This is an optimization exercise on Yosys and OpenROAD, whose aim is small area, not a production implementation. Where RTL was checked, it was by simulation tests only, not by an equivalence proof against the original. Some runs may be left out. An edit can pass the tests and still lose a function that they never use. For run 4, only the layout was checked, not whether the RTL still works. Power is estimated from default activity; no workload was simulated.

### Selected gate families, run 1

Bar = 100 um.
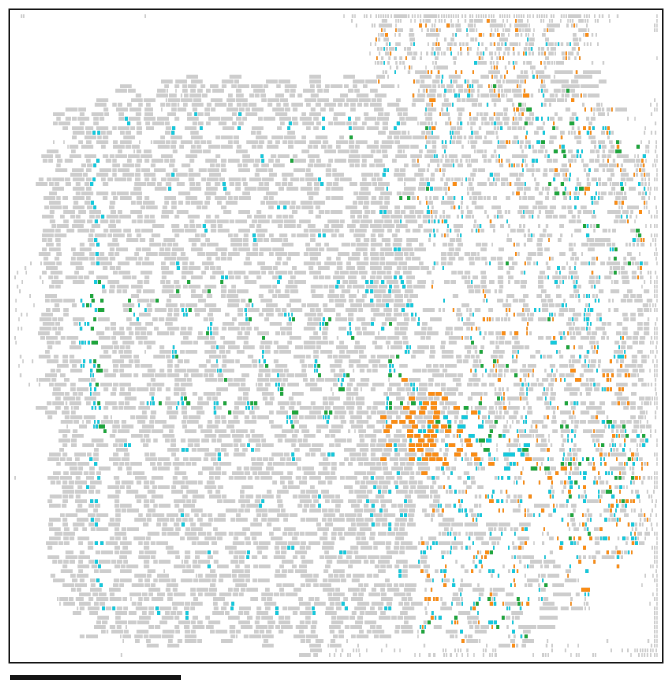
### Metal 3, run 1

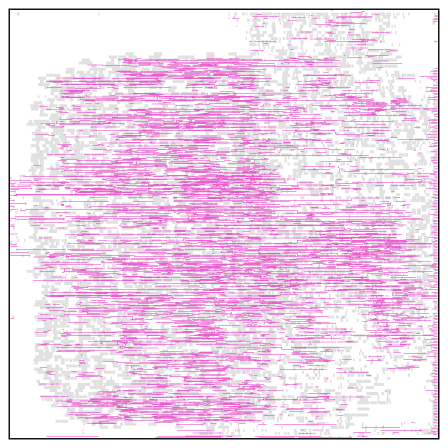
### Sequential cells coloured by netlist name, run 1

Other sequential cells in the stronger grey, the rest of the logic in the fainter grey.
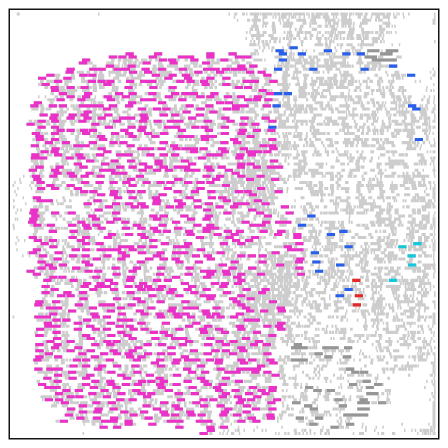
==> design.v <==
module snitch #(
  parameter logic [31:0] BootAddr  = 32'h0000_1000,
  parameter logic [31:0] MTVEC     = BootAddr,  
  parameter bit          RVE       = 0,    
  parameter bit          RVFD      = 0     
) (
  input  logic          clk_i,
  input  logic          rst_i,
  input  logic [31:0]   hart_id_i,
  output logic [31:0]   inst_addr_o,
  input  logic [31:0]   inst_data_i,
  output logic          inst_valid_o,
  input  logic          inst_ready_i,
  output logic [31:0]   acc_qaddr_o,
  output logic [4:0]    acc_qid_o,
  output logic [31:0]   acc_qdata_op_o,
  output logic [63:0]   acc_qdata_arga_o,
  output logic [63:0]   acc_qdata_argb_o,
  output logic [63:0]   acc_qdata_argc_o,
  output logic          acc_qvalid_o,
  input  logic          acc_qready_i,
  input  logic [63:0]   acc_pdata_i,
  input  logic [4:0]    acc_pid_i,
  input  logic          acc_perror_i,
  input  logic          acc_pvalid_i,
  output logic          acc_pready_o,
  output logic [31:0]   data_qaddr_o,
  output logic          data_qwrite_o,
  output logic [3:0]    data_qamo_o,
  output logic [63:0]   data_qdata_o,
  output logic [7:0]    data_qstrb_o,
  output logic          data_qvalid_o,
  input  logic          data_qready_i,
  input  logic [63:0]   data_pdata_i,
  input  logic          data_perror_i,
  input  logic          data_pvalid_i,
  output logic          data_pready_o,
  input  logic          wake_up_sync_i,  
  output logic [2:0]    fpu_rnd_mode_o,
  input  logic [4:0]    fpu_status_i,
  output logic [3:0]    core_events_o
);
  localparam logic [3:0] Add = 4'd0, Sub = 4'd1, Slt = 4'd2, Sltu = 4'd3, Sll = 4'd4,
                         Srl = 4'd5, Sra = 4'd6, LXor = 4'd7, LOr = 4'd8, LAnd = 4'd9,
                         LNAnd = 4'd10, Eq = 4'd11, Neq = 4'd12, Ge = 4'd13, Geu = 4'd14,
                         BypassA = 4'd15;
  localparam logic [3:0] None = 4'd0, Reg = 4'd1, IImmediate = 4'd2, UImmediate = 4'd3,
                         JImmediate = 4'd4, SImmediate = 4'd5, SFImmediate = 4'd6, PC = 4'd7,
                         CSR = 4'd8, CSRImmmediate = 4'd9;
  localparam logic [1:0] Consec = 2'd0, Alu = 2'd1, Exception = 2'd2;
  localparam logic [1:0] RdAlu = 2'd0, RdConsecPC = 2'd1, RdBypass = 2'd2;
  localparam logic [1:0] Byte = 2'b00, HalfWord = 2'b01, Word = 2'b10;
  localparam logic [3:0] AMONone = 4'h0, AMOSwap = 4'h1, AMOAdd = 4'h2, AMOAnd = 4'h3,
                         AMOOr = 4'h4, AMOXor = 4'h5, AMOMax = 4'h6, AMOMaxu = 4'h7,
                         AMOMin = 4'h8, AMOMinu = 4'h9, AMOLR = 4'hA, AMOSC = 4'hB;
  logic [31:0] pc_q, pc_d;
  logic [31:1] pc_hi_q;
  assign pc_q = {pc_hi_q, 1'b0};
  logic        wfi_q, wfi_d;
  logic [31:1] sb_q, sb_d;
  logic [2:0]  frm_q, frm_d;
  logic [4:0]  fflags_q, fflags_d;
  logic        laq_full_q, laq_full_d;
  logic [4:0]  laq_tag_q;
  logic        laq_sext_q;
  logic [2:0]  laq_off_q;
  logic [1:0]  laq_size_q;
  logic [31:0] mem_q [1:31];
  logic legal;
  logic d_opa_reg, d_opa_csri, d_opa_pc, d_opb_rdy, d_opb_reg, d_opb_csr, d_imm_i, d_imm_s, d_imm_u, d_imm_j, d_alu_sub, d_alu_uns, d_shift_left, d_shift_arith, d_cmp_ge, d_cmp_eq, d_cmp_inv, d_lu_tt0, d_lu_tt1, d_lu_tt2, d_lu_tt3, d_wb_pc, d_wb_csr, d_wb_add, d_wb_shr, d_wb_shl, d_wb_lu, d_wb_cmp, d_next_pc_alu, d_zero_lsb, d_is_branch, d_write_rd, d_is_load, d_is_store, d_is_signed, d_ls_size0, d_ls_size1, d_ls_amo0, d_ls_amo1, d_ls_amo2, d_ls_amo3, d_acc_off, d_acc_register_rd, d_csr_en, d_is_wfi;
  assign legal = ((inst_data_i & 32'h0000005f) == 32'h00000017) |
      ((inst_data_i & 32'h0000007f) == 32'h0000000b) |
      ((inst_data_i & 32'h0000007f) == 32'h0000006f) |
      ((inst_data_i & 32'h0000107f) == 32'h00000013) |
      ((inst_data_i & 32'h0000207f) == 32'h00000003) |
      ((inst_data_i & 32'h0000207f) == 32'h00000063) |
      ((inst_data_i & 32'h0000207f) == 32'h00002013) |
      ((inst_data_i & 32'h0000207f) == 32'h00002073) |
      ((inst_data_i & 32'h0000306f) == 32'h00000003) |
      ((inst_data_i & 32'h0000306f) == 32'h00001063) |
      ((inst_data_i & 32'h0000407f) == 32'h00004063) |
      ((inst_data_i & 32'h0000505f) == 32'h00000003) |
      ((inst_data_i & 32'h0000506f) == 32'h00000003) |
      ((inst_data_i & 32'h0000507f) == 32'h00001073) |
      ((inst_data_i & 32'h0000603f) == 32'h00000023) |
      ((inst_data_i & 32'h0000605f) == 32'h00000003) |
      ((inst_data_i & 32'h0000605f) == 32'h00002007) |
      ((inst_data_i & 32'h0000705b) == 32'h00002003) |
      ((inst_data_i & 32'h0000707b) == 32'h00000063) |
      ((inst_data_i & 32'h0000707f) == 32'h0000000f) |
      ((inst_data_i & 32'h04000073) == 32'h00000043) |
      ((inst_data_i & 32'h1800707f) == 32'h0000202f) |
      ((inst_data_i & 32'h7c00507f) == 32'h20000053) |
      ((inst_data_i & 32'h7c00607f) == 32'h20000053) |
      ((inst_data_i & 32'h7e00307f) == 32'h02000033) |
      ((inst_data_i & 32'h7ff0007f) == 32'h40100053) |
      ((inst_data_i & 32'h7ff0007f) == 32'h42000053) |
      ((inst_data_i & 32'hbc00707f) == 32'h00005013) |
      ((inst_data_i & 32'hbe00707f) == 32'h00000033) |
      ((inst_data_i & 32'hbe00707f) == 32'h00005033) |
      ((inst_data_i & 32'hd600307f) == 32'h82000033) |
      ((inst_data_i & 32'hda00307f) == 32'h82000033) |
      ((inst_data_i & 32'hdc00307f) == 32'h84000033) |
      ((inst_data_i & 32'hdc00307f) == 32'h88000033) |
      ((inst_data_i & 32'hde00707f) == 32'h90000033) |
      ((inst_data_i & 32'he400007f) == 32'h00000053) |
      ((inst_data_i & 32'he600307f) == 32'h82000033) |
      ((inst_data_i & 32'he800707f) == 32'h0800202f) |
      ((inst_data_i & 32'hea00707f) == 32'ha0000033) |
      ((inst_data_i & 32'hede0007f) == 32'hc0000053) |
      ((inst_data_i & 32'hee00307f) == 32'h8c000033) |
      ((inst_data_i & 32'heff0707f) == 32'he0000053) |
      ((inst_data_i & 32'hf000707f) == 32'h0000202f) |
      ((inst_data_i & 32'hf400307f) == 32'ha0000033) |
      ((inst_data_i & 32'hf400607f) == 32'h20000053) |
      ((inst_data_i & 32'hf600307f) == 32'h84000033) |
      ((inst_data_i & 32'hf800307f) == 32'ha0000033) |
      ((inst_data_i & 32'hf9f0707f) == 32'h1000202f) |
      ((inst_data_i & 32'hfa00307f) == 32'h88000033) |
      ((inst_data_i & 32'hfa00307f) == 32'h9a000033) |
      ((inst_data_i & 32'hfc00007f) == 32'h00000033) |
      ((inst_data_i & 32'hfc00305f) == 32'h00001013) |
      ((inst_data_i & 32'hfc00307f) == 32'h90000033) |
      ((inst_data_i & 32'hfc00307f) == 32'h9c000033) |
      ((inst_data_i & 32'hfdf0007f) == 32'h58000053) |
      ((inst_data_i & 32'hfdf0707f) == 32'he0001053) |
      ((inst_data_i & 32'hfe003077) == 32'h02000033) |
      ((inst_data_i & 32'hfe004077) == 32'h02004033) |
      ((inst_data_i & 32'hffefffff) == 32'h00000073) |
      ((inst_data_i & 32'hfff0007f) == 32'h46600053) |
      ((inst_data_i & 32'hfff0607f) == 32'he0000053) |
      ((inst_data_i & 32'hfff0707f) == 32'h44305053) |
      ((inst_data_i & 32'hfff0707f) == 32'h8e000033) |
      ((inst_data_i & 32'hfff0707f) == 32'h98100033) |
      ((inst_data_i & 32'hffffffff) == 32'h10500073);
  assign d_opa_reg = ((inst_data_i & 32'h00000038) == 32'h00000020) |
      ((inst_data_i & 32'h00000058) == 32'h00000000) |
      ((inst_data_i & 32'h00000064) == 32'h00000000) |
      ((inst_data_i & 32'h00002044) == 32'h00002000) |
      ((inst_data_i & 32'h00002050) == 32'h00002000) |
      ((inst_data_i & 32'h00005068) == 32'h00001060) |
      ((inst_data_i & 32'h00005070) == 32'h00001070) |
      ((inst_data_i & 32'h00006070) == 32'h00002070) |
      ((inst_data_i & 32'h80000044) == 32'h00000000) |
      ((inst_data_i & 32'h90000070) == 32'h90000050) |
      ((inst_data_i & 32'h90004050) == 32'h90000050);
  assign d_opa_csri = ((inst_data_i & 32'h00006070) == 32'h00004070) |
      ((inst_data_i & 32'h00104070) == 32'h00104070) |
      ((inst_data_i & 32'h00204070) == 32'h00204070) |
      ((inst_data_i & 32'h00404070) == 32'h00404070) |
      ((inst_data_i & 32'h00804070) == 32'h00804070) |
      ((inst_data_i & 32'h01004070) == 32'h01004070) |
      ((inst_data_i & 32'h02004070) == 32'h02004070) |
      ((inst_data_i & 32'h04004070) == 32'h00004070) |
      ((inst_data_i & 32'h0c204050) == 32'h04004050) |
      ((inst_data_i & 32'h1c004050) == 32'h0c004050) |
      ((inst_data_i & 32'h34004050) == 32'h14004050) |
      ((inst_data_i & 32'h60004050) == 32'h20004050) |
      ((inst_data_i & 32'ha0004050) == 32'ha0004050);
  assign d_opa_pc = ((inst_data_i & 32'h00000034) == 32'h00000014) |
      ((inst_data_i & 32'h00000068) == 32'h00000068);
  assign d_opb_rdy = ((inst_data_i & 32'h00000034) == 32'h00000020) |
      ((inst_data_i & 32'h00000068) == 32'h00000028) |
      ((inst_data_i & 32'h00004038) == 32'h00004020) |
      ((inst_data_i & 32'h80000064) == 32'h00000020) |
      ((inst_data_i & 32'h82003024) == 32'h02000020);
  assign d_opb_reg = ((inst_data_i & 32'h00000074) == 32'h00000060) |
      ((inst_data_i & 32'h00004038) == 32'h00004020) |
      ((inst_data_i & 32'h80000074) == 32'h00000030) |
      ((inst_data_i & 32'h80004064) == 32'h00004020) |
      ((inst_data_i & 32'h82003034) == 32'h02000030);
  assign d_opb_csr = ((inst_data_i & 32'h00006070) == 32'h00002070) |
      ((inst_data_i & 32'h00102070) == 32'h00102070) |
      ((inst_data_i & 32'h00202070) == 32'h00202070) |
      ((inst_data_i & 32'h00402070) == 32'h00402070) |
      ((inst_data_i & 32'h00802070) == 32'h00802070) |
      ((inst_data_i & 32'h01002070) == 32'h01002070) |
      ((inst_data_i & 32'h02002070) == 32'h02002070) |
      ((inst_data_i & 32'h04002070) == 32'h00002070) |
      ((inst_data_i & 32'h0e002050) == 32'h04002050) |
      ((inst_data_i & 32'h1c002050) == 32'h0c002050) |
      ((inst_data_i & 32'h34002050) == 32'h14002050) |
      ((inst_data_i & 32'h70002050) == 32'h30002050) |
      ((inst_data_i & 32'he0002050) == 32'he0002050);
  assign d_imm_i = ((inst_data_i & 32'h0000006c) == 32'h00000000) |
      ((inst_data_i & 32'h0000006c) == 32'h00000064) |
      ((inst_data_i & 32'h00000074) == 32'h00000010) |
      ((inst_data_i & 32'h00000078) == 32'h00000000);
  assign d_imm_s = ((inst_data_i & 32'h00000078) == 32'h00000020) |
      ((inst_data_i & 32'h00002070) == 32'h00000020) |
      ((inst_data_i & 32'h00006038) == 32'h00002020);
  assign d_imm_u = ((inst_data_i & 32'h00000014) == 32'h00000014);
  assign d_imm_j = ((inst_data_i & 32'h00000068) == 32'h00000068);
  assign d_alu_sub = ((inst_data_i & 32'h00000074) == 32'h00000060) |
      ((inst_data_i & 32'h00004038) == 32'h00004020) |
      ((inst_data_i & 32'h00006074) == 32'h00002010) |
      ((inst_data_i & 32'h02006054) == 32'h00002010) |
      ((inst_data_i & 32'h40003034) == 32'h40000030);
  assign d_alu_uns = ((inst_data_i & 32'h00006038) == 32'h00006020) |
      ((inst_data_i & 32'h00007074) == 32'h00003010) |
      ((inst_data_i & 32'h02007064) == 32'h00003020);
  assign d_shift_left = ((inst_data_i & 32'h00007074) == 32'h00001010) |
      ((inst_data_i & 32'h02007054) == 32'h00001010);
  assign d_shift_arith = ((inst_data_i & 32'h40003054) == 32'h40001010) |
      ((inst_data_i & 32'h40004064) == 32'h40004020);
  assign d_cmp_ge = ((inst_data_i & 32'h00005038) == 32'h00005020);
  assign d_cmp_eq = ((inst_data_i & 32'h00004074) == 32'h00000060);
  assign d_cmp_inv = ((inst_data_i & 32'h00005038) == 32'h00005020) |
      ((inst_data_i & 32'h00005074) == 32'h00000060);
  assign d_lu_tt0 = 1'b0;
  assign d_lu_tt1 = ((inst_data_i & 32'h00005074) == 32'h00004010) |
      ((inst_data_i & 32'h00006070) == 32'h00002070) |
      ((inst_data_i & 32'h00102070) == 32'h00102070) |
      ((inst_data_i & 32'h00202070) == 32'h00202070) |
      ((inst_data_i & 32'h00402070) == 32'h00402070) |
      ((inst_data_i & 32'h00802070) == 32'h00802070) |
      ((inst_data_i & 32'h01002070) == 32'h01002070) |
      ((inst_data_i & 32'h02002070) == 32'h02002070) |
      ((inst_data_i & 32'h04002070) == 32'h00002070) |
      ((inst_data_i & 32'h0e002050) == 32'h04002050) |
      ((inst_data_i & 32'h1c002050) == 32'h0c002050) |
      ((inst_data_i & 32'h34002050) == 32'h14002050) |
      ((inst_data_i & 32'h70002050) == 32'h30002050) |
      ((inst_data_i & 32'h82005064) == 32'h00004020) |
      ((inst_data_i & 32'he0002050) == 32'he0002050);
  assign d_lu_tt2 = ((inst_data_i & 32'h00000004) == 32'h00000004) |
      ((inst_data_i & 32'h00000010) == 32'h00000000) |
      ((inst_data_i & 32'h00000060) == 32'h00000040) |
      ((inst_data_i & 32'h00001000) == 32'h00000000) |
      ((inst_data_i & 32'h00002000) == 32'h00000000) |
      ((inst_data_i & 32'h00004040) == 32'h00000000) |
      ((inst_data_i & 32'h02000060) == 32'h02000020) |
      ((inst_data_i & 32'hfff04040) == 32'h7c004040);
  assign d_lu_tt3 = ((inst_data_i & 32'h00000004) == 32'h00000004) |
      ((inst_data_i & 32'h00000010) == 32'h00000000) |
      ((inst_data_i & 32'h00000060) == 32'h00000040) |
      ((inst_data_i & 32'h00001040) == 32'h00001000) |
      ((inst_data_i & 32'h00002040) == 32'h00000040) |
      ((inst_data_i & 32'h00002040) == 32'h00002000) |
      ((inst_data_i & 32'h00003000) == 32'h00001000) |
      ((inst_data_i & 32'h00003000) == 32'h00002000) |
      ((inst_data_i & 32'h00004040) == 32'h00000000) |
      ((inst_data_i & 32'h00005000) == 32'h00000000) |
      ((inst_data_i & 32'h00006000) == 32'h00000000) |
      ((inst_data_i & 32'h02000060) == 32'h02000020) |
      ((inst_data_i & 32'h02002020) == 32'h02000020) |
      ((inst_data_i & 32'h80002020) == 32'h80000020) |
      ((inst_data_i & 32'hfff06000) == 32'h7c006000);
  assign d_wb_pc = ((inst_data_i & 32'h00000064) == 32'h00000064) |
      ((inst_data_i & 32'h00000068) == 32'h00000068);
  assign d_wb_csr = ((inst_data_i & 32'h00003070) == 32'h00001070) |
      ((inst_data_i & 32'h00005070) == 32'h00001070) |
      ((inst_data_i & 32'h00006070) == 32'h00002070) |
      ((inst_data_i & 32'h00104070) == 32'h00104070) |
      ((inst_data_i & 32'h00200070) == 32'h00200070) |
      ((inst_data_i & 32'h00500070) == 32'h00400070) |
      ((inst_data_i & 32'h00800070) == 32'h00800070) |
      ((inst_data_i & 32'h01000070) == 32'h01000070) |
      ((inst_data_i & 32'h02000070) == 32'h02000070) |
      ((inst_data_i & 32'h04004070) == 32'h00004070) |
      ((inst_data_i & 32'h0c200050) == 32'h04000050) |
      ((inst_data_i & 32'h1c000050) == 32'h0c000050) |
      ((inst_data_i & 32'h34000050) == 32'h14000050) |
      ((inst_data_i & 32'h70000050) == 32'h30000050) |
      ((inst_data_i & 32'h88000050) == 32'h88000050);
  assign d_wb_add = ((inst_data_i & 32'h00000014) == 32'h00000014) |
      ((inst_data_i & 32'h00000030) == 32'h00000000) |
      ((inst_data_i & 32'h00000058) == 32'h00000000) |
      ((inst_data_i & 32'h00000060) == 32'h00000040) |
      ((inst_data_i & 32'h00002050) == 32'h00000000) |
      ((inst_data_i & 32'h00006018) == 32'h00002000) |
      ((inst_data_i & 32'h00007010) == 32'h00000010) |
      ((inst_data_i & 32'h00007040) == 32'h00000000) |
      ((inst_data_i & 32'h02000070) == 32'h02000030) |
      ((inst_data_i & 32'h02002060) == 32'h02000020) |
      ((inst_data_i & 32'h02004060) == 32'h02004020) |
      ((inst_data_i & 32'h04003020) == 32'h04001000) |
      ((inst_data_i & 32'h20006020) == 32'h20000000) |
      ((inst_data_i & 32'h80002060) == 32'h80000020) |
      ((inst_data_i & 32'h80006020) == 32'h80000000) |
      ((inst_data_i & 32'h80006040) == 32'h80000000) |
      ((inst_data_i & 32'h88000060) == 32'h88000020) |
      ((inst_data_i & 32'h90000060) == 32'h90000020) |
      ((inst_data_i & 32'hfff06050) == 32'h7c006050);
  assign d_wb_shr = ((inst_data_i & 32'h00007074) == 32'h00005010) |
      ((inst_data_i & 32'h02007064) == 32'h00005020);
  assign d_wb_shl = ((inst_data_i & 32'h00007074) == 32'h00001010) |
      ((inst_data_i & 32'h02007054) == 32'h00001010);
  assign d_wb_lu = ((inst_data_i & 32'h00005074) == 32'h00004010) |
      ((inst_data_i & 32'h00006068) == 32'h00002028) |
      ((inst_data_i & 32'h00006074) == 32'h00006010) |
      ((inst_data_i & 32'h02006064) == 32'h00006020) |
      ((inst_data_i & 32'h08000068) == 32'h08000028) |
      ((inst_data_i & 32'h10000068) == 32'h10000028) |
      ((inst_data_i & 32'h82005064) == 32'h00004020);
  assign d_wb_cmp = ((inst_data_i & 32'h00000074) == 32'h00000060) |
      ((inst_data_i & 32'h00004038) == 32'h00004020) |
      ((inst_data_i & 32'h00006074) == 32'h00002010) |
      ((inst_data_i & 32'h02006054) == 32'h00002010);
  assign d_next_pc_alu = ((inst_data_i & 32'h00000064) == 32'h00000064) |
      ((inst_data_i & 32'h00000068) == 32'h00000068);
  assign d_zero_lsb = ((inst_data_i & 32'h0000006c) == 32'h00000064);
  assign d_is_branch = ((inst_data_i & 32'h00000074) == 32'h00000060) |
      ((inst_data_i & 32'h00004038) == 32'h00004020);
  assign d_write_rd = ((inst_data_i & 32'h00000014) == 32'h00000014) |
      ((inst_data_i & 32'h00000068) == 32'h00000068) |
      ((inst_data_i & 32'h00000070) == 32'h00000010) |
      ((inst_data_i & 32'h00002024) == 32'h00000024) |
      ((inst_data_i & 32'h00003070) == 32'h00001070) |
      ((inst_data_i & 32'h00005070) == 32'h00001070) |
      ((inst_data_i & 32'h00006060) == 32'h00002060) |
      ((inst_data_i & 32'h00104070) == 32'h00104070) |
      ((inst_data_i & 32'h00200070) == 32'h00200070) |
      ((inst_data_i & 32'h00400070) == 32'h00400070) |
      ((inst_data_i & 32'h00800070) == 32'h00800070) |
      ((inst_data_i & 32'h01000070) == 32'h01000070) |
      ((inst_data_i & 32'h02000070) == 32'h02000070) |
      ((inst_data_i & 32'h06002030) == 32'h00002030) |
      ((inst_data_i & 32'h0e002010) == 32'h04002010) |
      ((inst_data_i & 32'h1c002010) == 32'h0c002010) |
      ((inst_data_i & 32'h34002010) == 32'h14002010) |
      ((inst_data_i & 32'h78000010) == 32'h38000010) |
      ((inst_data_i & 32'h82000050) == 32'h00000010) |
      ((inst_data_i & 32'h82004060) == 32'h00004020) |
      ((inst_data_i & 32'hc8000010) == 32'hc8000010) |
      ((inst_data_i & 32'hd0000030) == 32'h10000030);
  assign d_is_load = ((inst_data_i & 32'h0000007c) == 32'h00000000) |
      ((inst_data_i & 32'h00002078) == 32'h00000000) |
      ((inst_data_i & 32'h00006068) == 32'h00002028) |
      ((inst_data_i & 32'h08000068) == 32'h08000028) |
      ((inst_data_i & 32'h10000068) == 32'h10000028);
  assign d_is_store = ((inst_data_i & 32'h00000074) == 32'h00000020) |
      ((inst_data_i & 32'h00002070) == 32'h00000020);
  assign d_is_signed = ((inst_data_i & 32'h0000407c) == 32'h00000000) |
      ((inst_data_i & 32'h00006068) == 32'h00002028) |
      ((inst_data_i & 32'h00006078) == 32'h00000000) |
      ((inst_data_i & 32'h08000068) == 32'h08000028) |
      ((inst_data_i & 32'h10000068) == 32'h10000028);
  assign d_ls_size0 = ((inst_data_i & 32'h00003058) == 32'h00001000);
  assign d_ls_size1 = ((inst_data_i & 32'h0000205c) == 32'h00002000) |
      ((inst_data_i & 32'h00006068) == 32'h00002028) |
      ((inst_data_i & 32'h08000068) == 32'h08000028) |
      ((inst_data_i & 32'h10000068) == 32'h10000028);
  assign d_ls_amo0 = ((inst_data_i & 32'h08000068) == 32'h08000028) |
      ((inst_data_i & 32'h60000068) == 32'h60000028) |
      ((inst_data_i & 32'ha0000068) == 32'h20000028) |
      ((inst_data_i & 32'ha0000068) == 32'h80000028) |
      ((inst_data_i & 32'hc0000068) == 32'hc0000028);
  assign d_ls_amo1 = ((inst_data_i & 32'h10000068) == 32'h10000028) |
      ((inst_data_i & 32'h60000068) == 32'h60000028) |
      ((inst_data_i & 32'ha0000068) == 32'ha0000028) |
      ((inst_data_i & 32'he8006068) == 32'h00002028);
  assign d_ls_amo2 = ((inst_data_i & 32'h60000068) == 32'h20000028) |
      ((inst_data_i & 32'ha0000068) == 32'ha0000028) |
      ((inst_data_i & 32'he0000068) == 32'h40000028);
  assign d_ls_amo3 = ((inst_data_i & 32'h10000068) == 32'h10000028) |
      ((inst_data_i & 32'ha0000068) == 32'h80000028);
  assign d_acc_off = ((inst_data_i & 32'h0000000c) == 32'h00000008) |
      ((inst_data_i & 32'h00000060) == 32'h00000040) |
      ((inst_data_i & 32'h0000201c) == 32'h00002004) |
      ((inst_data_i & 32'h02000074) == 32'h02000030) |
      ((inst_data_i & 32'h02003034) == 32'h02000030) |
      ((inst_data_i & 32'h02004064) == 32'h02004020) |
      ((inst_data_i & 32'h80003034) == 32'h80000030) |
      ((inst_data_i & 32'hfff06050) == 32'h7c006050);
  assign d_acc_register_rd = ((inst_data_i & 32'h82000074) == 32'h02000030) |
      ((inst_data_i & 32'h82003034) == 32'h02000030) |
      ((inst_data_i & 32'h82004064) == 32'h02004020) |
      ((inst_data_i & 32'h90000070) == 32'h80000050) |
      ((inst_data_i & 32'hc0000070) == 32'h80000050);
  assign d_csr_en = ((inst_data_i & 32'h00003070) == 32'h00001070) |
      ((inst_data_i & 32'h00005070) == 32'h00001070) |
      ((inst_data_i & 32'h00006070) == 32'h00002070) |
      ((inst_data_i & 32'h00104070) == 32'h00104070) |
      ((inst_data_i & 32'h00200070) == 32'h00200070) |
      ((inst_data_i & 32'h00500070) == 32'h00400070) |
      ((inst_data_i & 32'h00800070) == 32'h00800070) |
      ((inst_data_i & 32'h01000070) == 32'h01000070) |
      ((inst_data_i & 32'h02000070) == 32'h02000070) |
      ((inst_data_i & 32'h04004070) == 32'h00004070) |
      ((inst_data_i & 32'h0c200050) == 32'h04000050) |
      ((inst_data_i & 32'h1c000050) == 32'h0c000050) |
      ((inst_data_i & 32'h34000050) == 32'h14000050) |
      ((inst_data_i & 32'h70000050) == 32'h30000050) |
      ((inst_data_i & 32'h88000050) == 32'h88000050);
  assign d_is_wfi = ((inst_data_i & 32'h10003070) == 32'h10000070);
  logic uses_rd, write_rd, is_load, is_store, is_signed, acc_off, acc_register_rd, csr_en, is_wfi;
  logic is_branch, zero_lsb;
  logic [1:0] ls_size;
  logic [3:0] ls_amo;
  assign uses_rd = legal;
  assign write_rd = d_write_rd;
  assign is_load = d_is_load;
  assign is_store = d_is_store;
  assign is_signed = d_is_signed;
  assign acc_off = d_acc_off;
  assign acc_register_rd = d_acc_register_rd;
  assign csr_en = d_csr_en;
  assign is_wfi = d_is_wfi;
  assign is_branch = d_is_branch;
  assign zero_lsb = d_zero_lsb;
  assign ls_size = {d_ls_size1, d_ls_size0};
  assign ls_amo = {d_ls_amo3, d_ls_amo2, d_ls_amo1, d_ls_amo0};
  logic [4:0] rd, rs1, rs2;
  assign rd  = inst_data_i[11:7];
  assign rs1 = inst_data_i[19:15];
  assign rs2 = inst_data_i[24:20];
  logic [31:1] rsel_a, rsel_b;
  logic [31:0] rdata_a, rdata_b;
  always_comb begin
    for (int unsigned k = 1; k < 32; k++) begin
      rsel_a[k] = (rs1 == k);
      rsel_b[k] = (rs2 == k);
    end
  end
  for (genvar b = 0; b < 32; b++) begin : gen_rf_rd
    logic [31:1] col;
    for (genvar k = 1; k < 32; k++) begin : gen_col
      assign col[k] = mem_q[k][b];
    end
    snitch_rf_bit i_rd_a (.d_i(col), .sel_i(rsel_a), .q_o(rdata_a[b]));
    snitch_rf_bit i_rd_b (.d_i(col), .sel_i(rsel_b), .q_o(rdata_b[b]));
  end
  logic [31:1] rdsel;
  always_comb begin
    for (int unsigned k = 1; k < 32; k++) rdsel[k] = (rd == k);
  end
  logic valid_instr, stall, lsu_stall, acc_stall;
  logic opa_ready, opb_ready, dst_ready;
  logic lsu_qvalid, lsu_qready;
  logic [32:0] adder_result;
  logic [31:0] csr_rvalue;
  assign opa_ready = ~d_opa_reg | ~|(sb_q & rsel_a);
  assign opb_ready = ~d_opb_rdy | ~|(sb_q & rsel_b);
  assign dst_ready = uses_rd & ~|(sb_q & rdsel);
  assign valid_instr = inst_ready_i & ~wfi_q & opa_ready & opb_ready & dst_ready;
  assign acc_qvalid_o = acc_off & valid_instr;
  assign acc_stall = acc_qvalid_o & ~acc_qready_i;
  assign lsu_stall = lsu_qvalid & ~lsu_qready;
  assign stall = ~valid_instr | lsu_stall | acc_stall;
  assign core_events_o = {3'b000, ~stall};
  assign inst_addr_o = pc_q;
  assign inst_valid_o = ~wfi_q;
  assign fpu_rnd_mode_o = frm_q;
  logic opa_is_reg, opa_is_pc, opa_is_csri;
  logic opb_is_reg, opb_is_imm, opb_is_csr;
  logic imm_i, imm_s, imm_u, imm_j;
  assign opa_is_reg  = d_opa_reg;
  assign opa_is_pc   = d_opa_pc;
  assign opa_is_csri = d_opa_csri;
  assign opb_is_reg  = d_opb_reg;
  assign opb_is_csr  = d_opb_csr;
  assign imm_i = d_imm_i;
  assign imm_s = d_imm_s;
  assign imm_u = d_imm_u;
  assign imm_j = d_imm_j;
  assign opb_is_imm = imm_i | imm_s | imm_u | imm_j;
  logic [31:0] bimm;
  assign bimm = {{20{inst_data_i[31]}}, inst_data_i[7], inst_data_i[30:25], inst_data_i[11:8], 1'b0};
  logic [31:0] imm;
  always_comb begin
    imm[31:20] = imm_u ? inst_data_i[31:20] : {12{inst_data_i[31]}};
    imm[19:12] = (imm_u | imm_j) ? inst_data_i[19:12] : {8{inst_data_i[31]}};
    imm[11] = imm_j ? inst_data_i[20] : (imm_u ? 1'b0 : inst_data_i[31]);
    imm[10:5] = imm_u ? 6'b0 : inst_data_i[30:25];
    imm[4:1] = imm_s ? inst_data_i[11:8] : (imm_u ? 4'b0 : inst_data_i[24:21]);
    imm[0] = imm_s ? inst_data_i[7] : (imm_i ? inst_data_i[20] : 1'b0);
  end
  logic [31:0] opa, opb;
  assign opa = ({32{opa_is_reg}} & rdata_a) | ({32{opa_is_pc}} & pc_q) |
               ({32{opa_is_csri}} & {27'b0, rs1});
  assign opb = ({32{opb_is_reg}} & rdata_b) | ({32{opb_is_imm}} & imm) |
               ({32{opb_is_csr}} & csr_rvalue);
  logic alu_sub, alu_sext;
  assign alu_sub = d_alu_sub;
  assign alu_sext = ~d_alu_uns;
  logic [32:0] alu_opa, alu_opb;
  assign alu_opa = {alu_sext & opa[31], opa};
  assign alu_opb = {alu_sext & opb[31], opb} ^ {33{alu_sub}};
  assign adder_result = alu_opa + alu_opb + {32'b0, alu_sub};
  logic shift_left, shift_arith;
  logic [31:0] shift_opa, shift_rres, shift_lres;
  assign shift_left = d_shift_left;
  assign shift_arith = d_shift_arith;
  for (genvar i = 0; i < 32; i++) begin : gen_rev
    assign shift_opa[i] = shift_left ? opa[31-i] : opa[i];
    assign shift_lres[i] = shift_rres[31-i];
  end
  logic [32:0] shift_ext;
  assign shift_ext = $unsigned($signed({shift_opa[31] & shift_arith, shift_opa}) >>> opb[4:0]);
  assign shift_rres = shift_ext[31:0];
  logic [3:0] lu_tt;
  assign lu_tt = {d_lu_tt3, d_lu_tt2, d_lu_tt1, d_lu_tt0};
  logic [31:0] lu;
  for (genvar i = 0; i < 32; i++) begin : gen_lu
    assign lu[i] = lu_tt[{opa[i], opb[i]}];
  end
  logic cmp_res;
  assign cmp_res = (d_cmp_eq ? |adder_result[31:0] : adder_result[32]) ^ d_cmp_inv;
  logic csr_hartid, csr_fflags, csr_frm, csr_fcsr;
  assign csr_hartid = csr_en & (inst_data_i[31:20] == 12'hf14);
  assign csr_fflags = csr_en & (inst_data_i[31:20] == 12'h001);
  assign csr_frm    = csr_en & (inst_data_i[31:20] == 12'h002);
  assign csr_fcsr   = csr_en & (inst_data_i[31:20] == 12'h003);
  assign csr_rvalue = ({32{csr_hartid}} & hart_id_i) |
                      ({32{csr_fflags}} & {27'b0, fflags_q}) |
                      ({32{csr_frm}} & {29'b0, frm_q}) |
                      ({32{csr_fcsr}} & {24'b0, frm_q, fflags_q});
  logic [7:0] csr_wdata;
  assign csr_wdata = lu[7:0];
  always_comb begin
    frm_d = frm_q;
    fflags_d = fflags_q | fpu_status_i;
    if (valid_instr) begin
      if (csr_fflags) fflags_d = csr_wdata[4:0];
      if (csr_frm) frm_d = csr_wdata[2:0];
      if (csr_fcsr) {frm_d, fflags_d} = csr_wdata[7:0];
    end
  end
  logic [31:0] consec_pc;
  assign consec_pc = pc_q + ((is_branch & cmp_res) ? bimm : 32'd4);
  always_comb begin
    pc_d = pc_q;
    if (!stall) begin
      if (d_next_pc_alu) pc_d = {adder_result[31:1], adder_result[0] & ~zero_lsb};
      else pc_d = consec_pc;
    end
  end
  always_comb begin
    wfi_d = wake_up_sync_i ? 1'b0 : wfi_q;
    if (is_wfi & valid_instr) wfi_d = 1'b1;
  end
  logic [31:0] lsu_addr;
  assign lsu_addr = adder_result[31:0];
  assign lsu_qvalid = valid_instr & (is_load | is_store);
  assign data_qvalid_o = lsu_qvalid & (is_store | ~laq_full_q);
  assign data_qwrite_o = is_store;
  assign data_qaddr_o = {lsu_addr[31:3], 3'b0};
  assign data_qamo_o = ls_amo;
  always_comb begin
    unique case (ls_size)
      2'b00: data_qstrb_o = (8'b1 << lsu_addr[2:0]);
      2'b01: data_qstrb_o = (8'b11 << lsu_addr[2:0]);
      2'b10: data_qstrb_o = (8'b1111 << lsu_addr[2:0]);
      default: data_qstrb_o = '1;
    endcase
  end
  logic [31:0] st_rot;
  always_comb begin
    unique case (lsu_addr[1:0])
      2'b00: st_rot = rdata_b;
      2'b01: st_rot = {rdata_b[23:0], rdata_b[31:24]};
      2'b10: st_rot = {rdata_b[15:0], rdata_b[31:16]};
      default: st_rot = {rdata_b[7:0], rdata_b[31:8]};
    endcase
  end
  assign data_qdata_o = {st_rot, st_rot};
  assign lsu_qready = ~(data_qvalid_o & ~data_qready_i) & (is_store | ~laq_full_q);
  logic laq_push, laq_pop;
  assign laq_push = ~is_store & data_qready_i & data_qvalid_o & ~laq_full_q;
  assign laq_pop = data_pvalid_i & data_pready_o;
  always_comb begin
    laq_full_d = laq_full_q;
    if (laq_push) laq_full_d = 1'b1;
    else if (laq_pop) laq_full_d = 1'b0;
  end
  logic [55:0] ld_s1;
  logic [39:0] ld_s2;
  logic [31:0] ld_s3, ld_result;
  assign ld_s1 = laq_off_q[2] ? {24'b0, data_pdata_i[63:32]} : data_pdata_i[55:0];
  assign ld_s2 = laq_off_q[1] ? ld_s1[55:16] : ld_s1[39:0];
  assign ld_s3 = laq_off_q[0] ? ld_s2[39:8] : ld_s2[31:0];
  always_comb begin
    unique case (laq_size_q)
      2'b00: ld_result = {{24{ld_s3[7] & laq_sext_q}}, ld_s3[7:0]};
      2'b01: ld_result = {{16{ld_s3[15] & laq_sext_q}}, ld_s3[15:0]};
      default: ld_result = ld_s3;
    endcase
  end
  assign acc_qaddr_o = hart_id_i;
  assign acc_qid_o = rd;
  assign acc_qdata_op_o = inst_data_i;
  assign acc_qdata_arga_o = {{32{rdata_a[31]}}, rdata_a};
  assign acc_qdata_argb_o = {{32{rdata_b[31]}}, rdata_b};
  assign acc_qdata_argc_o = {32'b0, adder_result[31:0]};
  logic retire_i, retire_load, retire_acc;
  assign retire_i = write_rd & valid_instr & (rd != 5'd0);
  assign retire_load = ~retire_i & data_pvalid_i;
  assign retire_acc = ~retire_i & ~data_pvalid_i & acc_pvalid_i;
  assign data_pready_o = retire_load;
  assign acc_pready_o = retire_acc;
  logic wb_add, wb_shr, wb_shl, wb_lu, wb_cmp, wb_pc, wb_csr;
  assign wb_pc  = d_wb_pc;
  assign wb_csr = d_wb_csr;
  assign wb_add = d_wb_add;
  assign wb_shr = d_wb_shr;
  assign wb_shl = d_wb_shl;
  assign wb_lu  = d_wb_lu;
  assign wb_cmp = d_wb_cmp;
  logic [31:0] alu_writeback;
  assign alu_writeback = ({32{wb_add}} & adder_result[31:0]) | ({32{wb_shr}} & shift_rres) |
                         ({32{wb_shl}} & shift_lres) | ({32{wb_lu}} & lu) |
                         ({32{wb_pc}} & consec_pc) | ({32{wb_csr}} & csr_rvalue) |
                         {31'b0, wb_cmp & cmp_res};
  logic gpr_we;
  logic [4:0] gpr_waddr;
  logic [31:0] gpr_wdata;
  assign gpr_we = retire_i | data_pvalid_i | acc_pvalid_i;
  always_comb begin
    if (retire_i) begin
      gpr_waddr = rd;
      gpr_wdata = alu_writeback;
    end else if (data_pvalid_i) begin
      gpr_waddr = laq_tag_q;
      gpr_wdata = ld_result;
    end else begin
      gpr_waddr = acc_pid_i;
      gpr_wdata = acc_pdata_i[31:0];
    end
  end
  always_comb begin
    sb_d = sb_q;
    for (int unsigned k = 1; k < 32; k++) begin
      if (retire_load && laq_tag_q == k) sb_d[k] = 1'b0;
      if ((is_load | acc_register_rd) && !stall && rdsel[k]) sb_d[k] = 1'b1;
      if (retire_acc && acc_pid_i == k) sb_d[k] = 1'b0;
    end
  end
  always_ff @(posedge clk_i) begin
    if (rst_i) begin
      pc_hi_q <= BootAddr[31:1];
      wfi_q <= 1'b0;
      sb_q <= '0;
      frm_q <= '0;
      fflags_q <= '0;
      laq_full_q <= 1'b0;
    end else begin
      pc_hi_q <= pc_d[31:1];
      wfi_q <= wfi_d;
      sb_q <= sb_d;
      frm_q <= frm_d;
      fflags_q <= fflags_d;
      laq_full_q <= laq_full_d;
    end
  end
  always_ff @(posedge clk_i) begin
    if (laq_push) begin
      laq_tag_q <= rd;
      laq_sext_q <= is_signed;
      laq_off_q <= lsu_addr[2:0];
      laq_size_q <= ls_size;
    end
  end
  logic [31:1] rf_we, rf_hold;
  always_comb begin
    for (int unsigned k = 1; k < 32; k++) begin
      rf_we[k] = gpr_we & (gpr_waddr == k);
      rf_hold[k] = ~rf_we[k];
    end
  end
  for (genvar k = 1; k < 32; k++) begin : gen_rf
    logic [31:0] mem_d;
    for (genvar b = 0; b < 32; b++) begin : gen_bit
      snitch_rf_wr i_wr (.we_i(rf_we[k]), .hold_i(rf_hold[k]), .d_i(gpr_wdata[b]),
                         .q_i(mem_q[k][b]), .q_o(mem_d[b]));
    end
    always_ff @(posedge clk_i) begin
      mem_q[k] <= mem_d;
    end
  end
endmodule
module snitch_rf_bit (
  input  logic [31:1] d_i,
  input  logic [31:1] sel_i,
  output logic        q_o
);
  logic [10:0] n;
  for (genvar g = 0; g < 10; g++) begin : gen_aoi
    snitch_rf_aoi3 i_aoi (.d_i(d_i[3*g+3:3*g+1]), .sel_i(sel_i[3*g+3:3*g+1]), .q_no(n[g]));
  end
  snitch_rf_nand2 i_nand (.a_i(d_i[31]), .b_i(sel_i[31]), .q_no(n[10]));
  snitch_rf_or11 i_or (.n_i(n), .q_o(q_o));
endmodule
module snitch_rf_aoi3 (
  input  logic [2:0] d_i,
  input  logic [2:0] sel_i,
  output logic       q_no
);
  assign q_no = ~|(d_i & sel_i);
endmodule
module snitch_rf_nand2 (
  input  logic a_i,
  input  logic b_i,
  output logic q_no
);
  assign q_no = ~(a_i & b_i);
endmodule
module snitch_rf_or11 (
  input  logic [10:0] n_i,
  output logic        q_o
);
  assign q_o = ~&n_i;
endmodule
module snitch_rf_wr (
  input  logic we_i,
  input  logic hold_i,
  input  logic d_i,
  input  logic q_i,
  output logic q_o
);
  assign q_o = (we_i & d_i) | (hold_i & q_i);
endmodule
==> flow/run.sh <==
#!/bin/bash
# Layout: the standard ORFS flow (standard.sh). Synthesis runs unchanged; the
# later steps change a few ORFS settings:
#  - port buffers use the smallest buffer cell;
#  - the buffers ABC inserted are removed before placement (repair_design
#    re-buffers what needs it);
#  - the largest buffers and inverters are kept out of repair (added to the
#    platform's don't-use list), so high-fanout nets get moderate buffers;
#  - clock tree synthesis with small clock buffers and no dummy loads.
# make's output goes to synth.log and standard.log; each tool's log is in orfs/logs.
set -euo pipefail
bash standard.sh synth > synth.log 2>&1
bash standard.sh \
  "DONT_USE_CELLS=sky130_fd_sc_hd__probe_p_8 sky130_fd_sc_hd__probec_p_8 sky130_fd_sc_hd__lpflow_bleeder_1 sky130_fd_sc_hd__lpflow_clkbufkapwr_1 sky130_fd_sc_hd__lpflow_clkbufkapwr_16 sky130_fd_sc_hd__lpflow_clkbufkapwr_2 sky130_fd_sc_hd__lpflow_clkbufkapwr_4 sky130_fd_sc_hd__lpflow_clkbufkapwr_8 sky130_fd_sc_hd__lpflow_clkinvkapwr_1 sky130_fd_sc_hd__lpflow_clkinvkapwr_16 sky130_fd_sc_hd__lpflow_clkinvkapwr_2 sky130_fd_sc_hd__lpflow_clkinvkapwr_4 sky130_fd_sc_hd__lpflow_clkinvkapwr_8 sky130_fd_sc_hd__lpflow_decapkapwr_12 sky130_fd_sc_hd__lpflow_decapkapwr_3 sky130_fd_sc_hd__lpflow_decapkapwr_4 sky130_fd_sc_hd__lpflow_decapkapwr_6 sky130_fd_sc_hd__lpflow_decapkapwr_8 sky130_fd_sc_hd__lpflow_inputiso0n_1 sky130_fd_sc_hd__lpflow_inputiso0p_1 sky130_fd_sc_hd__lpflow_inputiso1n_1 sky130_fd_sc_hd__lpflow_inputiso1p_1 sky130_fd_sc_hd__lpflow_inputisolatch_1 sky130_fd_sc_hd__lpflow_isobufsrc_1 sky130_fd_sc_hd__lpflow_isobufsrc_16 sky130_fd_sc_hd__lpflow_isobufsrc_2 sky130_fd_sc_hd__lpflow_isobufsrc_4 sky130_fd_sc_hd__lpflow_isobufsrc_8 sky130_fd_sc_hd__lpflow_isobufsrckapwr_16 sky130_fd_sc_hd__lpflow_lsbuf_lh_hl_isowell_tap_1 sky130_fd_sc_hd__lpflow_lsbuf_lh_hl_isowell_tap_2 sky130_fd_sc_hd__lpflow_lsbuf_lh_hl_isowell_tap_4 sky130_fd_sc_hd__lpflow_lsbuf_lh_isowell_4 sky130_fd_sc_hd__lpflow_lsbuf_lh_isowell_tap_1 sky130_fd_sc_hd__lpflow_lsbuf_lh_isowell_tap_2 sky130_fd_sc_hd__lpflow_lsbuf_lh_isowell_tap_4 sky130_fd_sc_hd__buf_12 sky130_fd_sc_hd__buf_16 sky130_fd_sc_hd__bufinv_16 sky130_fd_sc_hd__inv_12 sky130_fd_sc_hd__inv_16" \
  "BUFFER_PORTS_ARGS=-buffer_cell sky130_fd_sc_hd__buf_1" \
  "REMOVE_ABC_BUFFERS=1" \
  "CTS_ARGS=-sink_clustering_enable -repair_clock_nets -dont_use_dummy_load -buf_list {sky130_fd_sc_hd__clkbuf_4 sky130_fd_sc_hd__clkbuf_8}" \
  finish > standard.log 2>&1
==> standard.sh <==
#!/bin/bash
# synth_recipe.tcl (not shown) runs the flow's synth.tcl, then flattens the netlist and writes it again
# the make line also repeats each setting of config.mk as NAME=value (left out here)
make -C /OpenROAD-flow-scripts/flow DESIGN_CONFIG=/design/flow/config.mk WORK_HOME=/design/flow/orfs CLKGATE_MAP_FILE= SYNTH_SCRIPT=/design/flow/synth_recipe.tcl "${@:-finish}"
==> config.mk <==
export PLATFORM = sky130hd
export DESIGN_NAME = snitch
export DESIGN_NICKNAME = snitch
export VERILOG_FILES = /design/flow/design.v
export SDC_FILE = /design/flow/constraint.sdc
export NUM_CORES = 4
export LEC_CHECK = 0
export CAP_MARGIN = 5
export CORE_MARGIN = 2
export CORE_UTILIZATION = 40
export GPL_TIMING_DRIVEN = 0
export SETUP_SLACK_MARGIN = 0.3
export SLEW_MARGIN = 5
export SYNTH_HIERARCHICAL = 1
==> constraint.sdc <==
create_clock -name core_clock -period 16.0 [get_ports {clk_i}]
set_input_delay 3.2000 -clock core_clock [delete_from_list [all_inputs] [get_ports {clk_i}]]
set_output_delay 3.2000 -clock core_clock [all_outputs]
set_load 0.01 [all_outputs]
==> reports/results.txt, run 1 <==
worst min-delay path endpoint -> mem_q[31][21]$_DFF_P_
multiplexer area fraction after synthesis -> 5.03%
synthesized instance count -> 5936
multi-input gate area in the final layout -> 0.0335 sq mm
Layout clock buffers -> 181
Mean Syn Cell Area -> 9.54 sq um
amount of wire on met3 after detailed routing -> 47.2 mm
pin count of the biggest net entering global routing -> 44
global-route wire length before repair -> 444 mm
Area contributors post-synth -> sky130_fd_sc_hd__dfxtp_1 38%, sky130_fd_sc_hd__a22o_1 16%, sky130_fd_sc_hd__a222oi_1 12%, sky130_fd_sc_hd__mux2i_1 4.1%, sky130_fd_sc_hd__buf_4 3.1%
run status -> failed layout checks
post-route DRC violation count -> 0
layout cells sized above 1 -> 11.0%
number of top-level pins -> 626
Failed Checks -> capacitance limit
element type at the critical path start -> input pin
post-synthesis sequential area ratio -> 38.2%
Post-synth top cells -> 1064 x sky130_fd_sc_hd__dfxtp_1, 1019 x sky130_fd_sc_hd__a22o_1, 661 x sky130_fd_sc_hd__a222oi_1
total placed instance area -> 0.0623 sq mm
reg-to-reg critical path endpoint -> mem_q[12][30]$_DFF_P_
first drt pass iteration count -> 12
via/cell ratio -> 7.54
number of maximum-capacitance violations -> 1
CTS sink cnt -> 1075
path category of the worst min-delay check -> flop to flop
maximum clock insertion buffer count -> 3
hold wc startpoint -> mem_q[31][21]$_DFF_P_
count of antenna-violating nets left after detailed routing -> 0
worst flop-to-flop path startpoint -> mem_q[16][3]$_DFF_P_
Notes on 'Selected gate families' above:
family	colour	cells
NOR gates	orange	411
NAND gates	cyan	732
AND and OR gates	green	153
fraction of standard cell area in multi-input logic: 51.2%
most common cell after layout, fill and taps aside: sky130_fd_sc_hd__dfxtp_1

Notes on 'Metal 3' above:
main direction	horizontal
wire length on this layer	47.2 mm
share of all routed wire	15%
final wirelength: 323 mm
via count: 63196

Notes on 'Sequential cells coloured by netlist name' above:
netlist name	colour	sequential cells
fflags_q	cyan	5
pc_hi_q	blue	31
mem_q	magenta	992
frm_q	red	3
not coloured	44
Flop+latch power: 3.83 mW
Seq/total area: 33.1%
final core utilization: 46.4%
area used by sequential logic in the layout: 0.0216 sq mm

## run 1: power by group
| part | leakage, nW | internal, mW | switching (mW) |
|---|---|---|---|
| Clock | 1.30 | 0.990 | 1.07 |
| Sequential | 8.96 | 3.33 | 0.503 |
| Combinational | 15.5 | 0.901 | 1.66 |
| Total | 25.7 | 5.22 | 3.24 |
## run 1: modules after synthesis (local to each module, per instance), excerpt
module | flip-flops and latches | times used | cell area, sq um
snitch_rf_wr | 0 | 992 | 8.76
snitch_rf_or11 | 0 | 64 | 23.8
snitch_rf_nand2 | 0 | 64 | 3.75
snitch_rf_aoi3 | 0 | 640 | 10.0
snitch | 1075 | 1 | 39800
## run 1: critical path: cells and delay by family
kind / cells / cell delay [ns]
adders and majority gates: 2 / 0.65
AOI/OAI and AO/OA: 24 / 5.90
xor gates and xnor gates: 3 / 0.72
and+or+nand+nor: 12 / 4.98
buffers and inverters: 3 / 0.87
## run 1: repair_timing
action                     in CTS  in global routing
gates cloned                    1                  2
pin swaps                      10                  8
hold buffers                    0                  0
buffers inserted               17                 15
gates resized for setup        48                 35
setup endpoints to repair    1005                324
==> run 2, diff against run 1 <==
==> flow/run.sh (replaced) <==
#!/bin/bash
# Layout: the standard ORFS flow (standard.sh). Synthesis runs unchanged; the
# later steps change a few ORFS settings:
#  - port buffers use the smallest buffer cell;
#  - the buffers ABC inserted are removed before placement (repair_design
#    re-buffers what needs it);
#  - the largest buffers and inverters are kept out of repair (added to the
#    platform's don't-use list), so high-fanout nets get moderate buffers;
# make's output goes to synth.log and standard.log; each tool's log is in orfs/logs.
set -euo pipefail
bash standard.sh synth > synth.log 2>&1
bash standard.sh \
  "DONT_USE_CELLS=sky130_fd_sc_hd__probe_p_8 sky130_fd_sc_hd__probec_p_8 sky130_fd_sc_hd__lpflow_bleeder_1 sky130_fd_sc_hd__lpflow_clkbufkapwr_1 sky130_fd_sc_hd__lpflow_clkbufkapwr_16 sky130_fd_sc_hd__lpflow_clkbufkapwr_2 sky130_fd_sc_hd__lpflow_clkbufkapwr_4 sky130_fd_sc_hd__lpflow_clkbufkapwr_8 sky130_fd_sc_hd__lpflow_clkinvkapwr_1 sky130_fd_sc_hd__lpflow_clkinvkapwr_16 sky130_fd_sc_hd__lpflow_clkinvkapwr_2 sky130_fd_sc_hd__lpflow_clkinvkapwr_4 sky130_fd_sc_hd__lpflow_clkinvkapwr_8 sky130_fd_sc_hd__lpflow_decapkapwr_12 sky130_fd_sc_hd__lpflow_decapkapwr_3 sky130_fd_sc_hd__lpflow_decapkapwr_4 sky130_fd_sc_hd__lpflow_decapkapwr_6 sky130_fd_sc_hd__lpflow_decapkapwr_8 sky130_fd_sc_hd__lpflow_inputiso0n_1 sky130_fd_sc_hd__lpflow_inputiso0p_1 sky130_fd_sc_hd__lpflow_inputiso1n_1 sky130_fd_sc_hd__lpflow_inputiso1p_1 sky130_fd_sc_hd__lpflow_inputisolatch_1 sky130_fd_sc_hd__lpflow_isobufsrc_1 sky130_fd_sc_hd__lpflow_isobufsrc_16 sky130_fd_sc_hd__lpflow_isobufsrc_2 sky130_fd_sc_hd__lpflow_isobufsrc_4 sky130_fd_sc_hd__lpflow_isobufsrc_8 sky130_fd_sc_hd__lpflow_isobufsrckapwr_16 sky130_fd_sc_hd__lpflow_lsbuf_lh_hl_isowell_tap_1 sky130_fd_sc_hd__lpflow_lsbuf_lh_hl_isowell_tap_2 sky130_fd_sc_hd__lpflow_lsbuf_lh_hl_isowell_tap_4 sky130_fd_sc_hd__lpflow_lsbuf_lh_isowell_4 sky130_fd_sc_hd__lpflow_lsbuf_lh_isowell_tap_1 sky130_fd_sc_hd__lpflow_lsbuf_lh_isowell_tap_2 sky130_fd_sc_hd__lpflow_lsbuf_lh_isowell_tap_4 sky130_fd_sc_hd__buf_12 sky130_fd_sc_hd__buf_16 sky130_fd_sc_hd__bufinv_16 sky130_fd_sc_hd__inv_12 sky130_fd_sc_hd__inv_16" \
  "BUFFER_PORTS_ARGS=-buffer_cell sky130_fd_sc_hd__buf_1" \
  "REMOVE_ABC_BUFFERS=1" \
  finish > standard.log 2>&1
--- a/config.mk
+++ b/config.mk
@@ -9,6 +9,6 @@
 export CORE_MARGIN = 2
 export CORE_UTILIZATION = 40
 export GPL_TIMING_DRIVEN = 0
-export SETUP_SLACK_MARGIN = 0.3
+export SETUP_SLACK_MARGIN = 0.5
 export SLEW_MARGIN = 5
 export SYNTH_HIERARCHICAL = 1
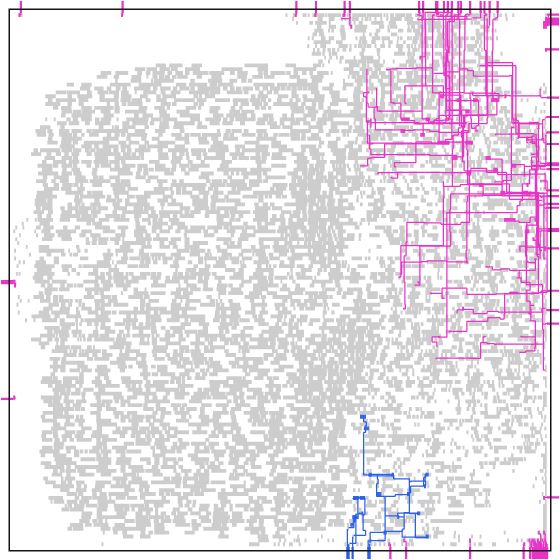
*Nets reached from selected ports, run 2*
port	colour	bits	direction	edge	end cells	buffers	wire
acc_qdata_argc_o	magenta	64	output	24 right, 20 top, 17 bottom, 3 left	64	32	5650 um
acc_pid_i	blue	5	input	bottom	21	5	541 um
number of port buffers: 552
number of top-level pins: 626

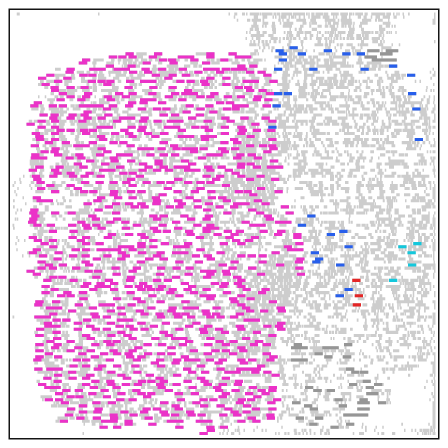
*Sequential cells coloured by netlist name, run 2*
Other sequential cells in the stronger grey, the rest of the logic in the fainter grey.
netlist name	colour	sequential cells
frm_q	red	3
pc_hi_q	blue	31
mem_q	magenta	992
fflags_q	cyan	5
not coloured	44
Seq/total area: 32.3%
final core utilization: 47.4%

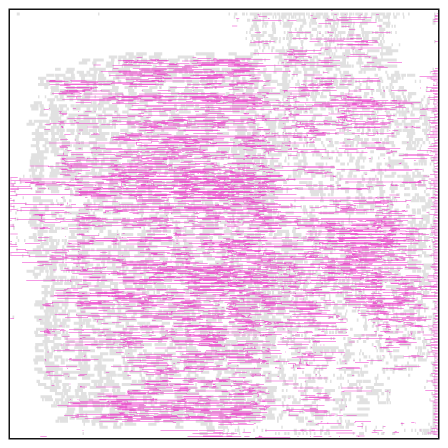
*Metal 3, run 2*
share of all routed wire	15%
wire length on this layer	47.0 mm
final wirelength: 322 mm
via count: 62833
met3 Use GR: 14.3%

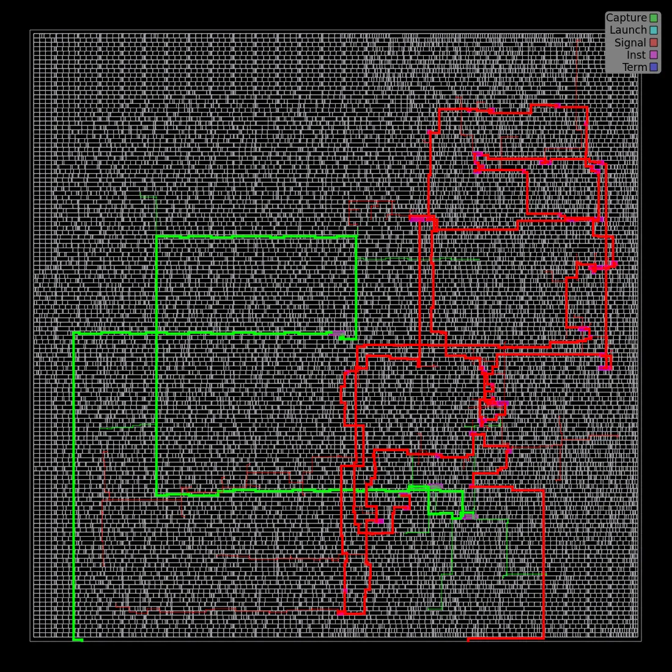
*Path with the least slack, run 2*
final standard cell count with taps included and fillers excluded: 8402
final worst setup slack: 0.595 ns
final critical-path required period: 15.40 ns
total negative setup slack: 0 ns

==> run 2 against run 1 <==
Effect of this change: fails the layout checks on capacitance limit, slew limit; die area unchanged; flip-flop and latch count is the same; critical path depth increased by 4; sequential share of layout area down 0.72 points; highest routed layer unchanged; via count is 0.57% lower; area after synthesis stayed put.
==> reports/results.txt, run 2 <==
run status -> failed layout checks (unchanged)
Failed Checks -> capacitance limit, slew limit (was capacitance limit)
post-route DRC violation count -> 0 (unchanged)
Post-synth top cells -> 1064 x sky130_fd_sc_hd__dfxtp_1, 1019 x sky130_fd_sc_hd__a22o_1, 661 x sky130_fd_sc_hd__a222oi_1 (unchanged)
Resized cells post-CTS -> 72 (was 48)
area used by sequential logic in the layout -> 0.0216 sq mm (unchanged)
Top pwr grp -> sequential cells (unchanged)
arrival time of the worst setup path -> 16.07 ns (was 16.41 ns)
amount of wire on met3 after detailed routing -> 47.0 mm (was 47.2 mm)
Critical Path Stages -> 48 (was 44)
drt first-iter violations -> 13358 (was 13859)
worst flop-to-flop path startpoint -> mem_q[7][2]$_DFF_P_ (was mem_q[16][3]$_DFF_P_)
net switching fraction of the power -> 36.9% (was 38.3%)
Slew Limit Fails -> 5 (was 0)
layout cells sized above 1 -> 11.3% (was 11.0%)
Flop+latch power -> 3.83 mW (about the same)
count of buffers added by post-CTS timing repair for setup -> 25 (was 17)
number of maximum-capacitance violations -> 2 (was 1)
clock power share -> 29.9% (was 24.4%)
top flip-flop cell by instance count after synthesis -> sky130_fd_sc_hd__dfxtp_1 (unchanged)
Cell Area, Synth -> 0.0566 sq mm (unchanged)
pin count of the biggest net entering global routing -> 44 (unchanged)
path category of the worst min-delay check -> flop to flop (unchanged)
multiplexer area fraction after synthesis -> 5.03% (unchanged)
Sequential Power Share -> 42.0% (was 45.3%)
via count of the first global-routing pass -> 56690 (was 57267)
post-synthesis sequential area ratio -> 38.2% (unchanged)
RD Place Congestion -> 1.01 (unchanged)
register containing the most flip-flops in the final layout -> mem_q (unchanged)
Mean Syn Cell Area -> 9.54 sq um (unchanged)
worst min-delay path endpoint -> mem_q[31][15]$_DFF_P_ (was mem_q[31][21]$_DFF_P_)
most utilized layer in the global route result -> met2 (unchanged)
most common cell after layout, fill and taps aside -> sky130_fd_sc_hd__dfxtp_1 (unchanged)
critical path buffer and inverter count -> 6 (was 3)
Internal Power -> 5.75 mW (was 5.22 mW)
synthesized instance count -> 5936 (unchanged)
multi-input gate area in the final layout -> 0.0336 sq mm (was 0.0335 sq mm)
GR Util All Layers -> 41.9% (was 42.1%)
NetSw -> 3.37 mW (was 3.24 mW)
cell total after placement -> 8137 (unchanged)
hold buffer count at CTS -> 0 (unchanged)
reg-to-reg critical path endpoint -> mem_q[3][31]$_DFF_P_ (was mem_q[12][30]$_DFF_P_)
delay-heaviest family, CP -> compound AO/OA/AOI/OAI gates (unchanged)
global-route wire length before repair -> 442 mm (was 444 mm)
element type at the critical path start -> input pin (unchanged)
total placed instance area -> 0.0623 sq mm (unchanged)
main combinational cell family by area after synthesis -> compound AO/OA/AOI/OAI gates (unchanged)
hold wc startpoint -> mem_q[31][15]$_DFF_P_ (was mem_q[31][21]$_DFF_P_)
via/cell ratio -> 7.48 (was 7.54)
power of the combinational group -> 2.56 mW (about the same)
CTS sink cnt -> 1075 (unchanged)
first drt pass iteration count -> 17 (was 12)
Area contributors post-synth -> sky130_fd_sc_hd__dfxtp_1 38%, sky130_fd_sc_hd__a22o_1 16%, sky130_fd_sc_hd__a222oi_1 12%, sky130_fd_sc_hd__mux2i_1 4.1%, sky130_fd_sc_hd__buf_4 3.1% (unchanged)
count of antenna-violating nets left after detailed routing -> 0 (unchanged)
Compound-Gate Fraction of Synth Area -> 37.6% (unchanged)
maximum clock insertion buffer count -> 3 (unchanged)
## run 2: cell types whose count changed in the layout (fill, tap and decap cells not counted), moves of 5 or more
cell,delta
sky130_fd_sc_hd__clkinvlp_4,+9
sky130_fd_sc_hd__clkbuf_16,+124
sky130_fd_sc_hd__or3_1,-5
sky130_fd_sc_hd__diode_2,-8
sky130_fd_sc_hd__clkbuf_8,-154
sky130_fd_sc_hd__clkbuf_1,+17
sky130_fd_sc_hd__clkinv_2,+18
## run 2: metrics by stage
stage / setup WS, ns / total power [mW]
after floorplan: -1.23 / 5.09
after global placement: -12.91 / 6.13
after detailed placement: -4.19 / 6.24
after CTS: 0.503 / 8.95
after global routing: 0.473 / 9.36
final: 0.595 / 9.12
## run 2: final cells by class
cell class              instances  share of cell area, %
flip-flops and latches       1075                   32.3
clock inverters                39                  0.498
well taps                    1890                   3.54
inverters                     110                  0.636
repair buffers                767                   7.45
clock buffers                 167                   5.25
diodes                         22                 0.0823
multi-input cells            4332                   50.2
==> run 3, diff against run 2 <==
==> run.sh (new file) <==
#!/bin/bash
# synth_recipe.tcl (not shown) runs the flow's synth.tcl, then flattens the netlist and writes it again
# the make line also repeats each setting of config.mk as NAME=value (left out here)
make -C /OpenROAD-flow-scripts/flow DESIGN_CONFIG=/design/flow/config.mk WORK_HOME=/design/flow/orfs CLKGATE_MAP_FILE= SYNTH_SCRIPT=/design/flow/synth_recipe.tcl finish
==> config.mk (replaced) <==
export PLATFORM = sky130hd
export DESIGN_NAME = snitch
export DESIGN_NICKNAME = snitch
export VERILOG_FILES = /design/flow/design.v
export SDC_FILE = /design/flow/constraint.sdc
export NUM_CORES = 4
export LEC_CHECK = 0
export CAP_MARGIN = 20
export CORE_MARGIN = 2
export CORE_UTILIZATION = 40
export GPL_TIMING_DRIVEN = 0
export SETUP_SLACK_MARGIN = 0.3
export SLEW_MARGIN = 20
export SYNTH_HIERARCHICAL = 1
removed: flow/run.sh
removed: standard.sh
==> run 3 against run 2 <==
Effect of this change: the run now finishes clean; routed wire length is 11% higher; area after synthesis unchanged; setup slack got worse by 0.32 ns; largest power group unchanged.
==> reports/results.txt, run 3 <==
run status -> complete, no violations (was failed layout checks)
clock power share -> 28.1% (was 29.9%)
path category of the worst min-delay check -> flop to flop (unchanged)
count of antenna-violating nets left after detailed routing -> 0 (unchanged)
highest clock rate -> 0.0636 GHz (was 0.0649 GHz)
hold buffer count at CTS -> 0 (unchanged)
arrival time of the worst setup path -> 16.37 ns (was 16.07 ns)
total negative setup slack -> 0 ns (unchanged)
combinational share of power -> 33.3% (was 28.1%)
critical path buffer and inverter count -> 5 (was 6)
Post-Place Setup Slack -> -3.95 ns (was -4.19 ns)
Sequential Power Share -> 38.5% (was 42.0%)
cell total after placement -> 8587 (was 8137)
Post-synth top cells -> 1064 x sky130_fd_sc_hd__dfxtp_1, 1019 x sky130_fd_sc_hd__a22o_1, 661 x sky130_fd_sc_hd__a222oi_1 (unchanged)
NetSw -> 3.58 mW (was 3.37 mW)
final worst setup slack -> 0.275 ns (was 0.595 ns)
GR Util All Layers -> 46.7% (was 41.9%)
element type at the critical path start -> input pin (unchanged)
multi-input gate area in the final layout -> 0.0336 sq mm (about the same)
net switching fraction of the power -> 36.0% (was 36.9%)
post-layout power -> 9.94 mW (was 9.12 mW)
power of the combinational group -> 3.31 mW (was 2.56 mW)
most common cell after layout, fill and taps aside -> sky130_fd_sc_hd__dfxtp_1 (unchanged)
layout cells sized above 1 -> 15.0% (was 11.3%)
pin count of the biggest net entering global routing -> 36 (was 44)
Top pwr grp -> sequential cells (unchanged)
Slew Limit Fails -> 0 (was 5)
final cycle utilization of the critical path -> 98.3% (was 96.3%)
most utilized layer in the global route result -> met2 (unchanged)
via/cell ratio -> 7.37 (was 7.48)
Mean Syn Cell Area -> 9.54 sq um (unchanged)
clock network power -> 2.80 mW (was 2.73 mW)
Cell Area, Synth -> 0.0566 sq mm (unchanged)
Flop+latch power -> 3.83 mW (about the same)
RD Place Congestion -> 1.07 (was 1.01)
via count of the first global-routing pass -> 60831 (was 56690)
synthesized instance count -> 5936 (unchanged)
first drt pass iteration count -> 14 (was 17)
global-route wire length before repair -> 487 mm (was 442 mm)
post-synthesis sequential area ratio -> 38.2% (unchanged)
maximum clock insertion buffer count -> 3 (unchanged)
Area contributors post-synth -> sky130_fd_sc_hd__dfxtp_1 38%, sky130_fd_sc_hd__a22o_1 16%, sky130_fd_sc_hd__a222oi_1 12%, sky130_fd_sc_hd__mux2i_1 4.1%, sky130_fd_sc_hd__buf_4 3.1% (unchanged)
count of buffers added by post-CTS timing repair for setup -> 67 (was 25)
Internal Power -> 6.36 mW (was 5.75 mW)
post-route DRC violation count -> 0 (unchanged)
drt first-iter violations -> 13232 (was 13358)
delay-heaviest family, CP -> compound AO/OA/AOI/OAI gates (unchanged)
register containing the most flip-flops in the final layout -> mem_q (unchanged)
GRT met1 Usage -> 55.0% (was 51.2%)
CTS sink cnt -> 1075 (unchanged)
die width -> 380 um (unchanged)
top flip-flop cell by instance count after synthesis -> sky130_fd_sc_hd__dfxtp_1 (unchanged)
number of top-level pins -> 626 (unchanged)
area used by sequential logic in the layout -> 0.0216 sq mm (unchanged)
Resized cells post-CTS -> 105 (was 72)
total placed instance area -> 0.0694 sq mm (was 0.0623 sq mm)
amount of wire on met3 after detailed routing -> 48.4 mm (was 47.0 mm)
number of maximum-capacitance violations -> 0 (was 2)
H-tree level count -> 3 (unchanged)
==> run 3: area by class of cell <==
cell class,instances,share of cell area (%)
Antenna cell,14,0.0469
Buffer,457,3.62
Clock buffer,162,4.49
Clock inverter,43,0.784
Inverter,110,0.574
Multi-Input combinational cell,4332,45.0
Sequential cell,1075,29.0
Tap cell,1890,3.17
Timing Repair Buffer,803,13.4
==> run 3: path summary, 6_finish.rpt <==
kind | start | slack (ns) | cells past startpoint | to
max reg2reg | mem_q[1][2]$_DFF_P_ | 3.57 | 42 | mem_q[7][22]$_DFF_P_
min reg2reg | mem_q[17][18]$_DFF_P_ | 0.50 | 1 | mem_q[17][18]$_DFF_P_
max | inst_data_i[19] | 0.28 | 43 | mem_q[7][22]$_DFF_P_
min | mem_q[17][18]$_DFF_P_ | 0.50 | 1 | mem_q[17][18]$_DFF_P_
==> run 3: cells by family (layout without fill, tap and decap cells) <==
group	Yosys count	count (layout)	synth area share [%]
compound gates	2572	2573	37.6
simple gates	1296	1297	11.0
other cells	1	53	0.00662
buf+inv	569	1575	5.37
fa+ha+maj	65	65	1.46
mux	270	270	5.03
xor+xnor	88	88	1.38
flops	1075	1075	38.2
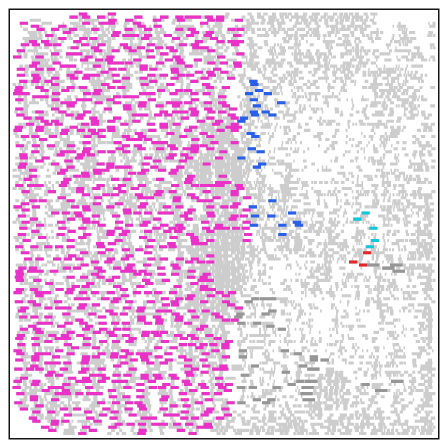
*Sequential cells coloured by netlist name, run 3*
Other sequential cells in the stronger grey, the rest of the logic in the fainter grey.
netlist name	colour	sequential cells
fflags_q	cyan	5
pc_hi_q	blue	31
frm_q	red	3
mem_q	magenta	992
final core utilization: 53.0%
Seq/total area: 29.0%

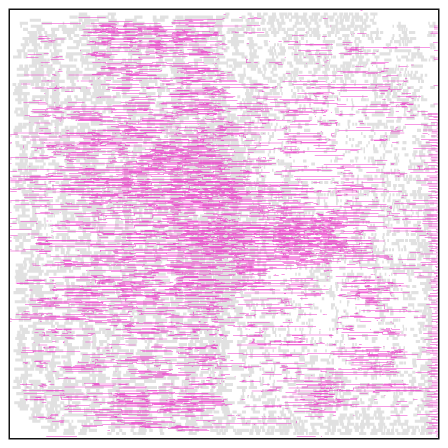
*Metal 3, run 3*
share of all routed wire	14%
nets with wire on the layer	1576
via count: 65457
final wirelength: 357 mm
met3 Use GR: 15.3%

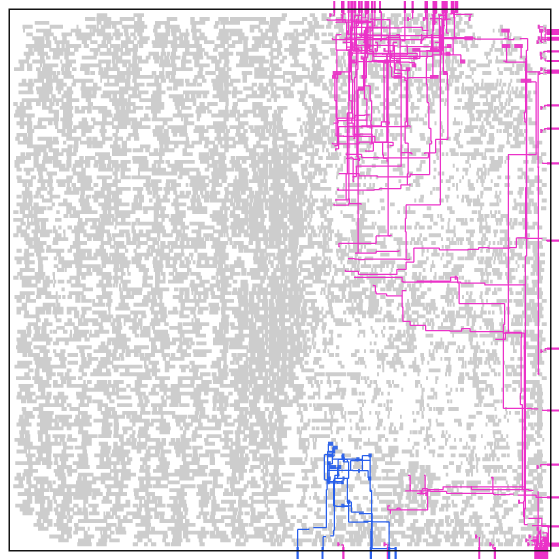
*Nets reached from selected ports, run 3*
port	colour	bits	direction	edge	end cells	buffers	wire
acc_qdata_argc_o	magenta	64	output	30 top, 20 right, 14 bottom	64	68	6800 um
acc_pid_i	blue	5	input	bottom	21	6	656 um
number of port buffers: 543

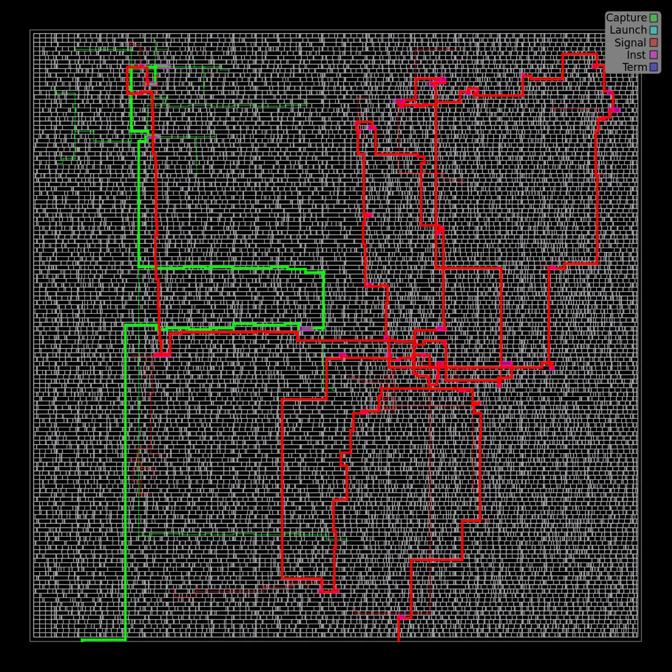
*Path with the least slack, run 3*
final standard cell count with taps included and fillers excluded: 8886
final critical-path required period: 15.72 ns

### Selected gate families, run 3

Bar = 100 um.
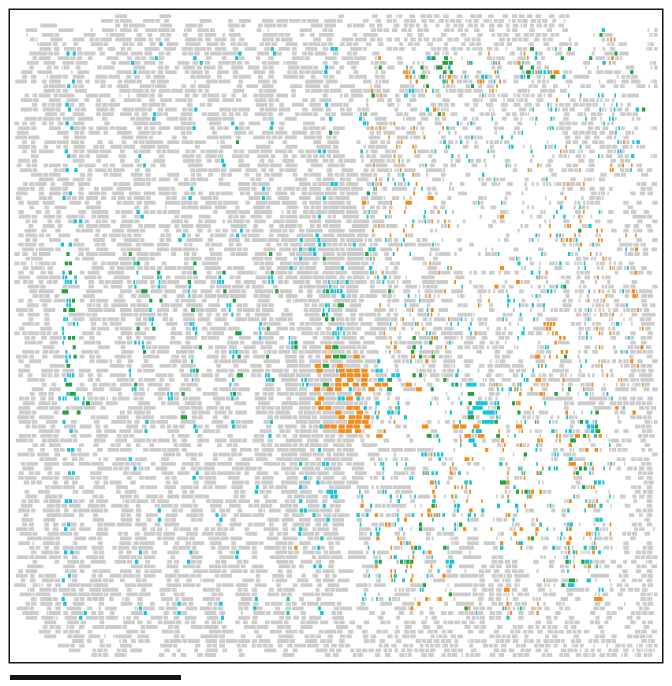

==> run 4: too many edits to list; what changed since run 3 <==
design.v: 712 -> 3962 lines; modules unchanged: 0
  snitch: edited, 671 -> 1556 lines
  snitch_rf_bit: edited, 12 -> 7 lines
  removed: snitch_rf_aoi3, snitch_rf_nand2, snitch_rf_or11, snitch_rf_wr
==> module snitch_rf_bit as of run 4 <==
module snitch_rf_bit (
  input  logic [31:1] d_i,
  input  logic [31:1] sel_i,
  output logic        q_o
);
  assign q_o = |(d_i & sel_i);
endmodule
--- a/config.mk
+++ b/config.mk
@@ -10,5 +10,5 @@
 export CORE_UTILIZATION = 40
 export GPL_TIMING_DRIVEN = 0
-export SETUP_SLACK_MARGIN = 0.3
+export SETUP_SLACK_MARGIN = 0.2
 export SLEW_MARGIN = 20
 export SYNTH_HIERARCHICAL = 1
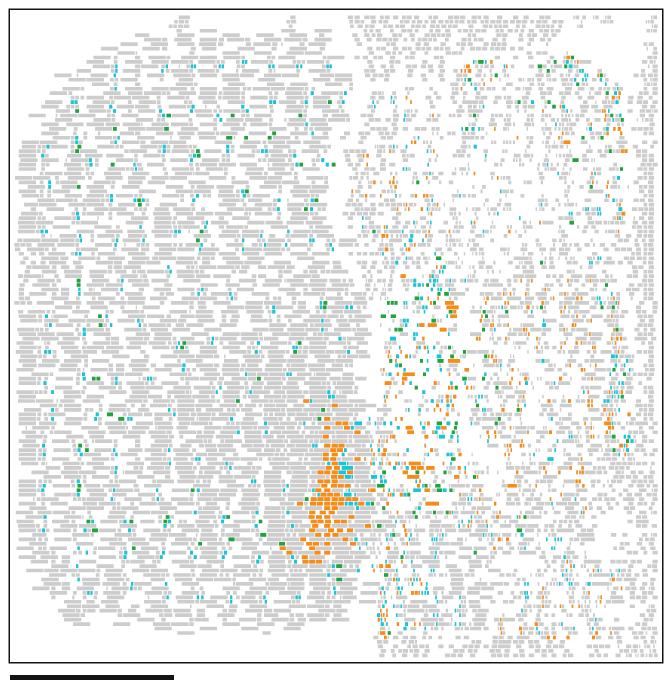
*Selected gate families, run 4*
Bar = 100 um.
family	colour	cells
AND and OR gates	green	169
NAND gates	cyan	626
NOR gates	orange	478
most common cell after layout, fill and taps aside: sky130_fd_sc_hd__edfxtp_1
fraction of standard cell area in multi-input logic: 36.1%

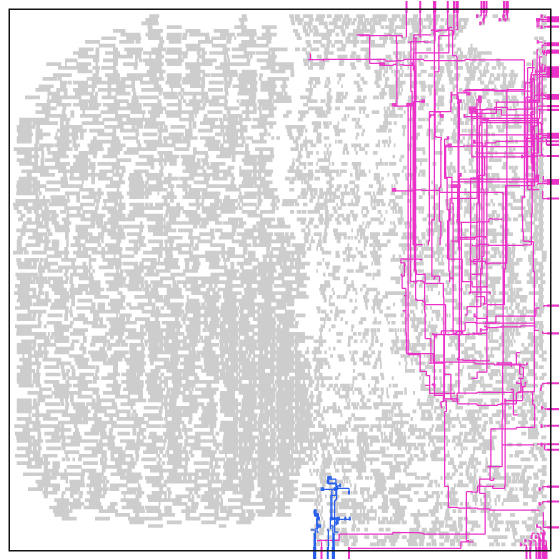
*Nets reached from selected ports, run 4*
port	colour	bits	direction	edge	end cells	buffers	wire
acc_pid_i	blue	5	input	bottom	16	5	308 um
acc_qdata_argc_o	magenta	64	output	39 right, 14 top, 11 bottom	64	69	8900 um
number of port buffers: 547

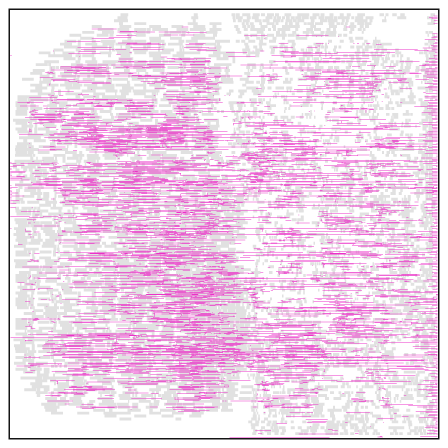
*Metal 3, run 4*
wire length on this layer	48.1 mm
main direction	horizontal
share of all routed wire	14%
nets with wire on the layer	1396
longest straight run	213 um
met3 Use GR: 14.7%
final wirelength: 346 mm
via count: 60486

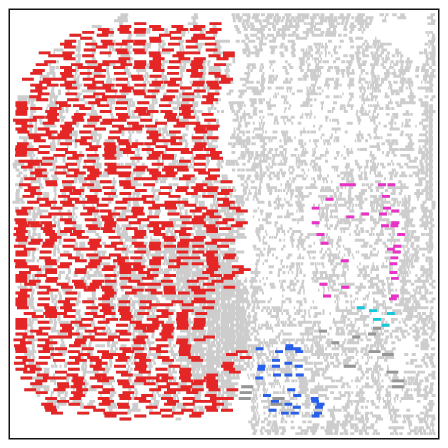
*Sequential cells coloured by netlist name, run 4*
Other sequential cells in the stronger grey, the rest of the logic in the fainter grey.
netlist name	colour	sequential cells
pc_q	magenta	32
fflags_q	cyan	5
mem_q	red	992
sb_q	blue	31
not coloured	16
final core utilization: 52.4%
area used by sequential logic in the layout: 0.0316 sq mm
Flop+latch power: 3.17 mW
Seq/total area: 39.1%

==> run 4 against run 3 <==
Effect of this change: still clean on timing, DRC and antenna; setup slack improved by 0.0096 ns; clock power is 5% lower; clock-buffer cell count is 24 lower; flip-flop and latch count up 1; synthesized cell count is 7.7% lower; die area increased by 9.2%; maximum frequency about the same; clock skew grew 0.031 ns; utilization fell by 0.53 points; register-to-register slack better by 0.32 ns; critical endpoint is now data_qdata_o[37].
==> reports/results.txt, run 4 <==
number of cells on the worst hold path -> 2 (was 1)
highest clock rate -> 0.0636 GHz (about the same)
NetSw -> 2.06 mW (was 3.58 mW)
run status -> complete, no violations (unchanged)
Post-Place Setup Slack -> -5.77 ns (was -3.95 ns)
Post-synth top cells -> 1003 x sky130_fd_sc_hd__edfxtp_1, 809 x sky130_fd_sc_hd__a22oi_1, 322 x sky130_fd_sc_hd__nor2_1 (was 1064 x sky130_fd_sc_hd__dfxtp_1, 1019 x sky130_fd_sc_hd__a22o_1, 661 x sky130_fd_sc_hd__a222oi_1)
fraction of the mapped netlist area in simple logic gates -> 10.5% (was 11.0%)
synthesized instance count -> 5476 (was 5936)
top flip-flop cell by instance count after synthesis -> sky130_fd_sc_hd__edfxtp_1 (was sky130_fd_sc_hd__dfxtp_1)
Internal Power -> 5.15 mW (was 6.36 mW)
global-route wire length before repair -> 463 mm (was 487 mm)
hold buffer count at CTS -> 0 (unchanged)
critical path buffer and inverter count -> 11 (was 5)
final critical-path required period -> 15.71 ns (was 15.72 ns)
H-tree level count -> 3 (unchanged)
Mean Syn Cell Area -> 11.3 sq um (was 9.54 sq um)
CTS sink cnt -> 1076 (was 1075)
Compound-Gate Fraction of Synth Area -> 24.8% (was 37.6%)
reg-to-reg critical path endpoint -> mem_q[17][31]$_DFFE_PP_ (was mem_q[7][22]$_DFF_P_)
post-route DRC violation count -> 0 (unchanged)
XOR/XNOR Fraction of Synth Area -> 1.33% (was 1.38%)
depth of the worst register-to-register path -> 50 (was 42)
Resized cells post-CTS -> 210 (was 105)
via/cell ratio -> 7.06 (was 7.37)
Slew Limit Fails -> 0 (unchanged)
first drt pass iteration count -> 12 (was 14)
worst min-delay path endpoint -> sb_q[11]$_SDFFE_PP0P_ (was mem_q[17][18]$_DFF_P_)
final worst setup slack -> 0.285 ns (was 0.275 ns)
Critical Path Stages -> 35 (was 43)
clock power share -> 36.8% (was 28.1%)
amount of wire on met3 after detailed routing -> 48.1 mm (was 48.4 mm)
die width -> 398 um (was 380 um)
GR Util All Layers -> 42.2% (was 46.7%)
post-synthesis adder-cell area fraction -> 2.35% (was 1.46%)
multiplexer area fraction after synthesis -> 4.85% (was 5.03%)
count of buffers added by post-CTS timing repair for setup -> 41 (was 67)
worst reg2reg setup slack -> 3.89 ns (was 3.57 ns)
total placed instance area -> 0.0755 sq mm (was 0.0694 sq mm)
number of top-level pins -> 626 (unchanged)
GRT met1 Usage -> 50.1% (was 55.0%)
worst setup path start -> inst_data_i[23] (was inst_data_i[19])
delay-heaviest family, CP -> compound AO/OA/AOI/OAI gates (unchanged)
pin count of the biggest net entering global routing -> 35 (was 36)
final standard cell count with taps included and fillers excluded -> 8572 (was 8886)
post-layout power -> 7.21 mW (was 9.94 mW)
count of antenna-violating nets left after detailed routing -> 0 (unchanged)
RD Place Congestion -> 1.08 (was 1.07)
maximum clock insertion buffer count -> 3 (unchanged)
Area contributors post-synth -> sky130_fd_sc_hd__edfxtp_1 49%, sky130_fd_sc_hd__a22oi_1 9.8%, sky130_fd_sc_hd__mux2i_1 3.1%, sky130_fd_sc_hd__buf_4 2.9%, sky130_fd_sc_hd__dfxtp_1 2.4% (was sky130_fd_sc_hd__dfxtp_1 38%, sky130_fd_sc_hd__a22o_1 16%, sky130_fd_sc_hd__a222oi_1 12%, sky130_fd_sc_hd__mux2i_1 4.1%, sky130_fd_sc_hd__buf_4 3.1%)
net switching fraction of the power -> 28.5% (was 36.0%)
main combinational cell family by area after synthesis -> compound AO/OA/AOI/OAI gates (unchanged)
Cell Area, Synth -> 0.0619 sq mm (was 0.0566 sq mm)
arrival time of the worst setup path -> 12.51 ns (was 16.37 ns)
final cycle utilization of the critical path -> 98.2% (was 98.3%)
## run 4: cell count changes after synthesis, sizes merged, moves of 33 or more
cell | previous run | this run
a222oi | 661 | 66
dfxtp | 1064 | 73
a22oi | 44 | 809
or4 | 7 | 71
nand3 | 134 | 175
or3 | 83 | 12
edfxtp | 11 | 1003
a22o | 1019 | 120
nor3 | 51 | 84
nand2 | 397 | 252
ha | 63 | 113
a221oi | 54 | 138
mux2i | 232 | 190
buf | 265 | 301
## run 4: power by group through the flow
stage | combinational (mW) | clock [mW] | sequential [mW]
6_report | 1.39 | 2.65 | 3.17
5_1_grt | 1.41 | 2.77 | 3.17
4_1_cts | 1.32 | 2.65 | 3.17
3_5_place_dp | 1.29 | 0 | 3.22
3_3_place_gp | 1.20 | 0 | 3.24
2_1_floorplan | 0.506 | 0 | 3.22
## run 4: final cells by class
type | count | share of cell area, %
well taps | 2044 | 3.17
inverters | 119 | 0.569
diodes | 19 | 0.0589
repair buffers | 790 | 12.7
flip-flops and latches | 1076 | 39.1
plain buffers | 473 | 3.73
clock inverters | 69 | 0.921
clock buffers | 138 | 3.62
multi-input cells | 3844 | 36.1

==> separate check: timing with driven ports <==
Ports are ideal in the flow. The routed layouts listed here were re-timed in OpenROAD.
Step 1 (the two cells are an assumption about what drives the block):
set clk [get_ports {clk_i}]
set_driving_cell -lib_cell sky130_fd_sc_hd__clkbuf_16 $clk
set_driving_cell -lib_cell sky130_fd_sc_hd__buf_2 [delete_from_list [all_inputs] $clk]
Step 2, shift: input delay + t, output delay - t, t = (earliest + latest rising clock arrival at the registers) / 2. This alone moves slack from input paths to output paths.
a / b / c = no drivers / after step 1 / after step 2; a / b = the first two.
run	shift t [ns]	slack for setup (ns)	worst setup path at the end	latest minus earliest clock arrival (ns)	slew at the worst register clock pin (ns)
run 1	0.952	0.328 / 0.303 / -0.649	input to register	0.120 / 0.119	0.07 / 0.07
run 2	0.843	0.595 / 0.516 / -0.326	input to register	0.059 / 0.059	0.07 / 0.07
run 3	0.827	0.275 / 0.321 / -0.505	input to register	0.055 / 0.055	0.08 / 0.08
run 4	0.829	0.285 / 0.117 / -0.393	input to register	0.086 / 0.086	0.07 / 0.07
The setup slack of run 1, which loses most, moves by -0.025 ns with the drivers and by -0.977 ns with both steps.
